Background: an optimization exercise with open tools, aiming at small area and a short achievable clock period. Do not read the settings as production practice. RTL that was checked went through simulation tests only; none was proved equivalent to the original. Some runs may be left out. An edit can pass the tests and still lose a function that they never use. Function not checked in runs 2 to 4: the RTL went through the layout flow alone. No activity file was given, so power comes from the tool's default toggle rates.

**design.v**
```verilog
`timescale 1ns/1ps
module regfile(input             clk, 
               input             we, 
               input      [4:0]  ra1, ra2, wa, 
               input      [31:0] wd, 
               output reg [31:0] rd1, rd2);
	reg [31:0] R1;
	reg [31:0] R2;
	reg [31:0] R3;
	reg [31:0] R4;
	reg [31:0] R5;
	reg [31:0] R6;
	reg [31:0] R7;
	reg [31:0] R8;
	reg [31:0] R9;
	reg [31:0] R10;
	reg [31:0] R11;
	reg [31:0] R12;
	reg [31:0] R13;
	reg [31:0] R14;
	reg [31:0] R15;
	reg [31:0] R16;
	reg [31:0] R17;
	reg [31:0] R18;
	reg [31:0] R19;
	reg [31:0] R20;
	reg [31:0] R21;
	reg [31:0] R22;
	reg [31:0] R23;
	reg [31:0] R24;
	reg [31:0] R25;
	reg [31:0] R26;
	reg [31:0] R27;
	reg [31:0] R28;
	reg [31:0] R29;
	reg [31:0] R30;
	reg [31:0] R31;
	always @(posedge clk)
	begin
  	 if (we) 
	 begin
   		case (wa[4:0])
   		5'd0:   ;
   		5'd1:   R1  <= wd;
   		5'd2:   R2  <= wd;
   		5'd3:   R3  <= wd;
   		5'd4:   R4  <= wd;
   		5'd5:   R5  <= wd;
   		5'd6:   R6  <= wd;
   		5'd7:   R7  <= wd;
   		5'd8:   R8  <= wd;
   		5'd9:   R9  <= wd;
   		5'd10:  R10 <= wd;
   		5'd11:  R11 <= wd;
   		5'd12:  R12 <= wd;
   		5'd13:  R13 <= wd;
   		5'd14:  R14 <= wd;
   		5'd15:  R15 <= wd;
   		5'd16:  R16 <= wd;
   		5'd17:  R17 <= wd;
   		5'd18:  R18 <= wd;
   		5'd19:  R19 <= wd;
   		5'd20:  R20 <= wd;
   		5'd21:  R21 <= wd;
   		5'd22:  R22 <= wd;
   		5'd23:  R23 <= wd;
   		5'd24:  R24 <= wd;
   		5'd25:  R25 <= wd;
   		5'd26:  R26 <= wd;
   		5'd27:  R27 <= wd;
   		5'd28:  R28 <= wd;
   		5'd29:  R29 <= wd;
   		5'd30:  R30 <= wd;
   		5'd31:  R31 <= wd;
   		endcase
     end
	end
	always @(*)
	begin
		case (ra2[4:0])
		5'd0:   rd2 = 32'b0;
		5'd1:   rd2 = R1;
		5'd2:   rd2 = R2;
		5'd3:   rd2 = R3;
		5'd4:   rd2 = R4;
		5'd5:   rd2 = R5;
		5'd6:   rd2 = R6;
		5'd7:   rd2 = R7;
		5'd8:   rd2 = R8;
		5'd9:   rd2 = R9;
		5'd10:  rd2 = R10;
		5'd11:  rd2 = R11;
		5'd12:  rd2 = R12;
		5'd13:  rd2 = R13;
		5'd14:  rd2 = R14;
		5'd15:  rd2 = R15;
		5'd16:  rd2 = R16;
		5'd17:  rd2 = R17;
		5'd18:  rd2 = R18;
		5'd19:  rd2 = R19;
		5'd20:  rd2 = R20;
		5'd21:  rd2 = R21;
		5'd22:  rd2 = R22;
		5'd23:  rd2 = R23;
		5'd24:  rd2 = R24;
		5'd25:  rd2 = R25;
		5'd26:  rd2 = R26;
		5'd27:  rd2 = R27;
		5'd28:  rd2 = R28;
		5'd29:  rd2 = R29;
		5'd30:  rd2 = R30;
		5'd31:  rd2 = R31;
		endcase
	end
	always @(*)
	begin
		case (ra1[4:0])
		5'd0:   rd1 = 32'b0;
		5'd1:   rd1 = R1;
		5'd2:   rd1 = R2;
		5'd3:   rd1 = R3;
		5'd4:   rd1 = R4;
		5'd5:   rd1 = R5;
		5'd6:   rd1 = R6;
		5'd7:   rd1 = R7;
		5'd8:   rd1 = R8;
		5'd9:   rd1 = R9;
		5'd10:  rd1 = R10;
		5'd11:  rd1 = R11;
		5'd12:  rd1 = R12;
		5'd13:  rd1 = R13;
		5'd14:  rd1 = R14;
		5'd15:  rd1 = R15;
		5'd16:  rd1 = R16;
		5'd17:  rd1 = R17;
		5'd18:  rd1 = R18;
		5'd19:  rd1 = R19;
		5'd20:  rd1 = R20;
		5'd21:  rd1 = R21;
		5'd22:  rd1 = R22;
		5'd23:  rd1 = R23;
		5'd24:  rd1 = R24;
		5'd25:  rd1 = R25;
		5'd26:  rd1 = R26;
		5'd27:  rd1 = R27;
		5'd28:  rd1 = R28;
		5'd29:  rd1 = R29;
		5'd30:  rd1 = R30;
		5'd31:  rd1 = R31;
		endcase
	end
endmodule
module alu(input      [31:0] a, b, 
           input      [2:0]  alucont, 
           output reg [31:0] result,
           output            zero);
  wire [31:0] b2, sum, slt;
  assign b2 = alucont[2] ? ~b:b; 
  assign sum = a + b2 + alucont[2];
  assign slt = sum[31];
  always@(*)
    case(alucont[1:0])
      2'b00: result <= a & b;
      2'b01: result <= a | b;
      2'b10: result <= sum;
      2'b11: result <= slt;
    endcase
  assign zero = (result == 32'b0);
endmodule
module adder(input [31:0] a, b,
             output [31:0] y);
  assign y = a + b;
endmodule
module sl2(input  [31:0] a,
           output [31:0] y);
  assign y = {a[29:0], 2'b00};
endmodule
module sign_zero_ext(input      [15:0] a,
                     input             signext,
                     output reg [31:0] y);
   always @(*)
	begin
	   if (signext)  y <= {{16{a[15]}}, a[15:0]};
	   else          y <= {16'b0, a[15:0]};
	end
endmodule
module shift_left_16(input      [31:0] a,
		               input         shiftl16,
                     output reg [31:0] y);
   always @(*)
	begin
	   if (shiftl16) y = {a[15:0],16'b0};
	   else          y = a[31:0];
	end
endmodule
module flopr #(parameter WIDTH = 8)
              (input                  clk, reset,
               input      [WIDTH-1:0] d, 
               output reg [WIDTH-1:0] q);
  always @(posedge clk, posedge reset)
    if (reset) q <= 0;
    else       q <= d;
endmodule
module flopenr #(parameter WIDTH = 8)
                (input                  clk, reset,
                 input                  en,
                 input      [WIDTH-1:0] d, 
                 output reg [WIDTH-1:0] q);
  always @(posedge clk, posedge reset)
    if      (reset) q <= 0;
    else if (en)    q <= d;
endmodule
module mux2 #(parameter WIDTH = 8)
             (input  [WIDTH-1:0] d0, d1, 
              input              s, 
              output [WIDTH-1:0] y);
  assign y = s ? d1 : d0; 
endmodule
module mux4to1 #(parameter WIDTH = 8)
             (input  [WIDTH-1:0] d0, d1, d2, d3, 
              input        s0,
				  input  		s1,  
              output [WIDTH-1:0] y);
  assign y = s1 ? (s0 ? d3 : d2) : (s0 ? d1 : d0); 
endmodule
`timescale 1ns/1ps
module mips(input         clk, reset,
            output [31:0] pc,
            input  [31:0] instr,
            output        memwrite,
            output [31:0] memaddr,
            output [31:0] memwritedata,
            input  [31:0] memreaddata);
  wire        signext, shiftl16, memtoreg, branch;
  wire        pcsrc, zero;
  wire        alusrc, regdst, regwrite, jump;
  wire [2:0]  alucontrol;
  wire 		  stall;
  wire ID_EX_memtoreg;
  wire [4:0] ID_EX_rs, ID_EX_rt, IF_ID_rs, IF_ID_rt;
  wire EX_MEM_regwrite;   
  wire [1:0] ForwardC, ForwardD;
  wire ForwardA, ForwardB;
  wire [4:0] EX_MEM_writereg, MEM_WB_writereg;
  wire [31:0] IF_ID_instr;
  wire flush;
  controller c(
    .stall     (stall),
	 .flush     (flush),		 
    .clk       (clk),
	 .reset     (reset),		 
    .op         (IF_ID_instr[31:26]), 
		.funct      (IF_ID_instr[5:0]), 
		.zero       (zero),
		.signext    (signext),
		.shiftl16   (shiftl16),
		.MEM_WB_memtoreg   (memtoreg),
		.EX_MEM_memwrite   (memwrite),
		.pcsrc      (pcsrc),
		.ID_EX_alusrc     (alusrc),
		.ID_EX_regdst     (regdst),
		.MEM_WB_regwrite   (regwrite),
		.EX_MEM_regwrite   (EX_MEM_regwrite),
		.ID_EX_jump       (jump),
		.alucontrol (alucontrol),
		.ID_EX_memtoreg  (ID_EX_memtoreg)
		);
  datapath dp(
    .flush      (flush),    
    .stall      (stall),    
    .clk        (clk),
    .reset      (reset),
    .signext    (signext),
    .shiftl16   (shiftl16),
    .memtoreg   (memtoreg),
    .pcsrc      (pcsrc),
    .alusrc     (alusrc),
    .regdst     (regdst),
    .regwrite   (regwrite),
    .jump       (jump),
    .alucontrol (alucontrol),
    .EX_MEM_zero       (zero),   
    .pc         (pc),
    .instr      (instr),
    .EX_MEM_aluout     (memaddr), 
    .EX_MEM_writedata  (memwritedata),
    .readdata   (memreaddata),
	 .IF_ID_instr (IF_ID_instr),
	 .IF_ID_rs   (IF_ID_rs), 
	 .IF_ID_rt   (IF_ID_rt), 
	 .ID_EX_rt   (ID_EX_rt),
	 .ID_EX_rs   (ID_EX_rs),
	 .ForwardA   (ForwardA),
	 .ForwardB   (ForwardB),
	 .ForwardC   (ForwardC),
	 .ForwardD   (ForwardD),
	 .EX_MEM_writereg (EX_MEM_writereg), 
	 .MEM_WB_writereg (MEM_WB_writereg));
	hazard_detection hz (
	.reset      (reset),
	.stall      (stall),
	.ID_EX_memtoreg  (ID_EX_memtoreg),
	.IF_ID_rs   (IF_ID_rs), 
	.IF_ID_rt   (IF_ID_rt), 
	.ID_EX_rt   (ID_EX_rt),
	.flush      (flush),
	.jump       (jump),
	.pcsrc      (pcsrc));
	forwarding_unit fwd (
	.EX_MEM_regwrite  (EX_MEM_regwrite),
	.MEM_WB_regwrite  (regwrite),
	.IF_ID_rs         (IF_ID_rs),
	.IF_ID_rt         (IF_ID_rt),
	.ID_EX_rs         (ID_EX_rs),
	.ID_EX_rt         (ID_EX_rt),
	.EX_MEM_writereg  (EX_MEM_writereg),
	.MEM_WB_writereg  (MEM_WB_writereg),
	.ForwardA         (ForwardA),
	.ForwardB         (ForwardB),
	.ForwardC         (ForwardC),
	.ForwardD         (ForwardD));
endmodule
module forwarding_unit (
						input            EX_MEM_regwrite, MEM_WB_regwrite,
                  input      [4:0] IF_ID_rs, IF_ID_rt, ID_EX_rs, ID_EX_rt, EX_MEM_writereg, MEM_WB_writereg,
                  output reg [1:0] ForwardC, ForwardD,
						output reg ForwardA, ForwardB);
  always @(*) 
  begin
    if (MEM_WB_regwrite & MEM_WB_writereg == IF_ID_rs) 
		ForwardA = 1'b1;
    else 
		ForwardA = 1'b0;
    if (MEM_WB_regwrite & MEM_WB_writereg == IF_ID_rt) 
		ForwardB = 1'b1;
    else 
		ForwardB = 1'b0;
    if (EX_MEM_regwrite & EX_MEM_writereg == ID_EX_rs) 
		ForwardC[1:0] = 2'b01;
    else if (MEM_WB_regwrite & MEM_WB_writereg == ID_EX_rs) 
		ForwardC[1:0] = 2'b10;
    else 
		ForwardC[1:0] = 2'b00;
    if (EX_MEM_regwrite & EX_MEM_writereg == ID_EX_rt) 
		ForwardD[1:0] = 2'b01;
    else if (MEM_WB_regwrite & MEM_WB_writereg == ID_EX_rt) 
		ForwardD[1:0] = 2'b10;
    else 
		ForwardD[1:0] = 2'b00;
  end
endmodule
module hazard_detection (
								input reset,
								input ID_EX_memtoreg,   
								input [4:0] ID_EX_rt,  IF_ID_rs, IF_ID_rt,
								input pcsrc, jump,
								output reg stall, 
								output reg flush
								);
  always @(*) begin
  if (reset == 1)
   stall = 1'b0;
  else if ((ID_EX_memtoreg==1) & (IF_ID_rs == ID_EX_rt))
	stall = 1'b1;
  else if ((ID_EX_memtoreg==1) & (IF_ID_rt == ID_EX_rt))
	stall = 1'b1;
  else 
	stall = 1'b0;
  end
  always @(*) begin
  if (reset == 1)
   flush = 1'b0;
  if (pcsrc | jump)
   flush = 1'b1;
  else
	flush = 1'b0;
  end
endmodule
module controller(  
						input clk, reset, stall, flush,     
						input  [5:0] op, funct,
                  input        zero,
                  output       signext,
                  output       shiftl16,
                  output       MEM_WB_memtoreg, EX_MEM_memwrite,
                  output       pcsrc, ID_EX_alusrc,
                  output       ID_EX_regdst, MEM_WB_regwrite,
                  output       ID_EX_jump,
                  output [2:0] alucontrol,
						output ID_EX_memtoreg,
						output EX_MEM_regwrite
						);
  wire [1:0] aluop;
  wire       branch;
  wire [1:0] hz_aluop;
  wire hz_memtoreg, hz_memwrite, hz_branch, hz_alusrc, hz_regdst, hz_regwrite, hz_jump;
  wire ID_EX_memwrite, ID_EX_branch, ID_EX_regwrite;   
  wire [5:0] ID_EX_funct;
  wire [1:0] ID_EX_aluop;
  wire EX_MEM_memtoreg, EX_MEM_branch;  
  mux2 #(9) hazard (
    .d0 ({memtoreg, memwrite, branch, alusrc, regdst, regwrite, aluop, jump}),
    .d1 (9'b0),
    .s  (stall | flush),
    .y  ({hz_memtoreg, hz_memwrite, hz_branch, hz_alusrc, hz_regdst, hz_regwrite, hz_aluop, hz_jump}));
  flopr #(15) ID_EX (
    .clk (clk),
    .reset (reset),
    .d  ({hz_memtoreg, hz_memwrite, hz_branch, hz_alusrc, hz_regdst, hz_regwrite, hz_aluop, funct, hz_jump}),
    .q  ({ID_EX_memtoreg, ID_EX_memwrite, ID_EX_branch, ID_EX_alusrc, ID_EX_regdst, ID_EX_regwrite, ID_EX_aluop, ID_EX_funct, ID_EX_jump}));
  flopr #(4) EX_MEM (
    .clk (clk),
	 .reset (reset),
	 .d  ({ID_EX_memtoreg, ID_EX_memwrite, ID_EX_branch, ID_EX_regwrite}),
	 .q  ({EX_MEM_memtoreg, EX_MEM_memwrite, EX_MEM_branch, EX_MEM_regwrite}));
  flopr #(2) MEM_WB (
    .clk (clk),
	 .reset (reset),
	 .d  ({EX_MEM_regwrite, EX_MEM_memtoreg}),
	 .q  ({MEM_WB_regwrite, MEM_WB_memtoreg}));
  maindec md(
    .op       (op),
	 .funct	  (funct),    
    .signext  (signext),
    .shiftl16 (shiftl16),
    .memtoreg (memtoreg),
    .memwrite (memwrite),
    .branch   (branch),
    .alusrc   (alusrc),
    .regdst   (regdst),
    .regwrite (regwrite),
    .jump     (jump),
    .aluop    (aluop));
  aludec ad( 
    .op         (op),
    .funct      (ID_EX_funct),
    .aluop      (ID_EX_aluop), 
    .alucontrol (alucontrol));
  assign pcsrc = op[0] ? (EX_MEM_branch & ~zero) : (EX_MEM_branch & zero);  
endmodule
module maindec(input  [5:0] op, funct,   
               output       signext,
               output       shiftl16,
               output       memtoreg, memwrite,
               output       branch, alusrc,
               output       regdst, regwrite,
               output       jump,
               output [1:0] aluop);
  reg [10:0] controls;
  assign {signext, shiftl16, regwrite, regdst, alusrc, branch, memwrite,
          memtoreg, jump, aluop} = controls;
  always @(*)
    case(op)
      6'b000000:
		if (funct == 6'b001000)
			controls <= 11'b00000000100; 
      else if(funct == 6'b000000)
			controls <= 11'b00000000000;  
		else
			controls <= 11'b00110000011;  
      6'b100011: controls <= 11'b10101001000;  
      6'b101011: controls <= 11'b10001010000;  
      6'b000100: controls <= 11'b10000100001;  
		6'b000101: controls <= 11'b10000100001;  
      6'b001000, 
      6'b001001: controls <= 11'b10101000000;  
      6'b001101: controls <= 11'b00101000010;  
      6'b001111: controls <= 11'b01101000000;  
      6'b000010: controls <= 11'b00000000100;  
		6'b000011: controls <= 11'b00100000100;  
		6'b001010: controls <= 11'b10101000011;  
      default:   controls <= 11'b00000000000;  
    endcase
endmodule
module aludec(input      [5:0] funct,
              input      [1:0] aluop,
              output reg [2:0] alucontrol,
				  input      [5:0] op);
  always @(*)
    case(aluop)
      2'b00: alucontrol <= 3'b010;   
      2'b01: alucontrol <= 3'b110;   
      2'b10: alucontrol <= 3'b001;   
		default: case(op)
			 6'b001010: alucontrol <= 3'b111;  
      default: case(funct)           
          6'b100000,
          6'b100001: alucontrol <= 3'b010;  
          6'b100010,
          6'b100011: alucontrol <= 3'b110;  
          6'b100100: alucontrol <= 3'b000;  
          6'b100101: alucontrol <= 3'b001;  
			 6'b101010: alucontrol <= 3'b111;  
          6'b101011: alucontrol <= 3'b111;  
          default:   alucontrol <= 3'b010;  
        endcase
    endcase
    endcase
endmodule
module datapath(input         clk, reset,
                input         signext,
                input         shiftl16,
                input         memtoreg, pcsrc,
                input         alusrc, regdst,
                input         regwrite, jump,
                input  [2:0]  alucontrol,
                output        EX_MEM_zero,
                output [31:0] pc,
                input  [31:0] instr,
                output [31:0] EX_MEM_aluout, EX_MEM_writedata,
                input  [31:0] readdata,
					 output [4:0] IF_ID_rs, IF_ID_rt, ID_EX_rs, ID_EX_rt,
					 input stall, flush,
					 input ForwardA, ForwardB,
					 input [1:0] ForwardC, ForwardD,
					 output [4:0] EX_MEM_writereg, MEM_WB_writereg,
					 output [31:0] IF_ID_instr);
  wire [4:0]  writereg, wa_mux_result;
  wire [31:0] pcnext, pcnextbr, pcplus4, pcbranch;
  wire [31:0] signimm, signimmsh, shiftedimm;
  wire [31:0] srca, srcb;
  wire [31:0] result, jr_pc_result, wd_mux_result;
  wire        shift;
  wire [4:0] ra1_mux_result;
  wire [31:0] MEM_WB_readdata ,MEM_WB_aluout;  
  wire [31:0] aluout;  
  wire [31:0] ID_EX_pcplus4_out;
  wire [31:0] ID_EX_srca, ID_EX_writedata, ID_EX_shiftedimm;
  wire [31:0] IF_ID_pcplus4_out;
  wire [31:0] fwd_srca, fwd_writedata;
  wire [31:0] fwd_srca2, fwd_writedata2;
  wire [4:0]  IF_ID_rd, ID_EX_rd;
  wire [31:0] writedata;
  wire [31:0] pcnext_flush;
  assign IF_ID_rs = IF_ID_instr[25:21];
  assign IF_ID_rt = IF_ID_instr[20:16];
  assign IF_ID_rd = IF_ID_instr[15:11];
  flopenr #(32) pcreg(
    .clk   (clk),
    .reset (reset),
	 .en    (~stall),
    .d     (pcnext_flush),
    .q     (pc));
  adder pcadd1(
    .a (pc),
    .b (32'b100),
    .y (pcplus4));
  sl2 immsh(
    .a (signimm),
    .y (signimmsh));
  adder pcadd2(
    .a (ID_EX_pcplus4_out),
    .b (signimmsh),
    .y (pcbranch));
  mux2 #(32) pcbrmux(
    .d0  (pcplus4),
    .d1  (pcbranch),
    .s   (pcsrc),
    .y   (pcnextbr));
  mux2 #(32) pcmux(
    .d0   (pcnextbr),
    .d1   (jr_pc_result),   
    .s    (~IF_ID_instr[31] & ~IF_ID_instr[30] & ~IF_ID_instr[29] & ~IF_ID_instr[28] & ~IF_ID_instr[27] & ~IF_ID_instr[26] & ~IF_ID_instr[0] & ~IF_ID_instr[1] & ~IF_ID_instr[2] & IF_ID_instr[3] & ~IF_ID_instr[4] & ~IF_ID_instr[5]),
    .y    (pcnext));
   mux2 #(32) pcmux_flush(   
    .d0   (pcplus4),
    .d1   (pcnext),
    .s    (flush),
    .y    (pcnext_flush));
  regfile rf(
    .clk     (clk),
    .we      (regwrite),
    .ra1     (IF_ID_instr[25:21]),
    .ra2     (ra1_mux_result),
    .wa      (wa_mux_result),
    .wd      (wd_mux_result),
    .rd1     (srca),
    .rd2     (writedata));
  mux2 #(5) wrmux(
    .d0  (ID_EX_rt),
    .d1  (ID_EX_rd),
    .s   (regdst),
    .y   (writereg));
  mux2 #(32) resmux(
    .d0 (MEM_WB_aluout),
    .d1 (MEM_WB_readdata),
    .s  (memtoreg),
    .y  (result));
  sign_zero_ext sze(
    .a       (IF_ID_instr[15:0]),
    .signext (signext),
    .y       (signimm[31:0]));
  shift_left_16 sl16(
    .a         (signimm[31:0]),
    .shiftl16  (shiftl16),
    .y         (shiftedimm[31:0]));
  mux2 #(32) srcbmux(
    .d0 (fwd_writedata2),
    .d1 (ID_EX_shiftedimm[31:0]),
    .s  (alusrc),
    .y  (srcb));
  alu alu(
    .a       (fwd_srca2),
    .b       (srcb),
    .alucont (alucontrol),
    .result  (aluout),
    .zero    (zero));
	 mux2 #(32) wd_mux(
    .d0 (result),
    .d1 (IF_ID_pcplus4_out),
    .s  (jump),
    .y  (wd_mux_result));  
	 mux2 #(5) wa_mux(
    .d0 (MEM_WB_writereg),
    .d1 (5'b11111),
    .s  (jump),
    .y  (wa_mux_result));   
	 mux2 #(5) ra1_mux(
    .d0 (IF_ID_instr[20:16]),
    .d1 (5'b11111),
    .s  (~IF_ID_instr[31] & ~IF_ID_instr[30] & ~IF_ID_instr[29] & ~IF_ID_instr[28] & ~IF_ID_instr[27] & ~IF_ID_instr[26] & ~IF_ID_instr[0] & ~IF_ID_instr[1] & ~IF_ID_instr[2] & IF_ID_instr[3] & ~IF_ID_instr[4] & ~IF_ID_instr[5]),  
    .y  (ra1_mux_result));   
	 mux2 #(32) jr_pc_mux(
    .d0 ({pcplus4[31:28], IF_ID_instr[25:0], 2'b00}),
    .d1 (writedata),
    .s  (~IF_ID_instr[31] & ~IF_ID_instr[30] & ~IF_ID_instr[29] & ~IF_ID_instr[28] & ~IF_ID_instr[27] & ~IF_ID_instr[26] & ~IF_ID_instr[0] & ~IF_ID_instr[1] & ~IF_ID_instr[2] & IF_ID_instr[3] & ~IF_ID_instr[4] & ~IF_ID_instr[5]),
    .y  (jr_pc_result));   
	 flopenr #(32) IF_ID(
    .clk   (clk),
    .reset (reset),
    .en    (~stall),
    .d     (flush ? 32'b0 : {instr}),
    .q     ({IF_ID_instr}));
	 flopenr #(32) IF_ID_pcplus4 (   
	 .clk   (clk), 
	 .reset (reset),
	 .en    (~stall),
	 .d     (pcplus4),
	 .q     (IF_ID_pcplus4_out));
	 flopr #(111) ID_EX(    
    .clk   (clk),
    .reset (reset),
    .d     ({fwd_srca, fwd_writedata, shiftedimm, IF_ID_rs, IF_ID_rt, IF_ID_rd}),
    .q     ({ID_EX_srca, ID_EX_writedata, ID_EX_shiftedimm, ID_EX_rs, ID_EX_rt, ID_EX_rd}));
	 flopr #(32) ID_EX_pcplus4 (
	 .clk   (clk), 
	 .reset (reset),
	 .d     (IF_ID_pcplus4_out),
	 .q     (ID_EX_pcplus4_out));
	 flopr #(70) EX_MEM(    
    .clk   (clk),
    .reset (reset),
    .d     ({aluout, fwd_writedata2, writereg, zero}),   
    .q     ({EX_MEM_aluout, EX_MEM_writedata, EX_MEM_writereg, EX_MEM_zero}));
	 flopr #(69) MEM_WB(
    .clk   (clk),
    .reset (reset),
    .d     ({readdata, EX_MEM_aluout, EX_MEM_writereg}),
    .q     ({MEM_WB_readdata, MEM_WB_aluout, MEM_WB_writereg}));
	 mux2 #(32) fwd_before_srca(
    .d0 (srca),
    .d1 (result),
    .s  (ForwardA),
    .y  (fwd_srca));
	 mux2 #(32) fwd_before_writedata(
    .d0 (writedata),
    .d1 (result),
    .s  (ForwardB),
    .y  (fwd_writedata));
	 mux4to1 #(32) fwd_after_srca(
    .d0 (ID_EX_srca),
    .d1 (EX_MEM_aluout),
    .d2 (result),
    .d3 (32'b0),
    .s0 (ForwardC[0]),
	 .s1 (ForwardC[1]),
    .y  (fwd_srca2));
	 mux4to1 #(32) fwd_after_writedata(
    .d0 (ID_EX_writedata),
    .d1 (EX_MEM_aluout),
    .d2 (result),
    .d3 (32'b0),
    .s0 (ForwardD[0]),
	 .s1 (ForwardD[1]),
    .y  (fwd_writedata2));
endmodule
```
**run.sh**
```bash
#!/bin/bash
# synth_recipe.tcl (not shown) runs the flow's synth.tcl, then flattens the netlist and writes it again
# the make line also repeats each setting of config.mk as NAME=value (left out here)
make -C /OpenROAD-flow-scripts/flow DESIGN_CONFIG=/design/flow/config.mk WORK_HOME=/design/flow/orfs CLKGATE_MAP_FILE= SYNTH_SCRIPT=/design/flow/synth_recipe.tcl finish
```
**config.mk**
```make
export PLATFORM = sky130hd
export DESIGN_NAME = mips
export DESIGN_NICKNAME = mips
export VERILOG_FILES = /design/flow/design.v
export SDC_FILE = /design/flow/constraint.sdc
export NUM_CORES = 4
export LEC_CHECK = 0
export CAP_MARGIN = 20
export CORE_MARGIN = 2
export CORE_UTILIZATION = 40
export PLACE_DENSITY = 0.6
export SLEW_MARGIN = 20
```
**constraint.sdc**
```tcl
create_clock -name core_clock -period 7.0 [get_ports {clk}]
set_input_delay 1.4000 -clock core_clock [delete_from_list [all_inputs] [get_ports {clk}]]
set_output_delay 1.4000 -clock core_clock [all_outputs]
set_load 0.01 [all_outputs]
```
Run 1, the metal 3 layer:
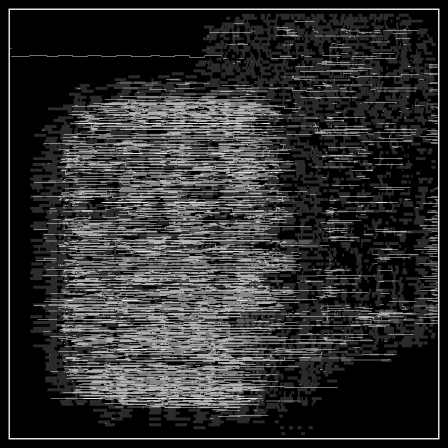
804 nets have wire on it. The layer holds 16% of the routed length. The longest straight run is 214 um. The layer carries 48.8 mm of wire.
grt met3 use: 0.162
via count: 51638
Total Wirelength: 300000 um

Run 1, routed metal, one color a layer:
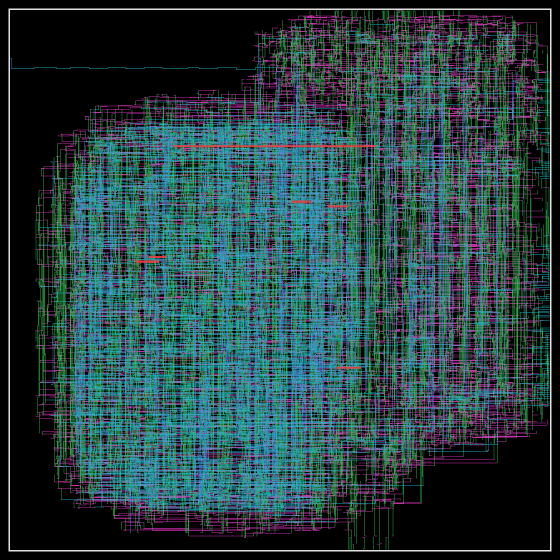
Key: metal 2 = green [wire length 122 mm]; metal 4 = blue [wire length 27.2 mm]; metal 5 = red [wire length 217 um]; metal 1 = magenta [wire length 103 mm]; metal 3 = cyan [wire length 48.8 mm]
wire per inst: 41.8 um
GR Util All Layers: 0.371

==> reports/metrics.yaml, run 1 <==
worst_setup_path:
  cp_max_fo: 16
  crit_path_end: "dp.EX_MEM.q[0]"
  r2r_cells: 19
  crit_top_cell: "a21o_1"
  worstPathArrival_ps: 7130
  crit_chain: "nand4bb_1 > o311ai_2 > nand2_2 > buf_4 > xor2_1 > ha_1 > a21o_1 > a21o_1 > a21o_1 > a221o_1 > a21oi_1 > o211ai_1 > a21o_1 > a21oi_1 > mux2i_1 > o32a_1 > or4_1 > nor3_1 > o211a_1"
  cp-end-kind: "register"
  cp.required_ps: 7710
  critical_path_class: "register to register"
  startpoint: "dp.IF_ID.q[26]"
  regToRegEndpoint: "dp.EX_MEM.q[0]"
  r2r_start: "dp.IF_ID.q[26]"
  r2r_slack_ps: 570
  cp_top_family: "compound AO/OA/AOI/OAI gates"
  path_buf_inv: 1
clock_tree:
  holdBufCountCts: 0
  clk_pin_slew_ps: 60
  htreeDepth: 4
  cts_root_buf: "clkbuf_16"
  insertion_delay_ps: 820
  cts_num_sinks: 1391
  numCtsBuffers: 150
  cts_setup_buffers: 0
  cts_buffer_depth: 3
synthesis:
  synth_edf_count: 992
  syn_area_um2: 62100
  synth-adder-area-share: 0.0146
  synthArstFlopShare: 0.287
  synthXorXnorAreaFrac: 0.0205
  synth.distinct_cells: 89
  synth_cells: 4819
  avgSynthCellArea_um2: 12.9
  synth_ff_type: "edfxtp_1"
  synthMuxAreaShare: 0.0248
  synth_top_area_frac: 0.480
  ys_seq_area_frac: 0.641
  synth_seq_cells: 1391
  synth_top_family_by_area: "compound AO/OA/AOI/OAI gates"
  yosys.area_share.simple: 0.0850
  syn_nets: 4949
  synth_area_leader_cell: "edfxtp_1"
timing:
  finalCritPeriodShare: 0.918
  hold_viol: 0
  clock_skew_ps: 57.1
  fmax_mhz: 156
  slew_headroom: 0.106
  drv_slew: 0
  fin_crit_ps: 6430
floorplan:
  die_width_um: 398
  initial_core_util: 0.403
  die_area_um2: 158000
  io-pin-count: 163
  placementRows: 144
  die_height_um: 398
  taps: 2044
layout:
  top_regs: "dp.ID_EX.q: 111 flops, dp.EX_MEM.q: 70 flops, dp.MEM_WB.q: 69 flops"
  diodes: 8
  inv_count: 66
  multi_input_area_um2: 21600
  drive_above_1_share: 0.130
  dominant-cell-class: "sequential cells"
  regArea_um2: 39800
  flops_and_latches: 1391
  nets: 5137
  final_common_cell: "edfxtp_1"
  syn_to_final_growth_pct: 16.9
  multi_input_comb_cells: 3016
  largest_reg_flops: 111
  multi_input_area_share: 0.298
  clock_buffers: 190
  clk_share: 0.0680
  mostFrequentLayoutCells: "edfxtp_1 (992), a22oi_1 (496), dfrtp_1 (397), nand2_1 (265), buf_4 (211)"
  n_fill_cell: 13603
  buffers_excl_clock: 382
  regMostFlops: "dp.ID_EX.q"
routing:
  route.antenna.remaining_nets: 0
  viasPerCell: 7.19
  drt_iter0_markers: 10004
  drc: 0
global_route:
  grt_pass1_vias: 48660
  grt_max_degree: 156
  antenna_found_initial: 10
  grt_pass1_wl_um: 403000
power:
  largestPowerGroup: "registers"
  peakVddDrop_mv: 0.254
  seqPwrFrac: 0.461
  clkPwrFrac: 0.343
  p_leak_nw: 25.3
  p_total_mw: 23.3
  powerComb_mw: 4.57
  p_per_area_nw_per_um2: 321
  p_switching_mw: 7.31
  clock_power_mw: 7.99
  p_int_mw: 16.0
hold_path:
  hp-start: "c.ID_EX.q[12]"
  worstHoldPathCells: 0
  min_path_type: "register to register"
flow_run:
  maxCapViolCount: 0
placed_design:
  io_buffers: 162
status:
  status: "finished clean"
Run 1, signal metal coverage by tile:
40 x 40 tiles, from dark purple (low) to yellow (high), scaled to the fullest tile. Values are wire area over tile area, all layers added.
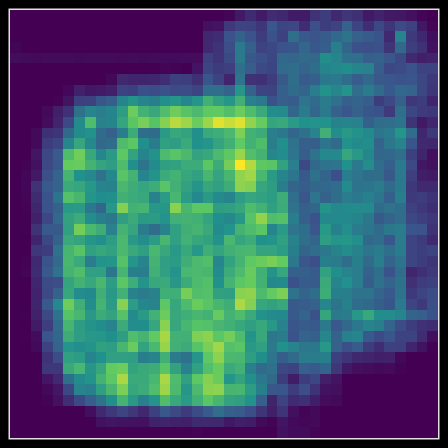
The fullest tile reaches 1.0. The densest ninth of the die: center. 31% of the tiles are over half the peak.

-- run 1: cell usage after synthesis, types with 34 or more instances --
library cell / instances
a21o_1: 39
a21oi_1: 161
a221oi_1: 211
a222oi_1: 64
a22o_1: 206
a22oi_1: 496
buf_1: 43
clkbuf_1: 273
dfrtp_1: 399
edfxtp_1: 992
ha_1: 62
inv_1: 66
mux2_2: 34
mux2i_1: 114
nand2_1: 267
nand3_1: 181
nand4_1: 136
nor2_1: 243
nor3_1: 95
o21ai_0: 154
o22ai_1: 49
xnor2_1: 67
xor2_1: 71
-- run 1: stage by stage --
step                      setup slack [ps]  instances  setup TNS, ps  cell area [um2]  hold slack (ps)
after floorplan                      -1930       4819        -186980            62300              331
after global placement                 767       6895              0            67500              334
after detailed placement               703       6898              0            67600              337
after CTS                              608       7177              0            72500              348
after global routing                   208       7181              0            72600              357
final                                  572       7186              0            72600              346
-- run 1: metal layers --
layer  track usage  share of wire
met2         0.522           0.40
met3         0.162           0.16
met1         0.457           0.34
met4         0.253          0.090
met5       0.00666        0.00072
--- run 2 (changed files replaced; the others as in run 1) ---
==> design.v <==
`timescale 1ns/1ps
module regfile(input             clk,
               input             we,
               input      [4:0]  ra1, ra2, wa,
               input      [31:0] wd,
               output     [31:0] rd1, rd2,
               output     [31:0] r31);
  wire [31:0] q   [0:31];
  wire [31:0] t1  [0:31];
  wire [31:0] t2  [0:31];
  assign q[0]  = 32'b0;
  assign t1[0] = 32'b0;
  assign t2[0] = 32'b0;
  genvar i;
  generate
    for (i = 1; i < 32; i = i + 1) begin : r
      reg  [31:0] R;
      wire        wen = we & (wa == i);
      always @(posedge clk)
        if (wen) R <= wd;
      assign q[i]  = R;
      assign t1[i] = t1[i-1] | (R & {32{ra1 == i}});
      assign t2[i] = t2[i-1] | (R & {32{ra2 == i}});
    end
  endgenerate
  assign rd1 = t1[31];
  assign rd2 = t2[31];
  assign r31 = q[31];
endmodule
module alu(input      [31:0] a, b,
           input      [2:0]  alucont,
           output reg [31:0] result);
  wire [31:0] b2, sum;
  assign b2  = alucont[2] ? ~b : b;
  assign sum = a + b2 + alucont[2];
  always @(*)
    case (alucont[1:0])
      2'b00: result = a & b;
      2'b01: result = a | b;
      2'b10: result = sum;
      2'b11: result = {31'b0, sum[31]};
    endcase
endmodule
`timescale 1ns/1ps
module mips(input         clk, reset,
            output [31:0] pc,
            input  [31:0] instr,
            output        memwrite,
            output [31:0] memaddr,
            output [31:0] memwritedata,
            input  [31:0] memreaddata);
  reg  [31:0] pcF;           
  reg  [31:0] pcprev;        
  reg  [11:0] ctlD;          
  reg  [19:0] fldD;          
  reg         sltiD;         
  reg  [31:0] srcaE, wdE, immE;
  reg  [4:0]  wregE;
  reg         fa1E, fa2E, fb1E, fb2E;   
  reg  [2:0]  aluctlE;
  reg         rtypeE, alusrcE;
  reg         memtoregE, memwriteE, branchE, regwriteE, jumpE;
  reg  [31:0] aluoutM, wdM;
  reg  [4:0]  wregM;
  reg         eqM;
  reg         memtoregM, memwriteM, branchM, regwriteM;
  reg  [31:0] resultW;
  reg  [4:0]  wregW;
  reg         regwriteW;
  wire [31:0] instrD = {ctlD[11:6], fldD, ctlD[5:0]};
  wire [5:0]  opD    = instrD[31:26];
  wire [5:0]  functD = instrD[5:0];
  wire [4:0]  rsD    = instrD[25:21];
  wire [4:0]  rtD    = instrD[20:16];
  wire [4:0]  rdD    = instrD[15:11];
  wire [15:0] immD   = instrD[15:0];
  reg signext, shiftl16, regwrite, regdst, alusrc, branch, memwrite_d,
      memtoreg, jump;
  reg [1:0] aluop;
  always @(*) begin
    {signext, shiftl16, regwrite, regdst, alusrc, branch, memwrite_d,
     memtoreg, jump, aluop} = 11'b0;
    case (opD)
      6'b000000:
        if (functD == 6'b001000)      {jump} = 1'b1;                       
        else if (functD != 6'b000000) {regwrite, regdst, aluop} = 4'b1111;  
      6'b100011: {signext, regwrite, alusrc, memtoreg} = 4'b1111;           
      6'b101011: {signext, alusrc, memwrite_d} = 3'b111;                    
      6'b000100,
      6'b000101: {signext, branch, aluop} = 4'b1101;                        
      6'b001000,
      6'b001001: {signext, regwrite, alusrc} = 3'b111;                      
      6'b001101: {regwrite, alusrc, aluop} = 4'b1110;                       
      6'b001111: {shiftl16, regwrite, alusrc} = 3'b111;                     
      6'b000010: {jump} = 1'b1;                                             
      6'b000011: {regwrite, jump} = 2'b11;                                  
      6'b001010: {signext, regwrite, alusrc, aluop} = 5'b11111;             
      default: ;
    endcase
  end
  reg [2:0] aluctlD;
  always @(*)
    case (aluop)
      2'b00: aluctlD = 3'b010;
      2'b01: aluctlD = 3'b110;
      2'b10: aluctlD = 3'b001;
      default:
        case (functD)
          6'b100010, 6'b100011: aluctlD = 3'b110;
          6'b100100:            aluctlD = 3'b000;
          6'b100101:            aluctlD = 3'b001;
          6'b101010, 6'b101011: aluctlD = 3'b111;
          default:              aluctlD = 3'b010;
        endcase
    endcase
  wire isjrD = (opD == 6'b000000) & (functD == 6'b001000);
  wire [31:0] signimmD = {{16{signext & immD[15]}}, immD};
  wire [31:0] shimmD   = shiftl16 ? {immD, 16'b0} : signimmD;
  wire stall = memtoregE & ((rsD == wregE) | (rtD == wregE));
  wire pcsrc = branchM & (opD[0] ^ eqM);
  wire flush = pcsrc | jumpE;
  wire bubble = stall | flush;
  wire [31:0] rd1, rd2, r31;
  wire        jumpW = jumpE;
  regfile rf(
    .clk (clk),
    .we  (regwriteW),
    .ra1 (rsD),
    .ra2 (rtD),
    .wa  (jumpW ? 5'd31 : wregW),
    .wd  (jumpW ? pcF : resultW),
    .rd1 (rd1),
    .rd2 (rd2),
    .r31 (r31));
  wire fwdA = regwriteW & (wregW == rsD);
  wire fwdB = regwriteW & (wregW == rtD);
  wire [31:0] srcaD = fwdA ? resultW : rd1;
  wire [31:0] wdD   = fwdB ? resultW : rd2;
  wire [31:0] pcplus4  = pcF + 32'd4;
  wire [31:0] pcbranch = pcprev + {signimmD[29:0], 2'b00};
  wire [31:0] pcnext   = ~flush ? pcplus4 :
                         isjrD  ? r31 :
                         pcsrc  ? pcbranch : pcplus4;
  always @(posedge clk, posedge reset)
    if (reset)       pcF <= 32'b0;
    else if (~stall) pcF <= pcnext;
  always @(posedge clk)
    pcprev <= pcF;
  always @(posedge clk, posedge reset)
    if (reset)       ctlD <= 12'b0;
    else if (~stall) ctlD <= flush ? 12'b0 : {instr[31:26], instr[5:0]};
  always @(posedge clk)
    if (~stall) begin
      fldD  <= flush ? 20'b0 : instr[25:6];
      sltiD <= ~flush & (instr[31:26] == 6'b001010);
    end
  always @(posedge clk) begin
    srcaE   <= srcaD;
    wdE     <= wdD;
    immE    <= shimmD;
    wregE   <= regdst ? rdD : rtD;
    fa1E    <= regwriteE & (wregE == rsD);
    fa2E    <= regwriteM & (wregM == rsD);
    fb1E    <= regwriteE & (wregE == rtD);
    fb2E    <= regwriteM & (wregM == rtD);
    aluctlE <= aluctlD;
    rtypeE  <= aluop == 2'b11;
    alusrcE <= alusrc;
  end
  always @(posedge clk, posedge reset)
    if (reset) {memtoregE, memwriteE, branchE, regwriteE, jumpE} <= 5'b0;
    else       {memtoregE, memwriteE, branchE, regwriteE, jumpE} <=
                 bubble ? 5'b0 : {memtoreg, memwrite_d, branch, regwrite, jump};
  wire [31:0] srcA = fa1E ? aluoutM : fa2E ? resultW : srcaE;
  wire [31:0] srcB = fb1E ? aluoutM : fb2E ? resultW : wdE;
  wire [31:0] opB  = alusrcE ? immE : srcB;
  wire [2:0]  alucontrol = (rtypeE & sltiD) ? 3'b111 : aluctlE;
  wire [31:0] aluout;
  alu alu(
    .a       (srcA),
    .b       (opB),
    .alucont (alucontrol),
    .result  (aluout));
  always @(posedge clk) begin
    aluoutM <= aluout;
    wdM     <= srcB;
    wregM   <= wregE;
    eqM     <= srcA == opB;
  end
  always @(posedge clk, posedge reset)
    if (reset) {memtoregM, memwriteM, branchM, regwriteM} <= 4'b0;
    else       {memtoregM, memwriteM, branchM, regwriteM} <=
                 {memtoregE, memwriteE, branchE, regwriteE};
  assign pc           = pcF;
  assign memwrite     = memwriteM;
  assign memaddr      = aluoutM;
  assign memwritedata = wdM;
  always @(posedge clk) begin
    resultW <= memtoregM ? memreaddata : aluoutM;
    wregW   <= wregM;
  end
  always @(posedge clk, posedge reset)
    if (reset) regwriteW <= 1'b0;
    else       regwriteW <= regwriteM;
endmodule
==> config.mk <==
export PLATFORM = sky130hd
export DESIGN_NAME = mips
export DESIGN_NICKNAME = mips
export VERILOG_FILES = /design/flow/design.v
export SDC_FILE = /design/flow/constraint.sdc
export NUM_CORES = 4
export LEC_CHECK = 0
export ABC_CLOCK_PERIOD_IN_PS = 3500
export CAP_MARGIN = 20
export CORE_MARGIN = 2
export CORE_UTILIZATION = 40
export PLACE_DENSITY = 0.6
export SETUP_SLACK_MARGIN = 3.5
export SLEW_MARGIN = 20
Run 2, gate families picked out:
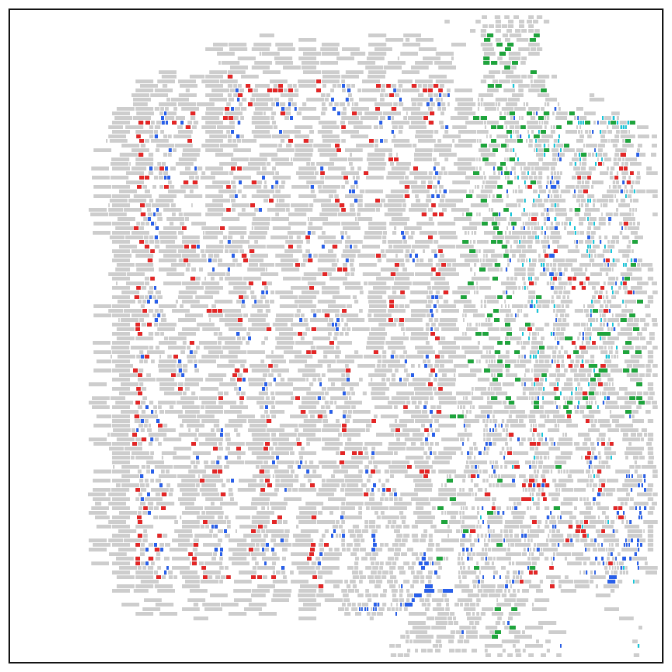
Key: AND-OR and OR-AND gates = red [cells 331, most used a22o_1, where widely spread]; inverters = cyan [cells 127, most used inv_1]; NAND gates = blue [cells 406, most used nand4_1, where widely spread]; multiplexers = green [cells 158, most used mux2i_1, where a column on the right]
most common cell after layout, fill and taps aside: edfxtp_1
fraction of area in multi-input gates: 0.311
Non-Filler Instances: 6868

Run 2, signal metal coverage by tile:
39 x 39 tiles, from dark purple (low) to yellow (high), scaled to the fullest tile. Values are wire area over tile area, all layers added.
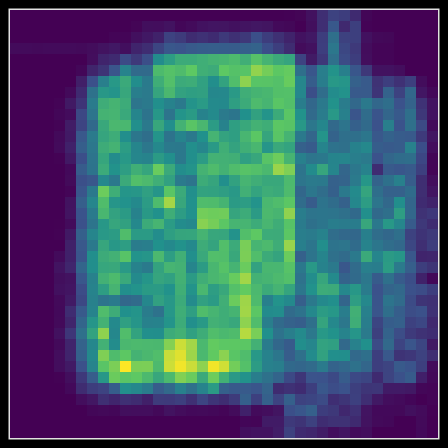
The fullest tile reaches 1.1. 20% of the tiles are nearly empty. 30% of the tiles are over half the peak. The densest ninth of the die: center.
via count: 49943
Total Wirelength: 281000 um
wire per inst: 40.9 um

==> run 2 against run 1 <==
  * Setup slack better by 2500 ps
  * Highest routed layer unchanged
  * Clock power down 7.8%
  * Largest cell class unchanged
  * Final cell count shrank 4.4%
  * Global-route usage shrank 0.57 points
  * Combinational power rose by 9.8%
  * Wire length decreased by 6.6%
  * Utilization up 0.63 points
  * Still clean
  * Clock skew is 17 ps lower
  * First-iteration DRC count up 9.0%
  * Fmax grew 65%
  * Area after synthesis decreased by 5.8%
  * Register-to-register slack better by 2500 ps
==> reports/metrics.yaml, run 2 <==
status:
  status: "finished clean"
synthesis:
  synth_seq_cells: 1316  # -5.4%
  synth_area_leader_cell: "edfxtp_1"
  synth_most_common_cell: "edfxtp_1"
  yosysWarningCount: 3
  synth_top_area_frac: 0.520  # +0.0404
  ys_seq_area_frac: 0.629  # -0.0121
  synth.distinct_cells: 76  # -15%
  synth_edf_count: 1013  # +2.1%
  synthArstFlopShare: 0.0410  # -0.246
  synth_ff_type: "edfxtp_1"
  synth.top_cells.by_count: "edfxtp_1 (1013), a22oi_1 (415), nor2_1 (322)"
  avgSynthCellArea_um2: 12.7  # -1.0%
  synth_cells: 4586  # -4.8%
routing:
  dr_wl_met2_um: 115000  # -5.5%
  route.antenna.remaining_nets: 0  # unchanged
  met3_length_um: 46900  # -3.9%
  m1WireLength_um: 91400  # -11%
  drc: 0  # unchanged
  drt_iter0_markers: 10905  # +9.0%
worst_setup_path:
  path_buf_inv: 2  # +1
  crit_chain: "buf_8 > mux2i_1 > nor2_1 > a21oi_2 > nor2_1 > a21oi_2 > xor2_1 > ha_1 > a21o_1 > a211oi_2 > o2111ai_2 > nand2_2 > o41ai_4 > a41oi_2 > buf_4 > nor2_1 > or4b_1 > a21oi_1 > o311a_1"
  worstPathArrival_ps: 4620  # -2510 ps
  cp.required_ps: 7730  # +20 ps
  cp_top_family: "compound AO/OA/AOI/OAI gates"
  cp_max_fo: 6  # -10
  crit_top_cell: "nor2_1"
  cp-end-kind: "register"
  critical_path_class: "register to register"
global_route:
  use_met1: 0.427  # -0.0291
  grt_max_degree: 65  # -58%
  antenna_found_initial: 17  # +7
  grt_pass1_wl_um: 375000  # -6.9%
  gr-usage-met2: 0.523  # +0.00121
  met3_usage: 0.167  # +0.00455
  grt_pass1_vias: 46563  # -4.3%
  grt.busiest_layer: "met2"
power:
  p_int_mw: 15.7  # -1.8%
  p_switching_mw: 7.38  # +0.92%
  peakVddDrop_mv: 0.183  # -28%
  clock_power_mw: 7.37  # -7.8%
  largestPowerGroup: "registers"
  p_per_area_nw_per_um2: 333  # +3.5%
  p_leak_nw: 23.8  # -6.0%
  p_total_mw: 23.1  # -0.96%
  powerComb_mw: 5.02  # +9.8%
  seqPwrFrac: 0.464  # +0.003
  clkPwrFrac: 0.319  # -0.024
floorplan:
  die_width_um: 386  # -2.9%
  io-pin-count: 163  # unchanged
  initial_core_util: 0.402  # -0.000805
  placementRows: 140  # -2.8%
  die_area_um2: 149000  # -5.7%
clock_tree:
  cts_buffer_depth: 3  # unchanged
  insertion_delay_ps: 810  # about the same
  cts_tree: "done"
  clk_pin_slew_ps: 60  # about the same
  holdBufCountCts: 0  # unchanged
  cts_num_sinks: 1316  # -5.4%
  numCtsBuffers: 138  # -8.0%
  cts_setup_buffers: 54  # +54
  cts_root_buf: "clkbuf_16"
  htreeDepth: 4  # unchanged
timing:
  slew_headroom: 0.120  # +0.0143
  fmax_mhz: 257  # +65%
  fin_setup_tns_ps: 0  # unchanged
  drv_slew: 0  # unchanged
  whs_ps: 349  # +2.60 ps
  hold_viol: 0  # unchanged
  finalCritPeriodShare: 0.556  # -0.362
  clock_skew_ps: 39.6  # -17.5 ps
  fin_crit_ps: 3890  # -2540 ps
placed_design:
  place_ws_ps: 2420  # +1720 ps
  io_buffers: 162  # unchanged
  place_area_um2: 63300  # -6.3%
  placed_cells: 6509  # -5.6%
layout:
  syn_to_final_growth_pct: 18.7
  largest_reg_flops: 992  # +790%
  n_fill_cell: 12690  # -6.7%
  regArea_um2: 36800  # -7.5%
  regMostFlops: "rf.r.R"
  fin_area_um2: 69400  # -4.4%
  multi_input_area_um2: 21600  # -0.17%
  drive_above_1_share: 0.163  # +0.0336
  mostFrequentLayoutCells: "edfxtp_1 (1013), a22oi_1 (414), a22o_1 (246), a221oi_1 (245), dfxtp_1 (242)"
  nets: 5021  # -2.3%
hold_path:
  min_path_type: "register to register"
flow_run:
  maxCapViolCount: 0  # unchanged
run 2: cell families after synthesis:
| group | count (synthesis) | synth area share |
|---|---|---|
| AO/OA/AOI/OAI | 1495 | 0.192 |
| flip-flops | 1316 | 0.629 |
| AND/OR/NAND/NOR | 948 | 0.0789 |
| buffers and inverters | 431 | 0.0278 |
| multiplexers | 158 | 0.0287 |
| adder cells (fa/ha/maj) | 126 | 0.0272 |
| XOR/XNOR | 112 | 0.0168 |
run 2: cell type report:
type                            instances  area share
Clock buffer                          170      0.0530
Antenna cell                           11    0.000396
Clock inverter                         81      0.0111
Tap cell                             1917      0.0345
Multi-Input combinational cell       2840       0.311
Inverter                              127     0.00687
Sequential cell                      1316       0.530
Timing Repair Buffer                  406      0.0527
run 2: worst paths after layout:
path / startpoint / end / slack, ps / depth (start not counted)
min in group asynchronous: reset / memwriteM / 1170 / 3
max in group asynchronous: reset / pcF[15] / 5250 / 3
hold / removal: memwriteE / memwriteM / 350 / 0
setup / recovery: fb2E / aluoutM[24] / 3110 / 19
hold reg to reg: memwriteE / memwriteM / 350 / 0
setup reg to reg: fb2E / aluoutM[24] / 3110 / 19
--- run 3 (changed files replaced; the others as in run 2) ---
==> design.v <==
`timescale 1ns/1ps
module regfile(input             clk,
               input             we,
               input      [4:0]  ra1, ra2, wa,
               input      [31:0] wd,
               output     [31:0] rd1, rd2,
               output     [31:0] r31);
  reg  [31:0] R [1:31];
  wire [31:1] s1, s2;
  genvar i, b;
  generate
    for (i = 1; i < 32; i = i + 1) begin : r
      always @(posedge clk)
        if (we & (wa == i)) R[i] <= wd;
      assign s1[i] = ra1 == i;
      assign s2[i] = ra2 == i;
    end
    for (b = 0; b < 32; b = b + 1) begin : c
      wire [31:1] col;
      for (i = 1; i < 32; i = i + 1) begin : g
        assign col[i] = R[i][b];
      end
      rdsel p1(.d(col), .s(s1), .y(rd1[b]));
      rdsel p2(.d(col), .s(s2), .y(rd2[b]));
    end
  endgenerate
  assign r31 = R[31];
endmodule
module rdsel(input [31:1] d, input [31:1] s, output y);
  wire [10:0] n;
  genvar k;
  generate
    for (k = 0; k < 10; k = k + 1) begin : g
      aoi222 a(.a1(d[3*k+1]), .a2(s[3*k+1]),
               .b1(d[3*k+2]), .b2(s[3*k+2]),
               .c1(d[3*k+3]), .c2(s[3*k+3]), .y(n[k]));
    end
  endgenerate
  assign n[10] = ~(d[31] & s[31]);
  assign y = ~(&n[3:0]) | ~(&n[7:4]) | ~(&n[10:8]);
endmodule
module aoi222(input a1, a2, b1, b2, c1, c2, output y);
  assign y = ~((a1 & a2) | (b1 & b2) | (c1 & c2));
endmodule
module alu(input      [31:0] a, b,
           input             cin,
           input      [1:0]  sel,
           output reg [31:0] result);
  wire [31:0] sum = a + b + cin;
  always @(*)
    case (sel)
      2'b00: result = a & b;
      2'b01: result = a | b;
      2'b10: result = sum;
      2'b11: result = {31'b0, sum[31]};
    endcase
endmodule
`timescale 1ns/1ps
module mips(input         clk, reset,
            output [31:0] pc,
            input  [31:0] instr,
            output        memwrite,
            output [31:0] memaddr,
            output [31:0] memwritedata,
            input  [31:0] memreaddata);
  reg  [31:0] pcF;           
  reg  [31:0] pcprev;        
  reg  [11:0] ctlD;          
  reg  [19:0] fldD;          
  reg         sltiD;         
  reg  [31:0] srcaE, wdE, immE;
  reg  [4:0]  wregE;
  reg         fa0E, fa1E, fa2E;   
  reg         fb0E, fb1E, fb2E;   
  reg  [1:0]  aluselE;
  reg         subE, alusrcE;
  reg         memtoregE, memwriteE, branchE, regwriteE, jumpE;
  reg  [31:0] aluoutM, wdM;
  reg  [4:0]  wregM;
  reg         eqM;
  reg         memtoregM, memwriteM, branchM, regwriteM;
  reg  [31:0] resultW;
  reg  [4:0]  wregW;
  reg         regwriteW;
  wire [31:0] instrD = {ctlD[11:6], fldD, ctlD[5:0]};
  wire [5:0]  opD    = instrD[31:26];
  wire [5:0]  functD = instrD[5:0];
  wire [4:0]  rsD    = instrD[25:21];
  wire [4:0]  rtD    = instrD[20:16];
  wire [4:0]  rdD    = instrD[15:11];
  wire [15:0] immD   = instrD[15:0];
  reg signext, shiftl16, regwrite, regdst, alusrc, branch, memwrite_d,
      memtoreg, jump;
  reg [1:0] aluop;
  always @(*) begin
    {signext, shiftl16, regwrite, regdst, alusrc, branch, memwrite_d,
     memtoreg, jump, aluop} = 11'b0;
    case (opD)
      6'b000000:
        if (functD == 6'b001000)      {jump} = 1'b1;                       
        else if (functD != 6'b000000) {regwrite, regdst, aluop} = 4'b1111;  
      6'b100011: {signext, regwrite, alusrc, memtoreg} = 4'b1111;           
      6'b101011: {signext, alusrc, memwrite_d} = 3'b111;                    
      6'b000100,
      6'b000101: {signext, branch, aluop} = 4'b1101;                        
      6'b001000,
      6'b001001: {signext, regwrite, alusrc} = 3'b111;                      
      6'b001101: {regwrite, alusrc, aluop} = 4'b1110;                       
      6'b001111: {shiftl16, regwrite, alusrc} = 3'b111;                     
      6'b000010: {jump} = 1'b1;                                             
      6'b000011: {regwrite, jump} = 2'b11;                                  
      6'b001010: {signext, regwrite, alusrc, aluop} = 5'b11111;             
      default: ;
    endcase
  end
  reg [2:0] aluctlD;
  always @(*)
    case (aluop)
      2'b00: aluctlD = 3'b010;
      2'b01: aluctlD = 3'b110;
      2'b10: aluctlD = 3'b001;
      default:
        case (functD)
          6'b100010, 6'b100011: aluctlD = 3'b110;
          6'b100100:            aluctlD = 3'b000;
          6'b100101:            aluctlD = 3'b001;
          6'b101010, 6'b101011: aluctlD = 3'b111;
          default:              aluctlD = 3'b010;
        endcase
    endcase
  wire isjrD = (opD == 6'b000000) & (functD == 6'b001000);
  wire [31:0] signimmD = {{16{signext & immD[15]}}, immD};
  wire [31:0] shimmD   = shiftl16 ? {immD, 16'b0} : signimmD;
  wire stall = memtoregE & ((rsD == wregE) | (rtD == wregE));
  wire pcsrc = branchM & (opD[0] ^ eqM);
  wire flush = pcsrc | jumpE;
  wire bubble = stall | flush;
  wire [31:0] rd1, rd2, r31;
  wire        jumpW = jumpE;
  regfile rf(
    .clk (clk),
    .we  (regwriteW),
    .ra1 (rsD),
    .ra2 (rtD),
    .wa  (jumpW ? 5'd31 : wregW),
    .wd  (jumpW ? pcF : resultW),
    .rd1 (rd1),
    .rd2 (rd2),
    .r31 (r31));
  wire fa1N = regwriteE & (wregE == rsD);
  wire fa2N = regwriteM & (wregM == rsD);
  wire fb1N = regwriteE & (wregE == rtD);
  wire fb2N = regwriteM & (wregM == rtD);
  wire subN = aluctlD[2] | (aluop == 2'b11 & sltiN);
  wire fwdA = regwriteW & (wregW == rsD);
  wire fwdB = regwriteW & (wregW == rtD);
  wire [31:0] srcaD = fwdA ? resultW : rd1;
  wire [31:0] wdD   = fwdB ? resultW : rd2;
  wire [31:0] pcplus4  = pcF + 32'd4;
  wire [31:0] pcbranch = pcprev + {signimmD[29:0], 2'b00};
  wire [31:0] pcnext   = ~flush ? pcplus4 :
                         isjrD  ? r31 :
                         pcsrc  ? pcbranch : pcplus4;
  always @(posedge clk, posedge reset)
    if (reset)       pcF <= 32'b0;
    else if (~stall) pcF <= pcnext;
  always @(posedge clk)
    pcprev <= pcF;
  always @(posedge clk, posedge reset)
    if (reset)       ctlD <= 12'b0;
    else if (~stall) ctlD <= flush ? 12'b0 : {instr[31:26], instr[5:0]};
  wire sltiN = stall ? sltiD : ~flush & (instr[31:26] == 6'b001010);
  always @(posedge clk) begin
    if (~stall) fldD <= flush ? 20'b0 : instr[25:6];
    sltiD <= sltiN;
  end
  always @(posedge clk) begin
    srcaE   <= srcaD;
    wdE     <= wdD;
    immE    <= shimmD ^ {32{subN}};
    wregE   <= regdst ? rdD : rtD;
    fa0E    <= ~fa1N & ~fa2N;
    fa1E    <= fa1N;
    fa2E    <= ~fa1N & fa2N;
    fb0E    <= ~fb1N & ~fb2N;
    fb1E    <= fb1N;
    fb2E    <= ~fb1N & fb2N;
    aluselE <= (aluop == 2'b11 & sltiN) ? 2'b11 : aluctlD[1:0];
    subE    <= subN;
    alusrcE <= alusrc;
  end
  always @(posedge clk, posedge reset)
    if (reset) {memtoregE, memwriteE, branchE, regwriteE, jumpE} <= 5'b0;
    else       {memtoregE, memwriteE, branchE, regwriteE, jumpE} <=
                 bubble ? 5'b0 : {memtoreg, memwrite_d, branch, regwrite, jump};
  wire [31:0] srcA = ({32{fa1E}} & aluoutM) | ({32{fa2E}} & resultW) |
                     ({32{fa0E}} & srcaE);
  wire [31:0] srcB = ({32{fb1E}} & aluoutM) | ({32{fb2E}} & resultW) |
                     ({32{fb0E}} & wdE);
  wire [31:0] opB  = alusrcE ? immE : srcB ^ {32{subE}};
  wire [31:0] aluout;
  alu alu(
    .a      (srcA),
    .b      (opB),
    .cin    (subE),
    .sel    (aluselE),
    .result (aluout));
  always @(posedge clk) begin
    aluoutM <= aluout;
    wdM     <= srcB;
    wregM   <= wregE;
    eqM     <= srcA == srcB;
  end
  always @(posedge clk, posedge reset)
    if (reset) {memtoregM, memwriteM, branchM, regwriteM} <= 4'b0;
    else       {memtoregM, memwriteM, branchM, regwriteM} <=
                 {memtoregE, memwriteE, branchE, regwriteE};
  assign pc           = pcF;
  assign memwrite     = memwriteM;
  assign memaddr      = aluoutM;
  assign memwritedata = wdM;
  always @(posedge clk) begin
    resultW <= memtoregM ? memreaddata : aluoutM;
    wregW   <= wregM;
  end
  always @(posedge clk, posedge reset)
    if (reset) regwriteW <= 1'b0;
    else       regwriteW <= regwriteM;
endmodule
==> config.mk <==
export PLATFORM = sky130hd
export DESIGN_NAME = mips
export DESIGN_NICKNAME = mips
export VERILOG_FILES = /design/flow/design.v
export SDC_FILE = /design/flow/constraint.sdc
export NUM_CORES = 4
export LEC_CHECK = 0
export ABC_CLOCK_PERIOD_IN_PS = 3500
export CAP_MARGIN = 20
export CORE_MARGIN = 2
export CORE_UTILIZATION = 55
export PLACE_DENSITY = 0.65
export SETUP_SLACK_MARGIN = 3.5
export SLEW_MARGIN = 20
export SYNTH_HIERARCHICAL = 1
Run 3, gate families picked out:
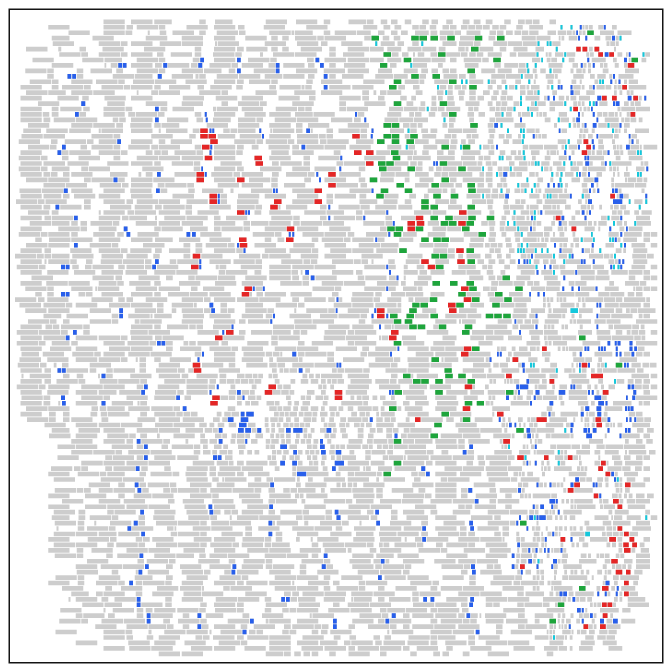
Key: multiplexers = green [cells 141, most used mux2_2]; inverters = cyan [cells 148, most used inv_1]; AND-OR and OR-AND gates = red [cells 127, most used a2111o_1, where widely spread]; NAND gates = blue [cells 477, most used nand2_1, where widely spread]
Non-Filler Instances: 5891
fraction of area in multi-input gates: 0.297

Run 3, sequential cells grouped by signal name:
Other sequential cells in the stronger gray, the rest of the logic in the fainter gray.
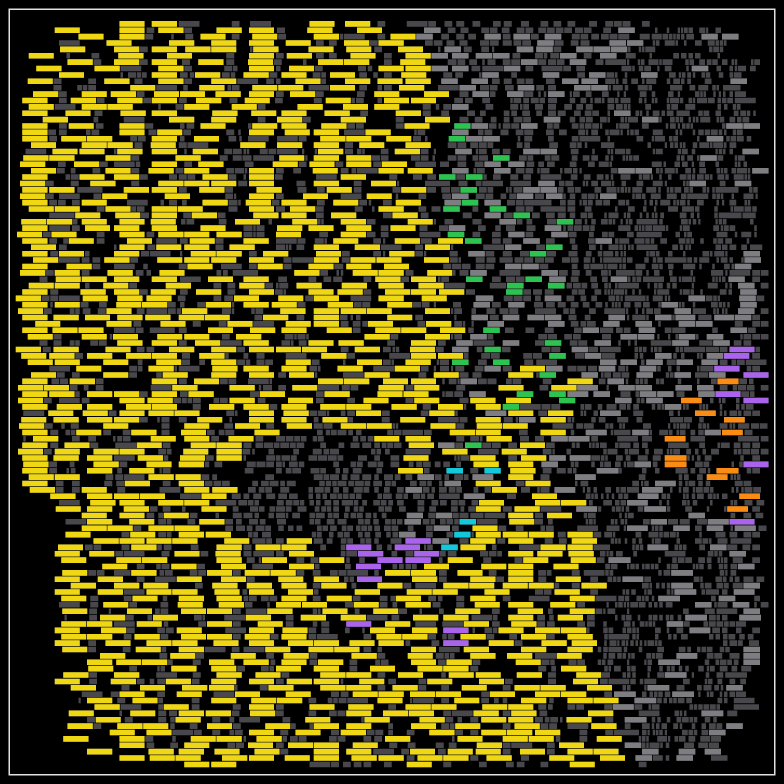
Key: `rf.R` = yellow [flops 992]; `fldD` = purple [flops 20]; `wregE` = cyan [flops 5]; `ctlD` = orange [flops 12, where middle right]; `srcaE` = green [flops 32]
Sequential Area: 36800 um2
sequential cell area share: 0.553
fin util: 0.651

==> run 3 against run 2 <==
  * Still clean on timing, DRC and antenna
  * Clock skew shrank 1.3 ps
  * Count of clock-buffer cells in the layout rose by 12
  * Sequential power barely moved
  * Area after synthesis shrank 2.8%
  * Highest routed layer unchanged
==> reports/metrics.yaml, run 3 <==
placed_design:
  placed_cells: 5548  # -15%
  place_ws_ps: 2930  # +510 ps
  place_area_um2: 61000  # -3.6%
global_route:
  grt_pass1_vias: 42247  # -9.3%
  grt_pass1_wl_um: 317000  # -16%
  grt_max_degree: 65  # unchanged
layout:
  dominant-cell-class: "sequential cells"
  n_fill_cell: 7609  # -40%
  nonClkBufAreaFrac: 0.0482  # -0.00447
  fin_area_um2: 66500  # -4.2%
  flops_and_latches: 1317  # +0.076%
  multi_input_comb_cells: 2435  # -14%
  mostFrequentLayoutCells: "edfxtp_1 (1012), a222oi_1 (703), dfxtp_1 (248), nand2_1 (244), buf_4 (192)"
  diodes: 6  # -5
  final_common_cell: "edfxtp_1"
  clk_share: 0.0669  # +0.00282
  drive_above_1_share: 0.167  # +0.00379
  regMostFlops: "rf.R"
  nets: 4569  # -9.0%
  inv_count: 148  # +17%
  buffers_excl_clock: 364  # -10%
synthesis:
  synth_most_common_cell: "edfxtp_1"
  synth_area_leader_cell: "edfxtp_1"
  synth_edf_count: 1012  # -0.099%
  synthXorXnorAreaFrac: 0.0251  # +0.00829
  synth_seq_cells: 1317  # +0.076%
  yosys.area_share.simple: 0.0720  # -0.00693
  synth_cells: 4019  # -12%
  synth-compound-area-share: 0.187  # -0.00451
  synth.top_cells.by_count: "edfxtp_1 (1012), a222oi_1 (703), dfxtp_1 (251)"
  synthMuxAreaShare: 0.0278  # -0.000902
  synthArstFlopShare: 0.0410  # about the same
  synth_top_area_frac: 0.535  # +0.0143
  avgSynthCellArea_um2: 14.1  # +11%
worst_setup_path:
  cp_max_fo: 32  # +26
  r2r_slack_ps: 3430  # +320 ps
  cp_top_family: "compound AO/OA/AOI/OAI gates"
  path_buf_inv: 1  # -1
  r2r_cells: 7  # -12
  cp-end-kind: "register"
  cp.required_ps: 7650  # -80 ps
routing:
  wire_per_inst_um: 39.1  # -4.4%
  route.antenna.remaining_nets: 0  # unchanged
  finalWirelength_um: 230000  # -18%
  drc: 0  # unchanged
power:
  peakVddDrop_mv: 0.240  # +31%
  clock_power_mw: 7.32  # -0.7%
  p_per_area_nw_per_um2: 354  # +6.3%
  p_switching_mw: 7.70  # +4.4%
clock_tree:
  numCtsBuffers: 139  # +0.72%
  htreeDepth: 4  # unchanged
  cts_num_sinks: 1317  # +0.076%
  clk_pin_slew_ps: 60  # about the same
  holdBufCountCts: 0  # unchanged
  cts_tree: "done"
  insertion_delay_ps: 790  # -20 ps
  cts_root_buf: "clkbuf_16"
hold_path:
  hp-start: "memwriteE"
  min_path_type: "register to register"
  min_to: "memwriteM"
  worstHoldPathCells: 0  # unchanged
floorplan:
  placementRows: 117  # -16%
  die_width_um: 326  # -16%
timing:
  hold_viol: 0  # unchanged
  whs_ps: 356  # +6.53 ps
  fmax_mhz: 280  # +8.9%
  clock_skew_ps: 38.3  # -1.32 ps
  finalCritPeriodShare: 0.511  # -0.0452
  fin_crit_ps: 3570  # -317 ps
status:
  status: "finished clean"
## run 3: changes by cell type in the layout (fill, tap and decap cells not counted), sizes merged, moves of 78 or more
| cell | previous run | this run |
|---|---|---|
| a21oi | 241 | 137 |
| a22o | 246 | 3 |
| a222oi | 64 | 703 |
| nand2 | 128 | 250 |
| nor2 | 322 | 183 |
| mux2i | 86 | 8 |
| a22oi | 415 | 4 |
| a221oi | 246 | 12 |
## run 3: Yosys stat by module, one instance, submodules excluded
module	cells inside	area, um2	flops+latches	copies in the design
mips	1518	15200	325	1
regfile	1133	30500	992	1
rdsel	4	27.5	0	64
aoi222	1	10.0	0	640
alu	472	3000	0	1
## run 3: how the worst max path moves through the flow
stage | to | cells after the start
final | srcaE[23] | 7
after global routing | aluoutM[16] | 15
after CTS | pcF[31] | 15
after detailed placement | immE[19] | 7
after global placement | immE[25] | 7
after floorplan | rf.R[3][0] | 6
## run 3: timing repair
action,CTS,global route
gates cloned,1,0
pin swaps,26,23
setup endpoints to repair,86,80
setup buffers,45,38
resized for setup,42,62
## run 3: routing by layer
layer	vias up	wire length, um	GRT usage
met5	-	94	0
met4	16	19000	0.292
met3	821	34200	0.130
met2	4021	99400	0.624
met1	22138	77400	0.533
li1	18159	-	-
--- run 4 (diff from run 3) ---
--- a/config.mk
+++ b/config.mk
@@ -10,6 +10,5 @@
 export CORE_MARGIN = 2
 export CORE_UTILIZATION = 55
 export PLACE_DENSITY = 0.65
-export SETUP_SLACK_MARGIN = 3.5
 export SLEW_MARGIN = 20
 export SYNTH_HIERARCHICAL = 1
Run 4, worst path highlighted:
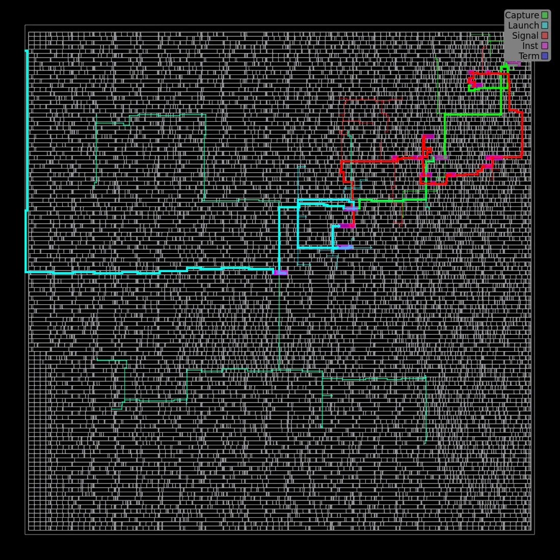
Worst Slack Setup Final: 2730 ps
Non-Filler Instances: 5809
Final TNS setup: 0 ps
Final Critical Period: 4270 ps
fin util: 0.643

Run 4, sequential cells grouped by signal name:
Other sequential cells in the stronger gray, the rest of the logic in the fainter gray.
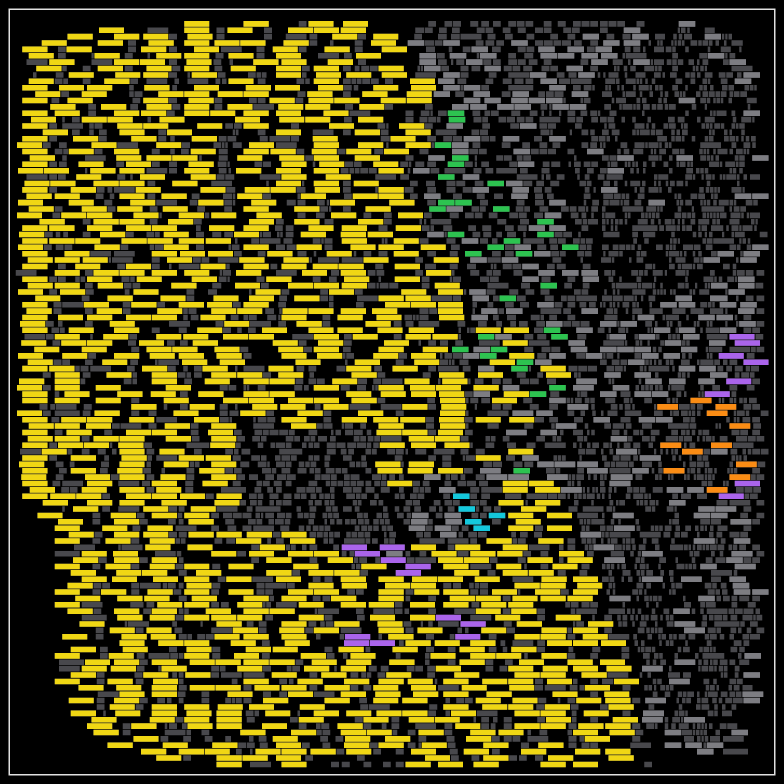
Key: `wregE` = cyan [flops 5]; `rf.R` = yellow [flops 992]; `ctlD` = orange [flops 12, where middle right]; `fldD` = purple [flops 20]; `srcaE` = green [flops 32]
Another 256 sequential cells are not colored.
Sequential Area: 36800 um2
seq pwr: 10.8 mW

==> run 4 against run 3 <==
  * First-iteration DRC count grew 0.69%
  * Critical path depth grew 6
  * Clock power grew 0.7%
  * Sequential power is essentially flat
  * Wire length shrank 0.59%
  * Largest power group unchanged
==> reports/metrics.yaml, run 4 <==
status:
  status: "finished clean"
timing:
  whs_ps: 352  # -3.34 ps
  fmax_mhz: 234  # -16%
  clock_skew_ps: 27.2  # -11.1 ps
clock_tree:
  cts_tree: "done"
  htreeDepth: 4  # unchanged
  insertion_delay_ps: 770  # -20 ps
  cts-resized-gates: 0  # -100%
  numCtsBuffers: 139  # unchanged
  cts_setup_buffers: 0  # -100%
  cts_root_buf: "clkbuf_16"
  clk_pin_slew_ps: 60  # about the same
  cts_num_sinks: 1317  # unchanged
routing:
  finalWirelength_um: 229000  # -0.59%
  met3_length_um: 35200  # +3.0%
  wire_per_inst_um: 39.4  # +0.82%
  drc: 0  # unchanged
  route.antenna.remaining_nets: 0  # unchanged
  dr_wl_met2_um: 97300  # -2.1%
layout:
  seq_share: 0.560  # +0.00661
  mostFrequentLayoutCells: "edfxtp_1 (1012), a222oi_1 (703), dfxtp_1 (249), nand2_1 (248), clkdlybuf4s50_1 (162)"
  buffers_excl_clock: 283  # -22%
  drive_above_1_share: 0.139  # -0.0277
  multi_input_area_share: 0.297  # about the same
  final_common_cell: "edfxtp_1"
  flops_and_latches: 1317  # unchanged
  multi_input_comb_cells: 2435  # unchanged
  n_fill_cell: 7790  # +2.4%
  dominant-cell-class: "sequential cells"
  regMostFlops: "rf.R"
  diodes: 8  # +2
synthesis:
  synth_area_leader_cell: "edfxtp_1"
  synth_top_area_frac: 0.535  # unchanged
  synthArstFlopShare: 0.0410  # unchanged
  synth-compound-area-share: 0.187  # unchanged
  synth_seq_cells: 1317  # unchanged
  avgSynthCellArea_um2: 14.1  # unchanged
  synth.top_cells.by_count: "edfxtp_1 (1012), a222oi_1 (703), dfxtp_1 (251)"
  synthMuxAreaShare: 0.0278  # unchanged
  synthXorXnorAreaFrac: 0.0251  # unchanged
  synth_cells: 4019  # unchanged
  synth_most_common_cell: "edfxtp_1"
placed_design:
  place_ws_ps: 2930  # -3.24 ps
  placed_cells: 5550  # +0.036%
  place_area_um2: 61100  # about the same
global_route:
  grt_pass1_vias: 41740  # -1.2%
  grt_max_degree: 65  # unchanged
worst_setup_path:
  cp.required_ps: 7620  # -30 ps
  cp-end-kind: "register"
hold_path:
  min_path_type: "register to register"
==> run 4: cell counts after synthesis <==
Identical to the previous run, type by type.
==> run 4: worst max-delay path, delay by kind of cell, from the launching register on <==
kind	cells	cell delay, ps
AO/OA/AOI/OAI	7	2000
adder cells (fa/ha/maj)	2	960
XOR/XNOR	2	380
flip-flops	1	290
buffers and inverters	1	240
AND/OR/NAND/NOR	1	240
==> run 4: metal layers <==
metal | global-route usage | vias to the layer above
met3 | 0.129 | 863
met1 | 0.534 | 21947
met4 | 0.295 | 24
li1 | - | 18001
met5 | 0 | -
met2 | 0.607 | 4195
==> run 4: final timing paths <==
check / start / end / slack [ps] / cells after the start
worst max-delay path: fb1E / aluoutM[26] / 2730 / 13
worst min-delay path: memwriteE / memwriteM / 350 / 0
worst max register to register: fb1E / aluoutM[26] / 2730 / 13
worst min register to register: memwriteE / memwriteM / 350 / 0
max in group asynchronous: reset / jumpE / 5230 / 3
min in group asynchronous: reset / pcF[19] / 1180 / 3
==> run 4: per-module statistics from Yosys, one instance, submodules excluded <==
module	area (um2)	cells	copies in the design
aoi222	10.0	1	640
alu	3000	472	1
rdsel	27.5	4	64
regfile	30500	1133	1
mips	15200	1518	1
--- run 5 (changed files replaced; the others as in run 4) ---
==> design.v <==
`timescale 1ns/1ps
module regfile(input             clk,
               input             we,
               input      [4:0]  ra1, ra2, wa,
               input      [31:0] wd,
               input             f1, f2,
               input      [31:0] fd,
               output     [31:0] rd1, rd2,
               output     [31:0] r31);
  reg  [31:0] R [1:31];
  wire [31:1] s1, s2;
  genvar i, b;
  generate
    for (i = 1; i < 32; i = i + 1) begin : r
      always @(posedge clk)
        if (we & (wa == i)) R[i] <= wd;
      assign s1[i] = ~f1 & (ra1 == i);
      assign s2[i] = ~f2 & (ra2 == i);
    end
    for (b = 0; b < 32; b = b + 1) begin : c
      wire [31:1] col;
      for (i = 1; i < 32; i = i + 1) begin : g
        assign col[i] = R[i][b];
      end
      rdsel p1(.d(col), .s(s1), .f(f1), .fd(fd[b]), .y(rd1[b]));
      rdsel p2(.d(col), .s(s2), .f(f2), .fd(fd[b]), .y(rd2[b]));
    end
  endgenerate
  assign r31 = R[31];
endmodule
module rdsel(input [31:1] d, input [31:1] s, input f, fd, output y);
  wire [10:0] n;
  genvar k;
  generate
    for (k = 0; k < 10; k = k + 1) begin : g
      aoi222 a(.a1(d[3*k+1]), .a2(s[3*k+1]),
               .b1(d[3*k+2]), .b2(s[3*k+2]),
               .c1(d[3*k+3]), .c2(s[3*k+3]), .y(n[k]));
    end
  endgenerate
  assign n[10] = ~((d[31] & s[31]) | (f & fd));
  assign y = ~(&n[3:0]) | ~(&n[7:4]) | ~(&n[10:8]);
endmodule
module aoi222(input a1, a2, b1, b2, c1, c2, output y);
  assign y = ~((a1 & a2) | (b1 & b2) | (c1 & c2));
endmodule
module alu(input      [31:0] a, b,
           input             cin,
           input      [1:0]  sel,
           output reg [31:0] result);
  wire [31:0] sum = a + b + cin;
  always @(*)
    case (sel)
      2'b00: result = a & b;
      2'b01: result = a | b;
      2'b10: result = sum;
      2'b11: result = {31'b0, sum[31]};
    endcase
endmodule
`timescale 1ns/1ps
module mips(input         clk, reset,
            output [31:0] pc,
            input  [31:0] instr,
            output        memwrite,
            output [31:0] memaddr,
            output [31:0] memwritedata,
            input  [31:0] memreaddata);
  reg  [31:0] pcF;           
  reg  [31:0] pcprev;        
  reg  [11:0] ctlD;          
  reg  [19:0] fldD;          
  reg         sltiD;         
  reg         sxD;           
  reg  [31:0] srcaE, wdE;
  reg  [15:0] immE;          
  reg         luiE, sxE;     
  reg  [4:0]  wregE;
  reg         fa0E, fa1E, fa2E;   
  reg         fb0E, fb1E, fb2E;   
  reg  [1:0]  aluselE;
  reg         subE, alusrcE;
  reg         memtoregE, memwriteE, branchE, regwriteE, jumpE;
  reg  [31:0] aluoutM, wdM;
  reg  [4:0]  wregM;
  reg         eqM;
  reg         memtoregM, memwriteM, branchM, regwriteM;
  reg  [31:0] resultW;
  reg  [4:0]  wregW;
  reg         regwriteW;
  wire [31:0] instrD = {ctlD[11:6], fldD, ctlD[5:0]};
  wire [5:0]  opD    = instrD[31:26];
  wire [5:0]  functD = instrD[5:0];
  wire [4:0]  rsD    = instrD[25:21];
  wire [4:0]  rtD    = instrD[20:16];
  wire [4:0]  rdD    = instrD[15:11];
  wire [15:0] immD   = instrD[15:0];
  reg signext, shiftl16, regwrite, regdst, alusrc, branch, memwrite_d,
      memtoreg, jump;
  reg [1:0] aluop;
  always @(*) begin
    {signext, shiftl16, regwrite, regdst, alusrc, branch, memwrite_d,
     memtoreg, jump, aluop} = 11'b0;
    case (opD)
      6'b000000:
        if (functD == 6'b001000)      {jump} = 1'b1;                       
        else if (functD != 6'b000000) {regwrite, regdst, aluop} = 4'b1111;  
      6'b100011: {signext, regwrite, alusrc, memtoreg} = 4'b1111;           
      6'b101011: {signext, alusrc, memwrite_d} = 3'b111;                    
      6'b000100,
      6'b000101: {signext, branch, aluop} = 4'b1101;                        
      6'b001000,
      6'b001001: {signext, regwrite, alusrc} = 3'b111;                      
      6'b001101: {regwrite, alusrc, aluop} = 4'b1110;                       
      6'b001111: {shiftl16, regwrite, alusrc} = 3'b111;                     
      6'b000010: {jump} = 1'b1;                                             
      6'b000011: {regwrite, jump} = 2'b11;                                  
      6'b001010: {signext, regwrite, alusrc, aluop} = 5'b11111;             
      default: ;
    endcase
  end
  reg [2:0] aluctlD;
  always @(*)
    case (aluop)
      2'b00: aluctlD = 3'b010;
      2'b01: aluctlD = 3'b110;
      2'b10: aluctlD = 3'b001;
      default:
        case (functD)
          6'b100010, 6'b100011: aluctlD = 3'b110;
          6'b100100:            aluctlD = 3'b000;
          6'b100101:            aluctlD = 3'b001;
          6'b101010, 6'b101011: aluctlD = 3'b111;
          default:              aluctlD = 3'b010;
        endcase
    endcase
  wire isjrD = (opD == 6'b000000) & (functD == 6'b001000);
  wire [31:0] signimmD = {{16{sxD}}, immD};
  wire stall = memtoregE & ((rsD == wregE) | (rtD == wregE));
  wire pcsrc = branchM & (opD[0] ^ eqM);
  wire flush = pcsrc | jumpE;
  wire bubble = stall | flush;
  wire fa1N = regwriteE & (wregE == rsD);
  wire fa2N = regwriteM & (wregM == rsD);
  wire fb1N = regwriteE & (wregE == rtD);
  wire fb2N = regwriteM & (wregM == rtD);
  wire sltiN = stall ? sltiD : ~flush & (instr[31:26] == 6'b001010);
  wire subN = aluctlD[2] | (aluop == 2'b11 & sltiN);
  wire fwdA = regwriteW & (wregW == rsD);
  wire fwdB = regwriteW & (wregW == rtD);
  wire [31:0] rd1, rd2, r31;
  wire        jumpW = jumpE;
  regfile rf(
    .clk (clk),
    .we  (regwriteW),
    .ra1 (rsD),
    .ra2 (rtD),
    .wa  (jumpW ? 5'd31 : wregW),
    .wd  (jumpW ? pcF : resultW),
    .f1  (fwdA),
    .f2  (fwdB),
    .fd  (resultW),
    .rd1 (rd1),
    .rd2 (rd2),
    .r31 (r31));
  wire [31:0] srcaD = rd1;
  wire [31:0] wdD   = rd2;
  wire [31:0] pcplus4  = pcF + 32'd4;
  wire [31:0] pcbranch = pcprev + {signimmD[29:0], 2'b00};
  wire        selJr    = ~stall & flush & isjrD;
  wire        selBr    = ~stall & flush & ~isjrD & pcsrc;
  wire        selP4    = ~stall & ~(flush & (isjrD | pcsrc));
  wire [31:0] pcnext   = ({32{stall}} & pcF) | ({32{selP4}} & pcplus4) |
                         ({32{selJr}} & r31) | ({32{selBr}} & pcbranch);
  always @(posedge clk, posedge reset)
    if (reset) pcF <= 32'b0;
    else       pcF <= pcnext;
  always @(posedge clk)
    pcprev <= pcF;
  always @(posedge clk, posedge reset)
    if (reset)       ctlD <= 12'b0;
    else if (~stall) ctlD <= flush ? 12'b0 : {instr[31:26], instr[5:0]};
  always @(posedge clk) begin
    if (~stall) begin
      fldD <= flush ? 20'b0 : instr[25:6];
      sxD  <= ~flush & instr[15] &
              ((instr[31:26] == 6'b100011) | (instr[31:26] == 6'b101011) |
               (instr[31:27] == 5'b00010) | (instr[31:26] == 6'b001000) |
               (instr[31:26] == 6'b001001) | (instr[31:26] == 6'b001010));
    end
    sltiD <= sltiN;
  end
  always @(posedge clk) begin
    srcaE   <= srcaD;
    wdE     <= wdD;
    immE    <= immD;
    luiE    <= shiftl16;
    sxE     <= sxD;
    wregE   <= regdst ? rdD : rtD;
    fa0E    <= ~fa1N & ~fa2N;
    fa1E    <= fa1N;
    fa2E    <= ~fa1N & fa2N;
    fb0E    <= ~fb1N & ~fb2N;
    fb1E    <= fb1N;
    fb2E    <= ~fb1N & fb2N;
    aluselE <= (aluop == 2'b11 & sltiN) ? 2'b11 : aluctlD[1:0];
    subE    <= subN;
    alusrcE <= alusrc;
  end
  always @(posedge clk, posedge reset)
    if (reset) {memtoregE, memwriteE, branchE, regwriteE, jumpE} <= 5'b0;
    else       {memtoregE, memwriteE, branchE, regwriteE, jumpE} <=
                 bubble ? 5'b0 : {memtoreg, memwrite_d, branch, regwrite, jump};
  wire [31:0] srcA = ({32{fa1E}} & aluoutM) | ({32{fa2E}} & resultW) |
                     ({32{fa0E}} & srcaE);
  wire [31:0] srcB = ({32{fb1E}} & aluoutM) | ({32{fb2E}} & resultW) |
                     ({32{fb0E}} & wdE);
  wire [31:0] shimmE = luiE ? {immE, 16'b0} : {{16{sxE}}, immE};
  wire [31:0] opB  = (alusrcE ? shimmE : srcB) ^ {32{subE}};
  wire [31:0] aluout;
  alu alu(
    .a      (srcA),
    .b      (opB),
    .cin    (subE),
    .sel    (aluselE),
    .result (aluout));
  always @(posedge clk) begin
    aluoutM <= aluout;
    wdM     <= srcB;
    wregM   <= wregE;
    eqM     <= srcA == srcB;
  end
  always @(posedge clk, posedge reset)
    if (reset) {memtoregM, memwriteM, branchM, regwriteM} <= 4'b0;
    else       {memtoregM, memwriteM, branchM, regwriteM} <=
                 {memtoregE, memwriteE, branchE, regwriteE};
  assign pc           = pcF;
  assign memwrite     = memwriteM;
  assign memaddr      = aluoutM;
  assign memwritedata = wdM;
  always @(posedge clk) begin
    resultW <= memtoregM ? memreaddata : aluoutM;
    wregW   <= wregM;
  end
  always @(posedge clk, posedge reset)
    if (reset) regwriteW <= 1'b0;
    else       regwriteW <= regwriteM;
endmodule
==> config.mk <==
export PLATFORM = sky130hd
export DESIGN_NAME = mips
export DESIGN_NICKNAME = mips
export VERILOG_FILES = /design/flow/design.v
export SDC_FILE = /design/flow/constraint.sdc
export NUM_CORES = 4
export LEC_CHECK = 0
export ABC_CLOCK_PERIOD_IN_PS = 3500
export CAP_MARGIN = 20
export CORE_MARGIN = 2
export CORE_UTILIZATION = 55
export CTS_BUF_LIST = sky130_fd_sc_hd__clkbuf_16
export CTS_CLUSTER_DIAMETER = 80
export CTS_CLUSTER_SIZE = 30
export PLACE_DENSITY = 0.65
export SETUP_SLACK_MARGIN = 3.5
export SLEW_MARGIN = 20
export SYNTH_HIERARCHICAL = 1
Run 5, routed metal, one color a layer:
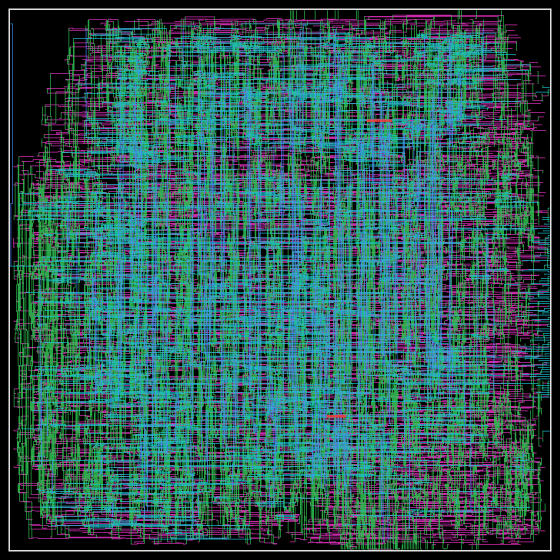
Key: metal 1 = magenta [wire length 80.4 mm]; metal 4 = blue [wire length 17300 um]; metal 3 = cyan [wire length 36.3 mm]; metal 2 = green [wire length 97.3 mm]; metal 5 = red [wire length 23.9 um]
wire per inst: 40.2 um
Total Wirelength: 231000 um
GR Util All Layers: 0.423

Run 5, gate families picked out:
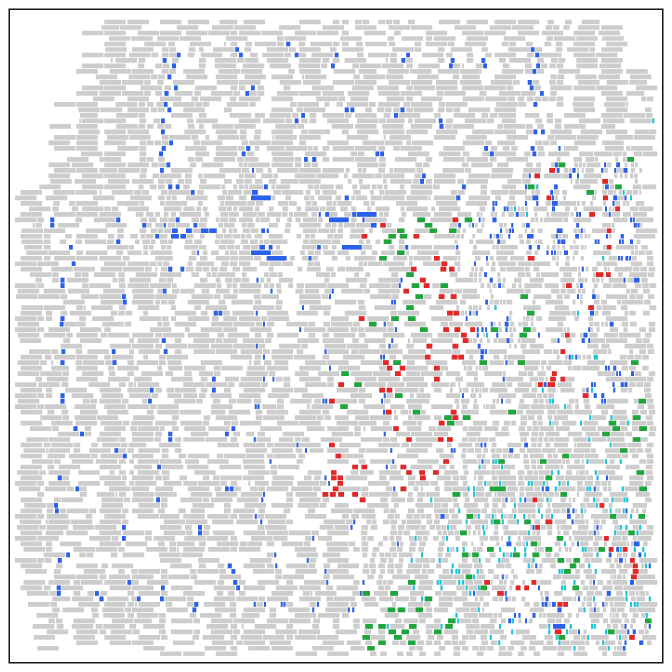
Key: AND-OR and OR-AND gates = red [cells 108, most used a22o_1]; inverters = cyan [cells 169, most used inv_1, where lower right]; multiplexers = green [cells 106, most used mux2_2]; NAND gates = blue [cells 428, most used nand2_1, where widely spread]
fraction of area in multi-input gates: 0.300
Non-Filler Instances: 5761

==> run 5 against run 4 <==
  * Highest routed layer unchanged
  * Global-route usage increased by 0.50 points
  * Utilization up 0.97 points
  * Still clean on timing, DRC and antenna
  * Cell area down 0.23%
  * Count of clock-buffer cells in the layout is 131 lower
  * Wire length grew 1.1%
  * Worst hold slack better by 16 ps
  * Critical path depth shrank 3
  * Power down 13%
  * Largest cell class unchanged
==> reports/metrics.yaml, run 5 <==
global_route:
  grt.busiest_layer: "met2"
  grt_max_degree: 63  # -3.1%
  use_met1: 0.585  # +0.0516
  grt_pass1_vias: 39898  # -4.4%
  met3_usage: 0.101  # -0.0278
  gr-usage-met2: 0.614  # +0.00672
synthesis:
  avgSynthCellArea_um2: 14.4  # +1.5%
  ys_seq_area_frac: 0.653
  synth.top_cells.by_count: "edfxtp_1 (1013), a222oi_1 (703), dfxtp_1 (237)"
  synth_seq_cells: 1304  # -0.99%
  synth_area_leader_cell: "edfxtp_1"
  synth_most_common_cell: "edfxtp_1"
  synth_cells: 3895  # -3.1%
worst_setup_path:
  regToRegEndpoint: "srcaE[4]"
  cp.required_ps: 7640  # +20 ps
  r2r_start: "fldD[18]"
  r2r_cells: 10  # -3
  cp_top_family: "simple AND/OR/NAND/NOR gates"
timing:
  fin_crit_ps: 3800  # -474 ps
  fin_setup_tns_ps: 0  # unchanged
  timing.final.ws_setup_ps: 3200  # +474 ps
  fmax_mhz: 263  # +12%
  whs_ps: 368  # +15.9 ps
placed_design:
  place_ws_ps: 2480  # -454 ps
  placed_cells: 5432  # -2.1%
clock_tree:
  numCtsBuffers: 56  # -60%
  htreeDepth: 2  # -2
  cts_tree: "done"
  insertion_delay_ps: 760  # about the same
routing:
  route.antenna.remaining_nets: 0  # unchanged
  dr_wl_met2_um: 97300  # about the same
  viasPerCell: 7.86
  drt_iter0_markers: 13057
  met3_length_um: 36300  # +3.3%
layout:
  diodes: 11  # +3
  n_fill_cell: 7437  # -4.5%
  multi_input_comb_cells: 2316  # -4.9%
  regArea_um2: 36500  # -0.63%
  seq_share: 0.558  # -0.00222
  drive_above_1_share: 0.178  # +0.0388
  dominant-cell-class: "sequential cells"
  final_common_cell: "edfxtp_1"
  mostFrequentLayoutCells: "edfxtp_1 (1013), a222oi_1 (703), buf_4 (250), dfxtp_1 (230)"
  inv_count: 169
  flops_and_latches: 1304  # -0.99%
  fin_util: 0.652  # +0.00965
  buffers_excl_clock: 499  # +76%
  regMostFlops: "rf.R"
hold_path:
  min_path_type: "register to register"
  hp-start: "branchE"
  worstHoldPathCells: 0  # unchanged
  min_to: "branchM"
power:
  p_per_area_nw_per_um2: 309
  seq_cell_power_mw: 10.7  # about the same
status:
  status: "finished clean"
[run 5: worst max-delay path by stage]
stage	to	cells after the start
floorplan	rf.R[3][0]	6
global placement	aluoutM[0]	13
detailed placement	wdE[1]	10
CTS	aluoutM[30]	15
global route	aluoutM[0]	17
finish	srcaE[4]	10
[run 5: cells by family (layout without fill, tap and decap cells)]
family | count (synthesis) | count (layout) | share of synthesized area
other | 0 | 11 | 0
xor gates and xnor gates | 139 | 139 | 0.0218
AOI/OAI and AO/OA | 1152 | 1152 | 0.179
DFF | 1304 | 1304 | 0.653
and+or+nand+nor | 820 | 822 | 0.0837
buffers and inverters | 277 | 773 | 0.0194
muxes | 106 | 106 | 0.0208
adders and majority gates | 97 | 97 | 0.0221
[run 5: per-module statistics from Yosys (local to each module, per instance)]
module	cells	flops+latches	times used	area (um2)
alu	446	0	1	3010
aoi222	1	0	640	10.0
mips	1350	312	1	13600
rdsel	5	0	64	36.3
regfile	1139	992	1	30600
[run 5: timing repair]
item | CTS | global route
setup endpoints to repair | 123 | 110
resized for setup | 126 | 127
gates cloned | 6 | 14
setup buffers | 102 | 91
pin swaps | 68 | 106
## Run 6: files that changed since run 5, shown whole
==> design.v <==
`timescale 1ns/1ps
module regfile(input             clk,
               input             we,
               input      [4:0]  ra1, ra2, wa,
               input      [31:0] wd,
               input             f1, f2,
               input      [31:0] fd,
               output     [31:0] rd1n, rd2n,
               output     [31:0] r31);
  reg  [31:0] R [1:31];
  wire [31:1] s1, s2;
  genvar i, b;
  generate
    for (i = 1; i < 32; i = i + 1) begin : r
      always @(posedge clk)
        if (we & (wa == i)) R[i] <= wd;
      assign s1[i] = ~f1 & (ra1 == i);
      assign s2[i] = ~f2 & (ra2 == i);
    end
    for (b = 0; b < 32; b = b + 1) begin : c
      wire [31:1] col;
      for (i = 1; i < 32; i = i + 1) begin : g
        assign col[i] = R[i][b];
      end
      rdsel p1(.d(col), .s(s1), .f(f1), .fd(fd[b]), .yn(rd1n[b]));
      rdsel p2(.d(col), .s(s2), .f(f2), .fd(fd[b]), .yn(rd2n[b]));
    end
  endgenerate
  assign r31 = R[31];
endmodule
module rdsel(input [31:1] d, input [31:1] s, input f, fd, output yn);
  wire [10:0] n;
  genvar k;
  generate
    for (k = 0; k < 10; k = k + 1) begin : g
      aoi222 a(.a1(d[3*k+1]), .a2(s[3*k+1]),
               .b1(d[3*k+2]), .b2(s[3*k+2]),
               .c1(d[3*k+3]), .c2(s[3*k+3]), .y(n[k]));
    end
  endgenerate
  assign n[10] = ~((d[31] & s[31]) | (f & fd));
  assign yn = &n;
endmodule
module aoi222(input a1, a2, b1, b2, c1, c2, output y);
  assign y = ~((a1 & a2) | (b1 & b2) | (c1 & c2));
endmodule
module exslice(input            clk,
               input     [13:0] selN,
               input            ssltN,
               input     [7:0]  mem, wb, rsv, rtv, immx,
               output    [7:0]  a, b, ob, lg,
               output reg       ssum, sslt);
  reg fa0, fa1, fa2, fb0, fb1, fb2, fo0, fo1, fo2, foi, sand, sor, sub;
  always @(posedge clk) begin
    {fa0, fa1, fa2, fb0, fb1, fb2, fo0, fo1, fo2, foi, sand, sor, ssum, sub}
      <= selN;
    sslt <= ssltN;
  end
  wire [7:0] subx = {8{sub}};
  assign a  = ({8{fa1}} & mem) | ({8{fa2}} & wb) | ({8{fa0}} & rsv);
  assign b  = ({8{fb1}} & mem) | ({8{fb2}} & wb) | ({8{fb0}} & rtv);
  assign ob = ({8{fo1}} & (mem ^ subx)) | ({8{fo2}} & (wb ^ subx)) |
              ({8{fo0}} & (rtv ^ subx)) | ({8{foi}} & immx);
  assign lg = ({8{sand}} & (a & ob)) | ({8{sor}} & (a | ob));
endmodule
module ksadd(input [31:0] a, b, input cin, output [31:0] s);
  wire [31:0] p = a ^ b;
  wire [31:0] g = a & b;
  wire [31:0] G [0:5];
  wire [31:0] P [0:5];
  assign G[0] = {g[31:1], g[0] | (p[0] & cin)};
  assign P[0] = p;
  genvar k, i;
  generate
    for (k = 0; k < 5; k = k + 1) begin : lvl
      for (i = 0; i < 32; i = i + 1) begin : b
        if (i >= (1 << k)) begin : op
          if (k % 2 == 0) begin : n
            aoi21 cg(.a1(P[k][i]), .a2(G[k][i-(1<<k)]), .b1(G[k][i]), .y(G[k+1][i]));
            nand2 cp(.a(P[k][i]), .b(P[k][i-(1<<k)]), .y(P[k+1][i]));
          end else begin : t
            oai21 cg(.a1(P[k][i]), .a2(G[k][i-(1<<k)]), .b1(G[k][i]), .y(G[k+1][i]));
            nor2 cp(.a(P[k][i]), .b(P[k][i-(1<<k)]), .y(P[k+1][i]));
          end
        end else begin : cp
          if (k % 2 == 0) begin : n
            assign G[k+1][i] = ~G[k][i];
            assign P[k+1][i] = ~P[k][i];
          end else begin : t
            assign G[k+1][i] = ~G[k][i];
            assign P[k+1][i] = ~P[k][i];
          end
        end
      end
    end
  endgenerate
  assign s = ~(p ^ {G[5][30:0], ~cin});
endmodule
module aoi21(input a1, a2, b1, output y);
  assign y = ~((a1 & a2) | b1);
endmodule
module oai21(input a1, a2, b1, output y);
  assign y = ~((a1 | a2) & b1);
endmodule
module nand2(input a, b, output y);
  assign y = ~(a & b);
endmodule
module nor2(input a, b, output y);
  assign y = ~(a | b);
endmodule
module outreg #(parameter WIDTH = 8)
               (input                  clk,
                input      [WIDTH-1:0] d,
                output reg [WIDTH-1:0] q);
  always @(posedge clk)
    q <= d;
endmodule
`timescale 1ns/1ps
module mips(input         clk, reset,
            output [31:0] pc,
            input  [31:0] instr,
            output        memwrite,
            output [31:0] memaddr,
            output [31:0] memwritedata,
            input  [31:0] memreaddata);
  reg  [31:0] pcF;           
  reg  [31:0] pcprev;        
  reg  [11:0] ctlD;          
  reg  [19:0] fldD;          
  reg         sltiD;         
  reg         sxD;           
  reg         fwdAD, fwdBD;  
  reg  [31:0] srcaEn, wdEn;  
  reg  [31:0] immxE;         
  reg  [4:0]  wregE;
  reg         subE;
  reg         memtoregE, memwriteE, branchE, regwriteE, jumpE;
  reg  [31:0] aluoutM, wdM;
  reg  [4:0]  wregM;
  reg         eqM;
  reg         memtoregM, memwriteM, branchM, regwriteM;
  reg  [31:0] resultW;
  reg  [4:0]  wregW;
  reg         regwriteW;
  wire [31:0] instrD = {ctlD[11:6], fldD, ctlD[5:0]};
  wire [5:0]  opD    = instrD[31:26];
  wire [5:0]  functD = instrD[5:0];
  wire [4:0]  rsD    = instrD[25:21];
  wire [4:0]  rtD    = instrD[20:16];
  wire [4:0]  rdD    = instrD[15:11];
  wire [15:0] immD   = instrD[15:0];
  reg signext, shiftl16, regwrite, regdst, alusrc, branch, memwrite_d,
      memtoreg, jump;
  reg [1:0] aluop;
  always @(*) begin
    {signext, shiftl16, regwrite, regdst, alusrc, branch, memwrite_d,
     memtoreg, jump, aluop} = 11'b0;
    case (opD)
      6'b000000:
        if (functD == 6'b001000)      {jump} = 1'b1;                       
        else if (functD != 6'b000000) {regwrite, regdst, aluop} = 4'b1111;  
      6'b100011: {signext, regwrite, alusrc, memtoreg} = 4'b1111;           
      6'b101011: {signext, alusrc, memwrite_d} = 3'b111;                    
      6'b000100,
      6'b000101: {signext, branch, aluop} = 4'b1101;                        
      6'b001000,
      6'b001001: {signext, regwrite, alusrc} = 3'b111;                      
      6'b001101: {regwrite, alusrc, aluop} = 4'b1110;                       
      6'b001111: {shiftl16, regwrite, alusrc} = 3'b111;                     
      6'b000010: {jump} = 1'b1;                                             
      6'b000011: {regwrite, jump} = 2'b11;                                  
      6'b001010: {signext, regwrite, alusrc, aluop} = 5'b11111;             
      default: ;
    endcase
  end
  reg [2:0] aluctlD;
  always @(*)
    case (aluop)
      2'b00: aluctlD = 3'b010;
      2'b01: aluctlD = 3'b110;
      2'b10: aluctlD = 3'b001;
      default:
        case (functD)
          6'b100010, 6'b100011: aluctlD = 3'b110;
          6'b100100:            aluctlD = 3'b000;
          6'b100101:            aluctlD = 3'b001;
          6'b101010, 6'b101011: aluctlD = 3'b111;
          default:              aluctlD = 3'b010;
        endcase
    endcase
  wire isjrD = (opD == 6'b000000) & (functD == 6'b001000);
  wire [31:0] signimmD = {{16{sxD}}, immD};
  wire stall  = memtoregE & ((rsD == wregE) | (rtD == wregE));
  wire pcsrc  = branchM & (opD[0] ^ eqM);
  wire flush  = pcsrc | jumpE;
  wire bubble = stall | flush;
  wire [31:0] instrN = stall ? instrD : flush ? 32'b0 : instr;
  wire [4:0]  rsN    = instrN[25:21];
  wire [4:0]  rtN    = instrN[20:16];
  wire fa1N = regwriteE & (wregE == rsD);
  wire fa2N = regwriteM & (wregM == rsD);
  wire fb1N = regwriteE & (wregE == rtD);
  wire fb2N = regwriteM & (wregM == rtD);
  wire       sltiN = stall ? sltiD : ~flush & (instr[31:26] == 6'b001010);
  wire [2:0] aluctlN = (aluop == 2'b11 & sltiN) ? 3'b111 : aluctlD;
  wire [31:0] rd1n, rd2n, r31;
  regfile rf(
    .clk (clk),
    .we  (regwriteW),
    .ra1 (rsD),
    .ra2 (rtD),
    .wa  (jumpE ? 5'd31 : wregW),
    .wd  (jumpE ? pcF : resultW),
    .f1  (fwdAD),
    .f2  (fwdBD),
    .fd  (resultW),
    .rd1n(rd1n),
    .rd2n(rd2n),
    .r31 (r31));
  wire [31:0] pcplus4  = pcF + 32'd4;
  wire [31:0] pcbranch = pcprev + {signimmD[29:0], 2'b00};
  wire        selJr    = ~stall & flush & isjrD;
  wire        selBr    = ~stall & flush & ~isjrD & pcsrc;
  wire        selP4    = ~stall & ~(flush & (isjrD | pcsrc));
  wire [31:0] pcnext   = ({32{stall}} & pcF) | ({32{selP4}} & pcplus4) |
                         ({32{selJr}} & r31) | ({32{selBr}} & pcbranch);
  always @(posedge clk, posedge reset)
    if (reset) pcF <= 32'b0;
    else       pcF <= pcnext;
  always @(posedge clk)
    pcprev <= pcF;
  always @(posedge clk, posedge reset)
    if (reset) ctlD <= 12'b0;
    else       ctlD <= {instrN[31:26], instrN[5:0]};
  always @(posedge clk) begin
    fldD  <= instrN[25:6];
    sltiD <= sltiN;
    if (~stall)
      sxD <= ~flush & instr[15] &
             ((instr[31:26] == 6'b100011) | (instr[31:26] == 6'b101011) |
              (instr[31:27] == 5'b00010)  | (instr[31:26] == 6'b001000) |
              (instr[31:26] == 6'b001001) | (instr[31:26] == 6'b001010));
    fwdAD <= regwriteM & (wregM == rsN);
    fwdBD <= regwriteM & (wregM == rtN);
  end
  always @(posedge clk) begin
    srcaEn <= rd1n;
    wdEn   <= rd2n;
    immxE  <= (shiftl16 ? {immD, 16'b0} : signimmD) ^ {32{aluctlN[2]}};
    wregE  <= regdst ? rdD : rtD;
    subE   <= aluctlN[2];
  end
  always @(posedge clk, posedge reset)
    if (reset) {memtoregE, memwriteE, branchE, regwriteE, jumpE} <= 5'b0;
    else       {memtoregE, memwriteE, branchE, regwriteE, jumpE} <=
                 bubble ? 5'b0 : {memtoreg, memwrite_d, branch, regwrite, jump};
  wire [31:0] srcaE  = ~srcaEn;
  wire [31:0] wdE    = ~wdEn;
  wire [13:0] selN = {~fa1N & ~fa2N, fa1N, ~fa1N & fa2N,
                      ~fb1N & ~fb2N, fb1N, ~fb1N & fb2N,
                      ~alusrc & ~fb1N & ~fb2N, ~alusrc & fb1N,
                      ~alusrc & ~fb1N & fb2N, alusrc,
                      aluctlN[1:0] == 2'b00, aluctlN[1:0] == 2'b01,
                      aluctlN[1:0] == 2'b10, aluctlN[2]};
  wire [31:0] srcA, srcB, opB, logicE;
  wire [3:0]  ssum, sslt;
  genvar q;
  generate
    for (q = 0; q < 4; q = q + 1) begin : ex
      exslice s(
        .clk    (clk),
        .selN   (selN),
        .ssltN  (aluctlN[1:0] == 2'b11),
        .mem    (aluoutM[8*q+7:8*q]),
        .wb     (resultW[8*q+7:8*q]),
        .rsv    (srcaE[8*q+7:8*q]),
        .rtv    (wdE[8*q+7:8*q]),
        .immx   (immxE[8*q+7:8*q]),
        .a      (srcA[8*q+7:8*q]),
        .b      (srcB[8*q+7:8*q]),
        .ob     (opB[8*q+7:8*q]),
        .lg     (logicE[8*q+7:8*q]),
        .ssum   (ssum[q]),
        .sslt   (sslt[q]));
    end
  endgenerate
  wire [31:0] sum;
  ksadd add(.a(srcA), .b(opB), .cin(subE), .s(sum));
  wire [31:0] aluout = logicE |
                       ({{8{ssum[3]}}, {8{ssum[2]}}, {8{ssum[1]}}, {8{ssum[0]}}} & sum) |
                       {31'b0, sslt[0] & sum[31]};
  always @(posedge clk) begin
    aluoutM <= aluout;
    wdM     <= srcB;
    wregM   <= wregE;
    eqM     <= srcA == srcB;
  end
  always @(posedge clk, posedge reset)
    if (reset) {memtoregM, memwriteM, branchM, regwriteM} <= 4'b0;
    else       {memtoregM, memwriteM, branchM, regwriteM} <=
                 {memtoregE, memwriteE, branchE, regwriteE};
  assign pc           = pcF;
  assign memwrite     = memwriteM;
  outreg #(32) maddr(.clk(clk), .d(aluout), .q(memaddr));
  assign memwritedata = wdM;
  always @(posedge clk) begin
    resultW <= memtoregM ? memreaddata : aluoutM;
    wregW   <= wregM;
  end
  always @(posedge clk, posedge reset)
    if (reset) regwriteW <= 1'b0;
    else       regwriteW <= regwriteM;
endmodule
==> config.mk <==
export PLATFORM = sky130hd
export DESIGN_NAME = mips
export DESIGN_NICKNAME = mips
export VERILOG_FILES = /design/flow/design.v
export SDC_FILE = /design/flow/constraint.sdc
export NUM_CORES = 4
export LEC_CHECK = 0
export ABC_CLOCK_PERIOD_IN_PS = 3000
export CAP_MARGIN = 20
export CORE_MARGIN = 2
export CORE_UTILIZATION = 55
export CTS_BUF_LIST = sky130_fd_sc_hd__clkbuf_16
export CTS_CLUSTER_DIAMETER = 80
export CTS_CLUSTER_SIZE = 30
export PLACE_DENSITY = 0.65
export SETUP_SLACK_MARGIN = 4.2
export SLEW_MARGIN = 20
export SYNTH_HIERARCHICAL = 1
Run 6, signal metal coverage by tile:
33 x 33 tiles, from dark purple (low) to yellow (high), scaled to the fullest tile. Values are wire area over tile area, all layers added.
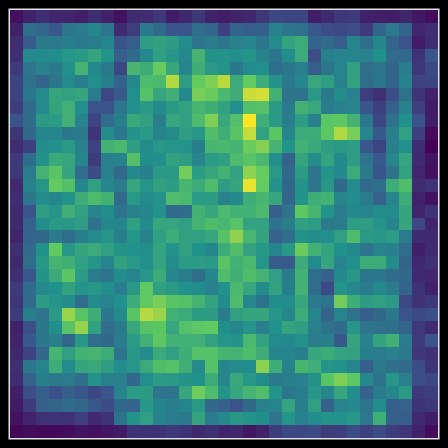
0.20% of the tiles are nearly empty. The mean over all tiles is 0.38. 41% of the tiles are over half the peak. The fullest tile reaches 0.86.
GR Util All Layers: 0.406
Total Wirelength: 234000 um

Run 6, routed metal, one color a layer:
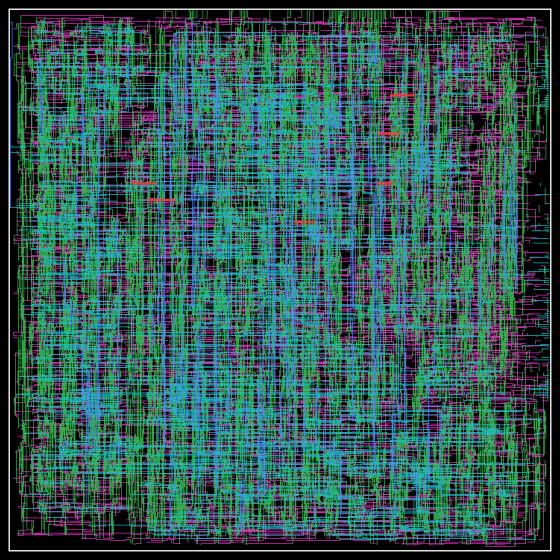
Key: metal 1 = magenta [wire length 80.9 mm]; metal 5 = red [wire length 73.8 um]; metal 3 = cyan [wire length 34.0 mm]; metal 4 = blue [wire length 15700 um]; metal 2 = green [wire length 103 mm]
wire per inst: 38.4 um
via count: 46557

==> run 6 against run 5 <==
  * Final cell count up 5.7%
  * Sequential share of layout area up 0.20 points
  * Setup slack better by 790 ps
  * Clock skew down 5.9 ps
  * Via count up 2.8%
  * Critical path depth up 2
  * Clock power up 6.2%
  * Wire length up 1.1%
  * Register-to-register slack better by 790 ps
  * Non-clock buffer count down 56
  * Sequential power up 6%
  * Worst hold slack worse by 6.3 ps
==> reports/metrics.yaml, run 6 <==
power:
  p_total_mw: 21.7
  p_int_mw: 14.1
  peakVddDrop_mv: 0.210
  comb_power_share: 0.275
  seqPwrFrac: 0.520
  p_per_area_nw_per_um2: 315  # +1.9%
  clkPwrFrac: 0.205
  p_switching_mw: 7.57
timing:
  fmax_mhz: 333  # +26%
  fin_setup_tns_ps: 0  # unchanged
  whs_ps: 362  # -6.28 ps
  fin_crit_ps: 3000  # -793 ps
  rsz0062_at_grt: "yes"
  hold_viol: 0
  slew_headroom: 0.300
  drv_slew: 0
  setup_viol: 0
  timing.final.ws_setup_ps: 4000  # +793 ps
worst_setup_path:
  r2r_start: "ex[0].s.sub"
  cp-end-kind: "register"
  cp_max_fo: 4
  cp.required_ps: 7630  # about the same
  critical_path_class: "register to register"
  crit_chain: "buf_4 > xor2_1 > a22o_1 > or2_4 > ha_4 > a21oi_4 > o21ai_2 > a21oi_2 > o21ai_2 > a21oi_2 > xnor3_2 > a221o_1"
  startpoint: "ex[0].s.sub"
  cp_num_cells: 12  # +2
  cp_top_family: "compound AO/OA/AOI/OAI gates"
  r2r_cells: 12  # +2
  start_kind: "register"
  crit_path_end: "maddr.q[0]"
  r2r_slack_ps: 4000
  cpPeakStageDelay_ps: 380
  regToRegEndpoint: "maddr.q[0]"
  worstPathArrival_ps: 3630
layout:
  fin_area_um2: 68800
  drive_above_1_share: 0.215  # +0.0371
  fin_util: 0.642  # -0.0103
  final_common_cell: "edfxtp_1"
  nets: 4760
  regMostFlops: "rf.R"
  mostFrequentLayoutCells: "edfxtp_1 (1003), a222oi_1 (675), dfxtp_1 (284), nand2_1 (272), buf_4 (221)"
  stdcell_count: 6088  # +5.7%
  syn_to_final_growth_pct: 15.5
  n_fill_cell: 7978  # +7.3%
clock_tree:
  cts_tree: "done"
  htreeDepth: 2  # unchanged
  cts_num_sinks: 1400
  numCtsBuffers: 59  # +5.4%
  cts_buffer_depth: 3
  cts_root_buf: "clkbuf_16"
  insertion_delay_ps: 770  # about the same
  clk_pin_slew_ps: 110
floorplan:
  die_area_um2: 111000
  initial_core_util: 0.556
  die_height_um: 333
  placementRows: 120
status:
  status: "finished clean"
synthesis:
  yosysWarningCount: 12
  synth_cells: 4249  # +9.1%
  syn_nets: 4377
  avgSynthCellArea_um2: 14.0  # -2.3%
global_route:
  gr-usage-met2: 0.620  # +0.00544
  grt.busiest_layer: "met2"
  grt_pass1_wl_um: 321000
  grt_max_degree: 55  # -13%
  grt_pass1_vias: 42905  # +7.5%
  use_met1: 0.535  # -0.0508
  antenna_found_initial: 14
  met3_usage: 0.109  # +0.00778
routing:
  viasPerCell: 7.65  # -2.7%
  drtPass1Iterations: 22
  route.antenna.remaining_nets: 0  # unchanged
  met3_length_um: 34000  # -6.6%
  drt_iter0_markers: 11565  # -11%
  m1WireLength_um: 80900
  dr_wl_met2_um: 103000  # +6.1%
hold_path:
  min_to: "branchM"
  min_path_type: "register to register"
  worstHoldPathCells: 0  # unchanged
  hp-start: "branchE"
placed_design:
  dpl.hpwl_um: 151000
  placed_cells: 5801  # +6.8%
  place_ws_ps: 3070  # +588 ps
  io_buffers: 162
  gp_congestion: 0.985
flow_run:
  maxCapViolCount: 0
run 6: power groups by stage:
stage	registers (mW)	logic (mW)	clock network (mW)
detailed placement	11.6	4.92	0
CTS	11.2	5.46	4.44
global placement	11.6	4.89	0
finish	11.3	5.97	4.44
floorplan	11.1	2.77	0
global route	11.3	6.17	4.71
run 6: repair_timing:
| action | in CTS | in global routing |
|---|---|---|
| hold endpoints to repair | 0 | 0 |
| gates resized for setup | 472 | 179 |
| endpoints found under the setup margin | 1256 | 653 |
| pin swaps | 50 | 73 |
| buffers inserted | 97 | 72 |
| cloned | 1 | 3 |
run 6: area by class of cell:
| cell class | instances | area, um2 | area share |
|---|---|---|---|
| clock inverter | 49 | 375 | 0.00546 |
| inverter | 130 | 495 | 0.00720 |
| tap | 1403 | 1760 | 0.0255 |
| multi-input combinational | 2598 | 22200 | 0.322 |
| antenna | 3 | 7.51 | 0.000109 |
| timing repair buffer | 443 | 3920 | 0.0570 |
| sequential | 1400 | 38500 | 0.560 |
| clock buffer | 62 | 1550 | 0.0225 |
--- run 7 (diff from run 6) ---
--- a/design.v
+++ b/design.v
@@ -59,8 +59,15 @@
   wire [7:0] subx = {8{sub}};
   assign a  = ({8{fa1}} & mem) | ({8{fa2}} & wb) | ({8{fa0}} & rsv);
   assign b  = ({8{fb1}} & mem) | ({8{fb2}} & wb) | ({8{fb0}} & rtv);
-  assign ob = ({8{fo1}} & (mem ^ subx)) | ({8{fo2}} & (wb ^ subx)) |
-              ({8{fo0}} & (rtv ^ subx)) | ({8{foi}} & immx);
+  wire [7:0] n1, n2;
+  genvar i;
+  generate
+    for (i = 0; i < 8; i = i + 1) begin : o
+      aoi22 x1(.a1(fo1), .a2(mem[i] ^ sub), .b1(fo2), .b2(wb[i] ^ sub), .y(n1[i]));
+      aoi22 x2(.a1(fo0), .a2(rtv[i] ^ sub), .b1(foi), .b2(immx[i]), .y(n2[i]));
+      nand2 x3(.a(n1[i]), .b(n2[i]), .y(ob[i]));
+    end
+  endgenerate
   assign lg = ({8{sand}} & (a & ob)) | ({8{sor}} & (a | ob));
 endmodule
 module ksadd(input [31:0] a, b, input cin, output [31:0] s);
@@ -94,7 +101,18 @@
       end
     end
   endgenerate
-  assign s = ~(p ^ {G[5][30:0], ~cin});
+  wire [31:0] cn = {G[5][30:0], ~cin};
+  generate
+    for (i = 0; i < 32; i = i + 1) begin : sx
+      xnor2 x(.a(p[i]), .b(cn[i]), .y(s[i]));
+    end
+  endgenerate
+endmodule
+module xnor2(input a, b, output y);
+  assign y = ~(a ^ b);
+endmodule
+module aoi22(input a1, a2, b1, b2, output y);
+  assign y = ~((a1 & a2) | (b1 & b2));
 endmodule
 module aoi21(input a1, a2, b1, output y);
   assign y = ~((a1 & a2) | b1);
@@ -140,7 +158,7 @@
   reg         eqM;
   reg         memtoregM, memwriteM, branchM, regwriteM;
   reg  [31:0] resultW;
-  reg  [4:0]  wregW;
+  reg  [4:0]  waW;           
   reg         regwriteW;
   wire [31:0] instrD = {ctlD[11:6], fldD, ctlD[5:0]};
   wire [5:0]  opD    = instrD[31:26];
@@ -209,7 +227,7 @@
     .we  (regwriteW),
     .ra1 (rsD),
     .ra2 (rtD),
-    .wa  (jumpE ? 5'd31 : wregW),
+    .wa  (waW),
     .wd  (jumpE ? pcF : resultW),
     .f1  (fwdAD),
     .f2  (fwdBD),
@@ -305,7 +323,7 @@
   assign memwritedata = wdM;
   always @(posedge clk) begin
     resultW <= memtoregM ? memreaddata : aluoutM;
-    wregW   <= wregM;
+    waW     <= (~bubble & jump) ? 5'd31 : wregM;
   end
   always @(posedge clk, posedge reset)
     if (reset) regwriteW <= 1'b0;
Run 7, signal metal coverage by tile:
33 x 33 tiles, from dark purple (low) to yellow (high), scaled to the fullest tile. Values are wire area over tile area, all layers added.
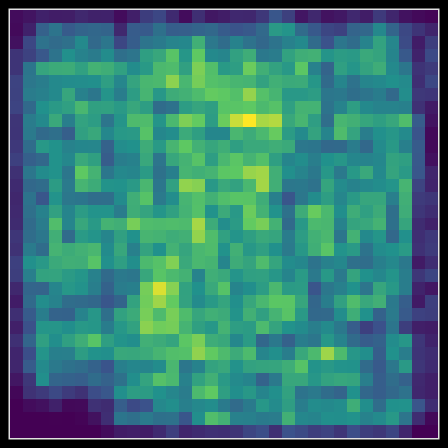
The densest ninth of the die: center. 1.7% of the tiles are nearly empty. The fullest tile reaches 0.83. The emptiest ninth of the die: lower left. The mean over all tiles is 0.37.
Total Wirelength: 231000 um
GR Util All Layers: 0.401
via count: 46134
wire per inst: 37.8 um

Run 7, worst path highlighted:
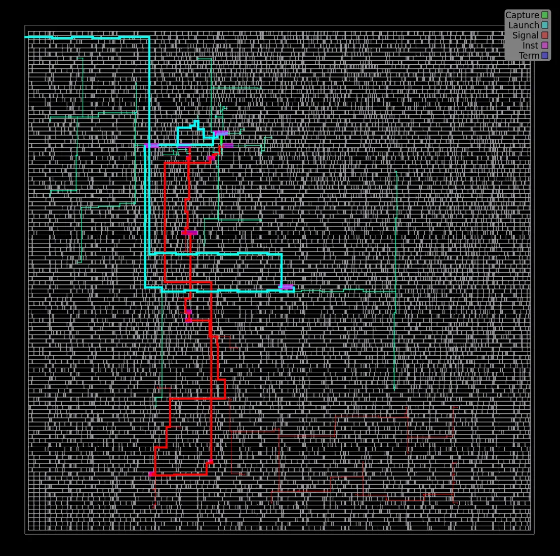
Non-Filler Instances: 6119
fin util: 0.641
Worst Slack Setup Final: 4130 ps
Final Critical Period: 2870 ps

==> run 7 against run 6 <==
  * Critical endpoint is now wdEn[23]
  * Setup slack better by 140 ps
  * Wire length is 1.1% lower
  * Global-route usage is 0.48 points lower
  * Sequential power hardly changed
  * Largest power group unchanged
  * Still clean on timing, DRC and antenna
  * Area after synthesis hardly changed
  * Utilization is 0.050 points lower
==> reports/metrics.yaml, run 7 <==
status:
  status: "finished clean"
clock_tree:
  clk_pin_slew_ps: 110  # about the same
  cts_tree: "done"
  cts_num_sinks: 1400  # unchanged
  cts_buffer_depth: 3  # unchanged
  insertion_delay_ps: 740  # -30 ps
  numCtsBuffers: 58  # -1.7%
  htreeDepth: 2  # unchanged
  cts_root_buf: "clkbuf_16"
floorplan:
  die_area_um2: 111000  # about the same
  initial_core_util: 0.556  # about the same
  placementRows: 120  # unchanged
worst_setup_path:
  cp-end-kind: "register"
  start_kind: "register"
  worstPathArrival_ps: 3490  # -140 ps
  cp.required_ps: 7630  # about the same
  cp_top_family: "simple AND/OR/NAND/NOR gates"
  cp_max_fo: 32  # +28
  crit_chain: "buf_4 > nand4bb_4 > nor2_4 > buf_6 > a222oi_1 > nand4_1 > nor4_2"
  cpPeakStageDelay_ps: 660  # +280 ps
  critical_path_class: "register to register"
routing:
  drtPass1Iterations: 13  # -41%
  viasPerCell: 7.54  # -1.4%
  route.antenna.remaining_nets: 0  # unchanged
  m1WireLength_um: 80800  # -0.16%
  dr_wl_met2_um: 103000  # -0.51%
  drt_iter0_markers: 10686  # -7.6%
global_route:
  grt_max_degree: 55  # unchanged
  gr-usage-met2: 0.616  # -0.00346
  use_met1: 0.524  # -0.0107
  grt_pass1_wl_um: 318000  # -0.92%
  met3_usage: 0.100  # -0.00895
  grt.busiest_layer: "met2"
  antenna_found_initial: 9  # -5
hold_path:
  min_path_type: "register to register"
synthesis:
  syn_nets: 4360  # -0.39%
  yosysWarningCount: 12  # unchanged
  synth_cells: 4232  # -0.40%
placed_design:
  dpl.hpwl_um: 148000  # -2.0%
  placed_cells: 5798  # -0.052%
  gp_congestion: 1.03  # +5.0%
  io_buffers: 162  # unchanged
power:
  powerComb_mw: 6.13  # +3%
  p_switching_mw: 7.57  # about the same
  clock_power_mw: 4.38  # -1%
  p_int_mw: 14.2  # +0.68%
  peakVddDrop_mv: 0.256  # +22%
  p_per_area_nw_per_um2: 317  # +0.51%
  seqPwrFrac: 0.518  # -0.002
  p_total_mw: 21.8  # +0.43%
  largestPowerGroup: "registers"
  comb_power_share: 0.281  # +0.006
  seq_cell_power_mw: 11.3  # about the same
  p_leak_nw: 24.2
  clkPwrFrac: 0.201  # -0.004
timing:
  drv_slew: 0  # unchanged
  fmax_mhz: 349  # +4.8%
  fin_setup_tns_ps: 0  # unchanged
  rsz0062_at_grt: "yes"
  slew_headroom: 0.393  # +0.0930
  setup_viol: 0  # unchanged
layout:
  drive_above_1_share: 0.228  # +0.0132
  mostFrequentLayoutCells: "edfxtp_1 (1003), a222oi_1 (704), dfxtp_1 (290), buf_4 (284), nand2_1 (255)"
  syn_to_final_growth_pct: 15.4  # about the same
  regArea_um2: 38500  # about the same
  regMostFlops: "rf.R"
  final_common_cell: "edfxtp_1"
  n_fill_cell: 8066  # +1.1%
  multi_input_area_um2: 21800  # -1.6%
flow_run:
  maxCapViolCount: 0  # unchanged
==> run 7: stage by stage <==
stage	hold WS (ps)	util	worst slack [ps]	area (um2)
2_1_floorplan	331	-	3560	59700
3_3_place_gp	340	0.596	3380	63900
3_5_place_dp	336	0.596	3300	63900
4_1_cts	361	0.630	4180	67600
5_1_grt	374	0.641	4170	68800
6_report	361	0.641	4130	68800
==> run 7: cell type report <==
cell class | count | area share
clock inverter | 50 | 0.00568
inverter | 167 | 0.00914
tap | 1403 | 0.0255
multi-input combinational | 2554 | 0.317
clock buffer | 59 | 0.0215
timing repair buffer | 484 | 0.0607
sequential | 1400 | 0.560
antenna | 2 | 0.0000728
==> run 7: path summary, 6_finish.rpt <==
check,slack [ps],to,startpoint,cells past startpoint
setup / recovery,4130,wdEn[23],fldD[11],7
max in group asynchronous,5140,pcF[24],reset,3
setup reg to reg,4130,wdEn[23],fldD[11],7
hold reg to reg,360,branchM,branchE,0
hold / removal,360,branchM,branchE,0
min in group asynchronous,1220,ctlD[11],reset,3
==> run 7: timing repair <==
action / in CTS / in global routing
endpoints found under the setup margin: 334 / 113
setup buffers: 136 / 65
gates resized for setup: 436 / 149
gates cloned: 4 / 5
pin swaps: 57 / 88

==> gallery <==
Gate families picked out.
picture 1
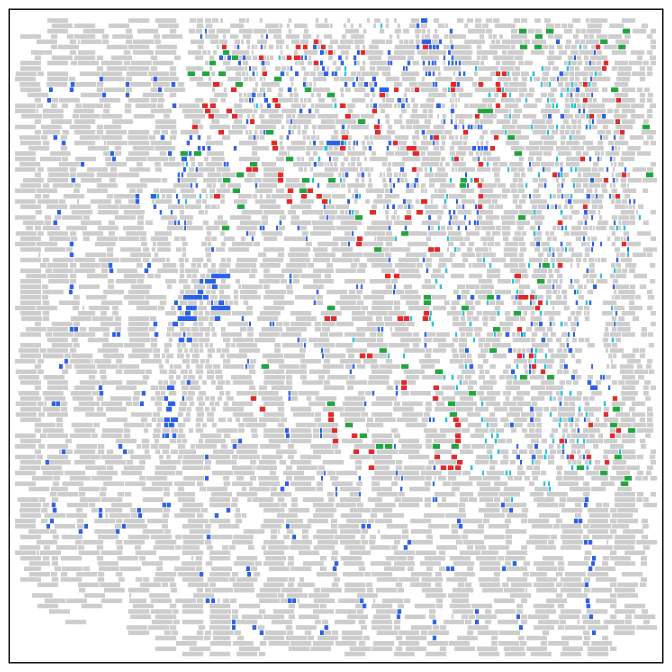
picture 2
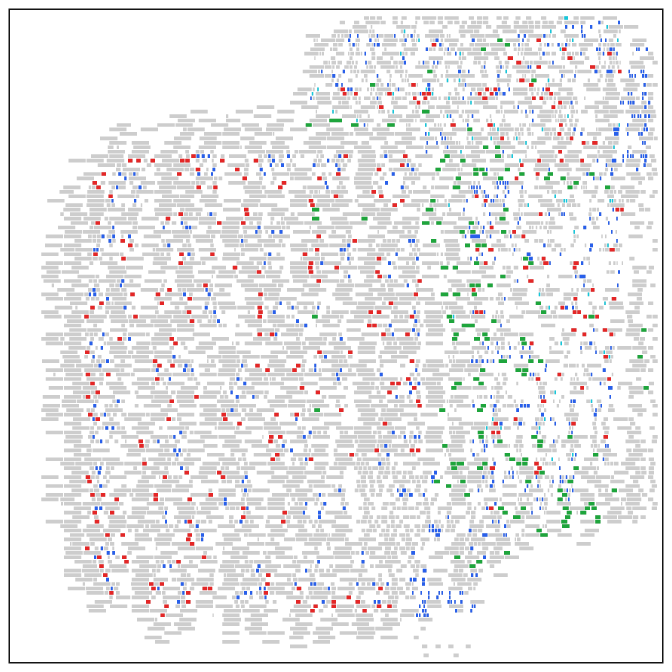
picture 3
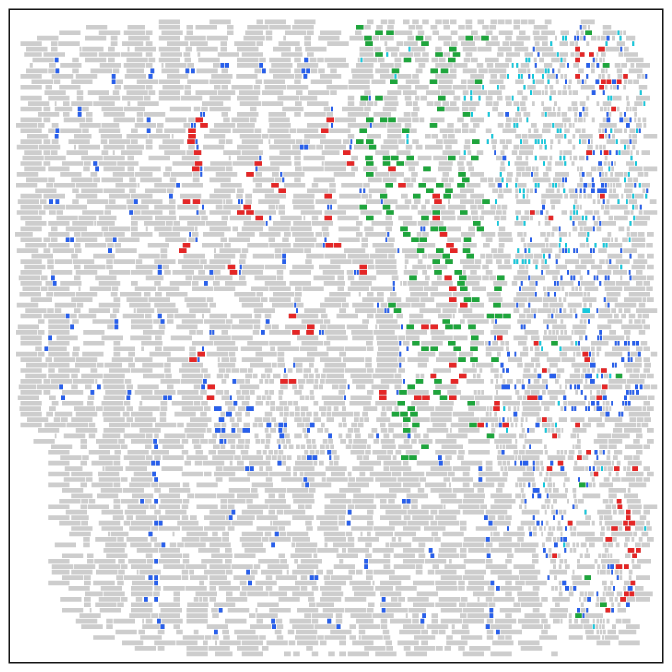
picture 4
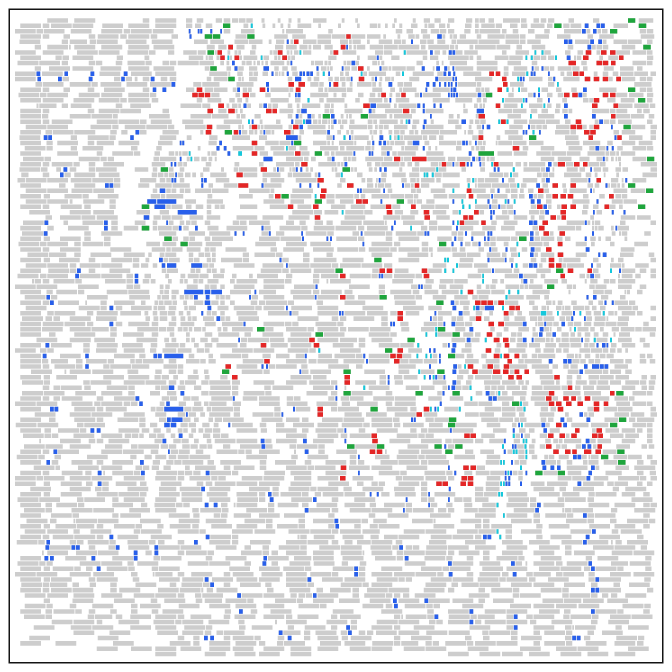
| picture | from |
|---|---|
| picture 1 | run 7 |
| picture 3 | run 4 |
| picture 2 | run 1 |
| picture 4 | run 6 |
- most cells: picture 2


==> notes/layouts.md <==
Pictures saved along the way, in no particular order.

Sequential cells grouped by signal name.
Other sequential cells in the stronger gray, the rest of the logic in the fainter gray.
Plate I
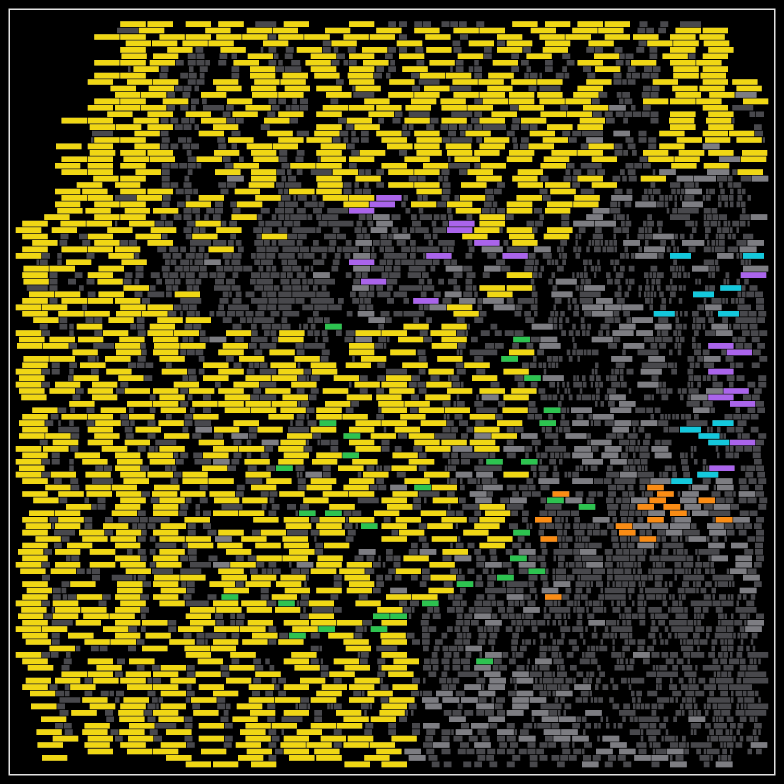
Plate II
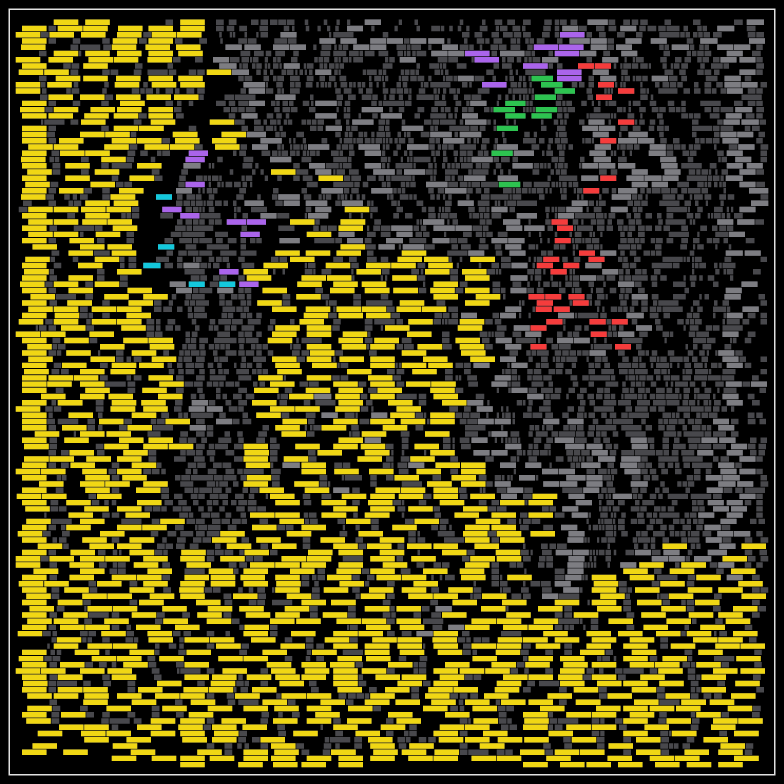
Plate III
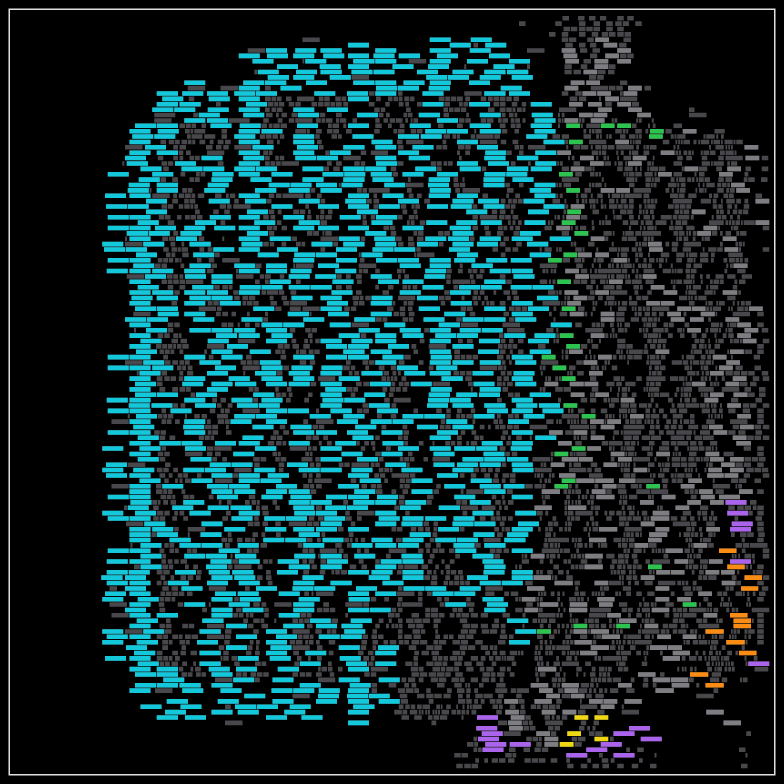
Plate II -> run 6
Plate III -> run 2
Plate I -> run 5

Key to Plate III:
Key: `rf.r.R` = cyan [flops 992]; `wregE` = yellow [flops 5, where lower right]; `srcaE` = green [flops 32, where a column on the right]; `ctlD` = orange [flops 12, where lower right]; `fldD` = purple [flops 20]
Another 255 sequential cells are not colored.

[port drivers added, routing unchanged]
The flow's constraints put no driver on any port. The routed layouts listed below were extracted and timed again, unchanged, in two steps. Step 1 sets driving cells, clkbuf_16 on the clock port and buf_2 on the other inputs (assumed; they add their load-dependent delay and slew). Step 2 times the ports against the registers' clock, not the clock port: input delays grow and output delays shrink by t, the midpoint of the rising clock arrivals with the driver on. Three values: no drivers, after step 1, after step 2; two values: the first two.
| run | t, ns | setup WS [ns] | hold slack, ns | pins driven straight from the clock port |
|---|---|---|---|---|
| run 1 | 0.875 | 0.572 / 0.572 / 0.572 | 0.346 / 0.346 / 0.346 | 1 |
| run 2 | 0.875 | 3.109 / 3.109 / 3.109 | 0.349 / 0.349 / 0.349 | 1 |
| run 3 | 0.843 | 3.425 / 3.408 / 3.137 | 0.356 / 0.356 / 0.356 | 1 |
| run 4 | 0.823 | 2.730 / 2.730 / 2.730 | 0.352 / 0.352 / 0.352 | 1 |
| run 5 | 0.804 | 3.204 / 3.204 / 3.204 | 0.368 / 0.368 / 0.368 | 1 |
| run 6 | 0.819 | 3.998 / 3.998 / 3.635 | 0.362 / 0.362 / 0.362 | 1 |
| run 7 | 0.809 | 4.134 / 4.134 / 3.476 | 0.361 / 0.361 / 0.361 | 1 |
After both steps every run listed still meets setup and hold. For run 7, which loses most, drivers alone change the setup slack by 0.000 ns; drivers and shift together by -0.658 ns.
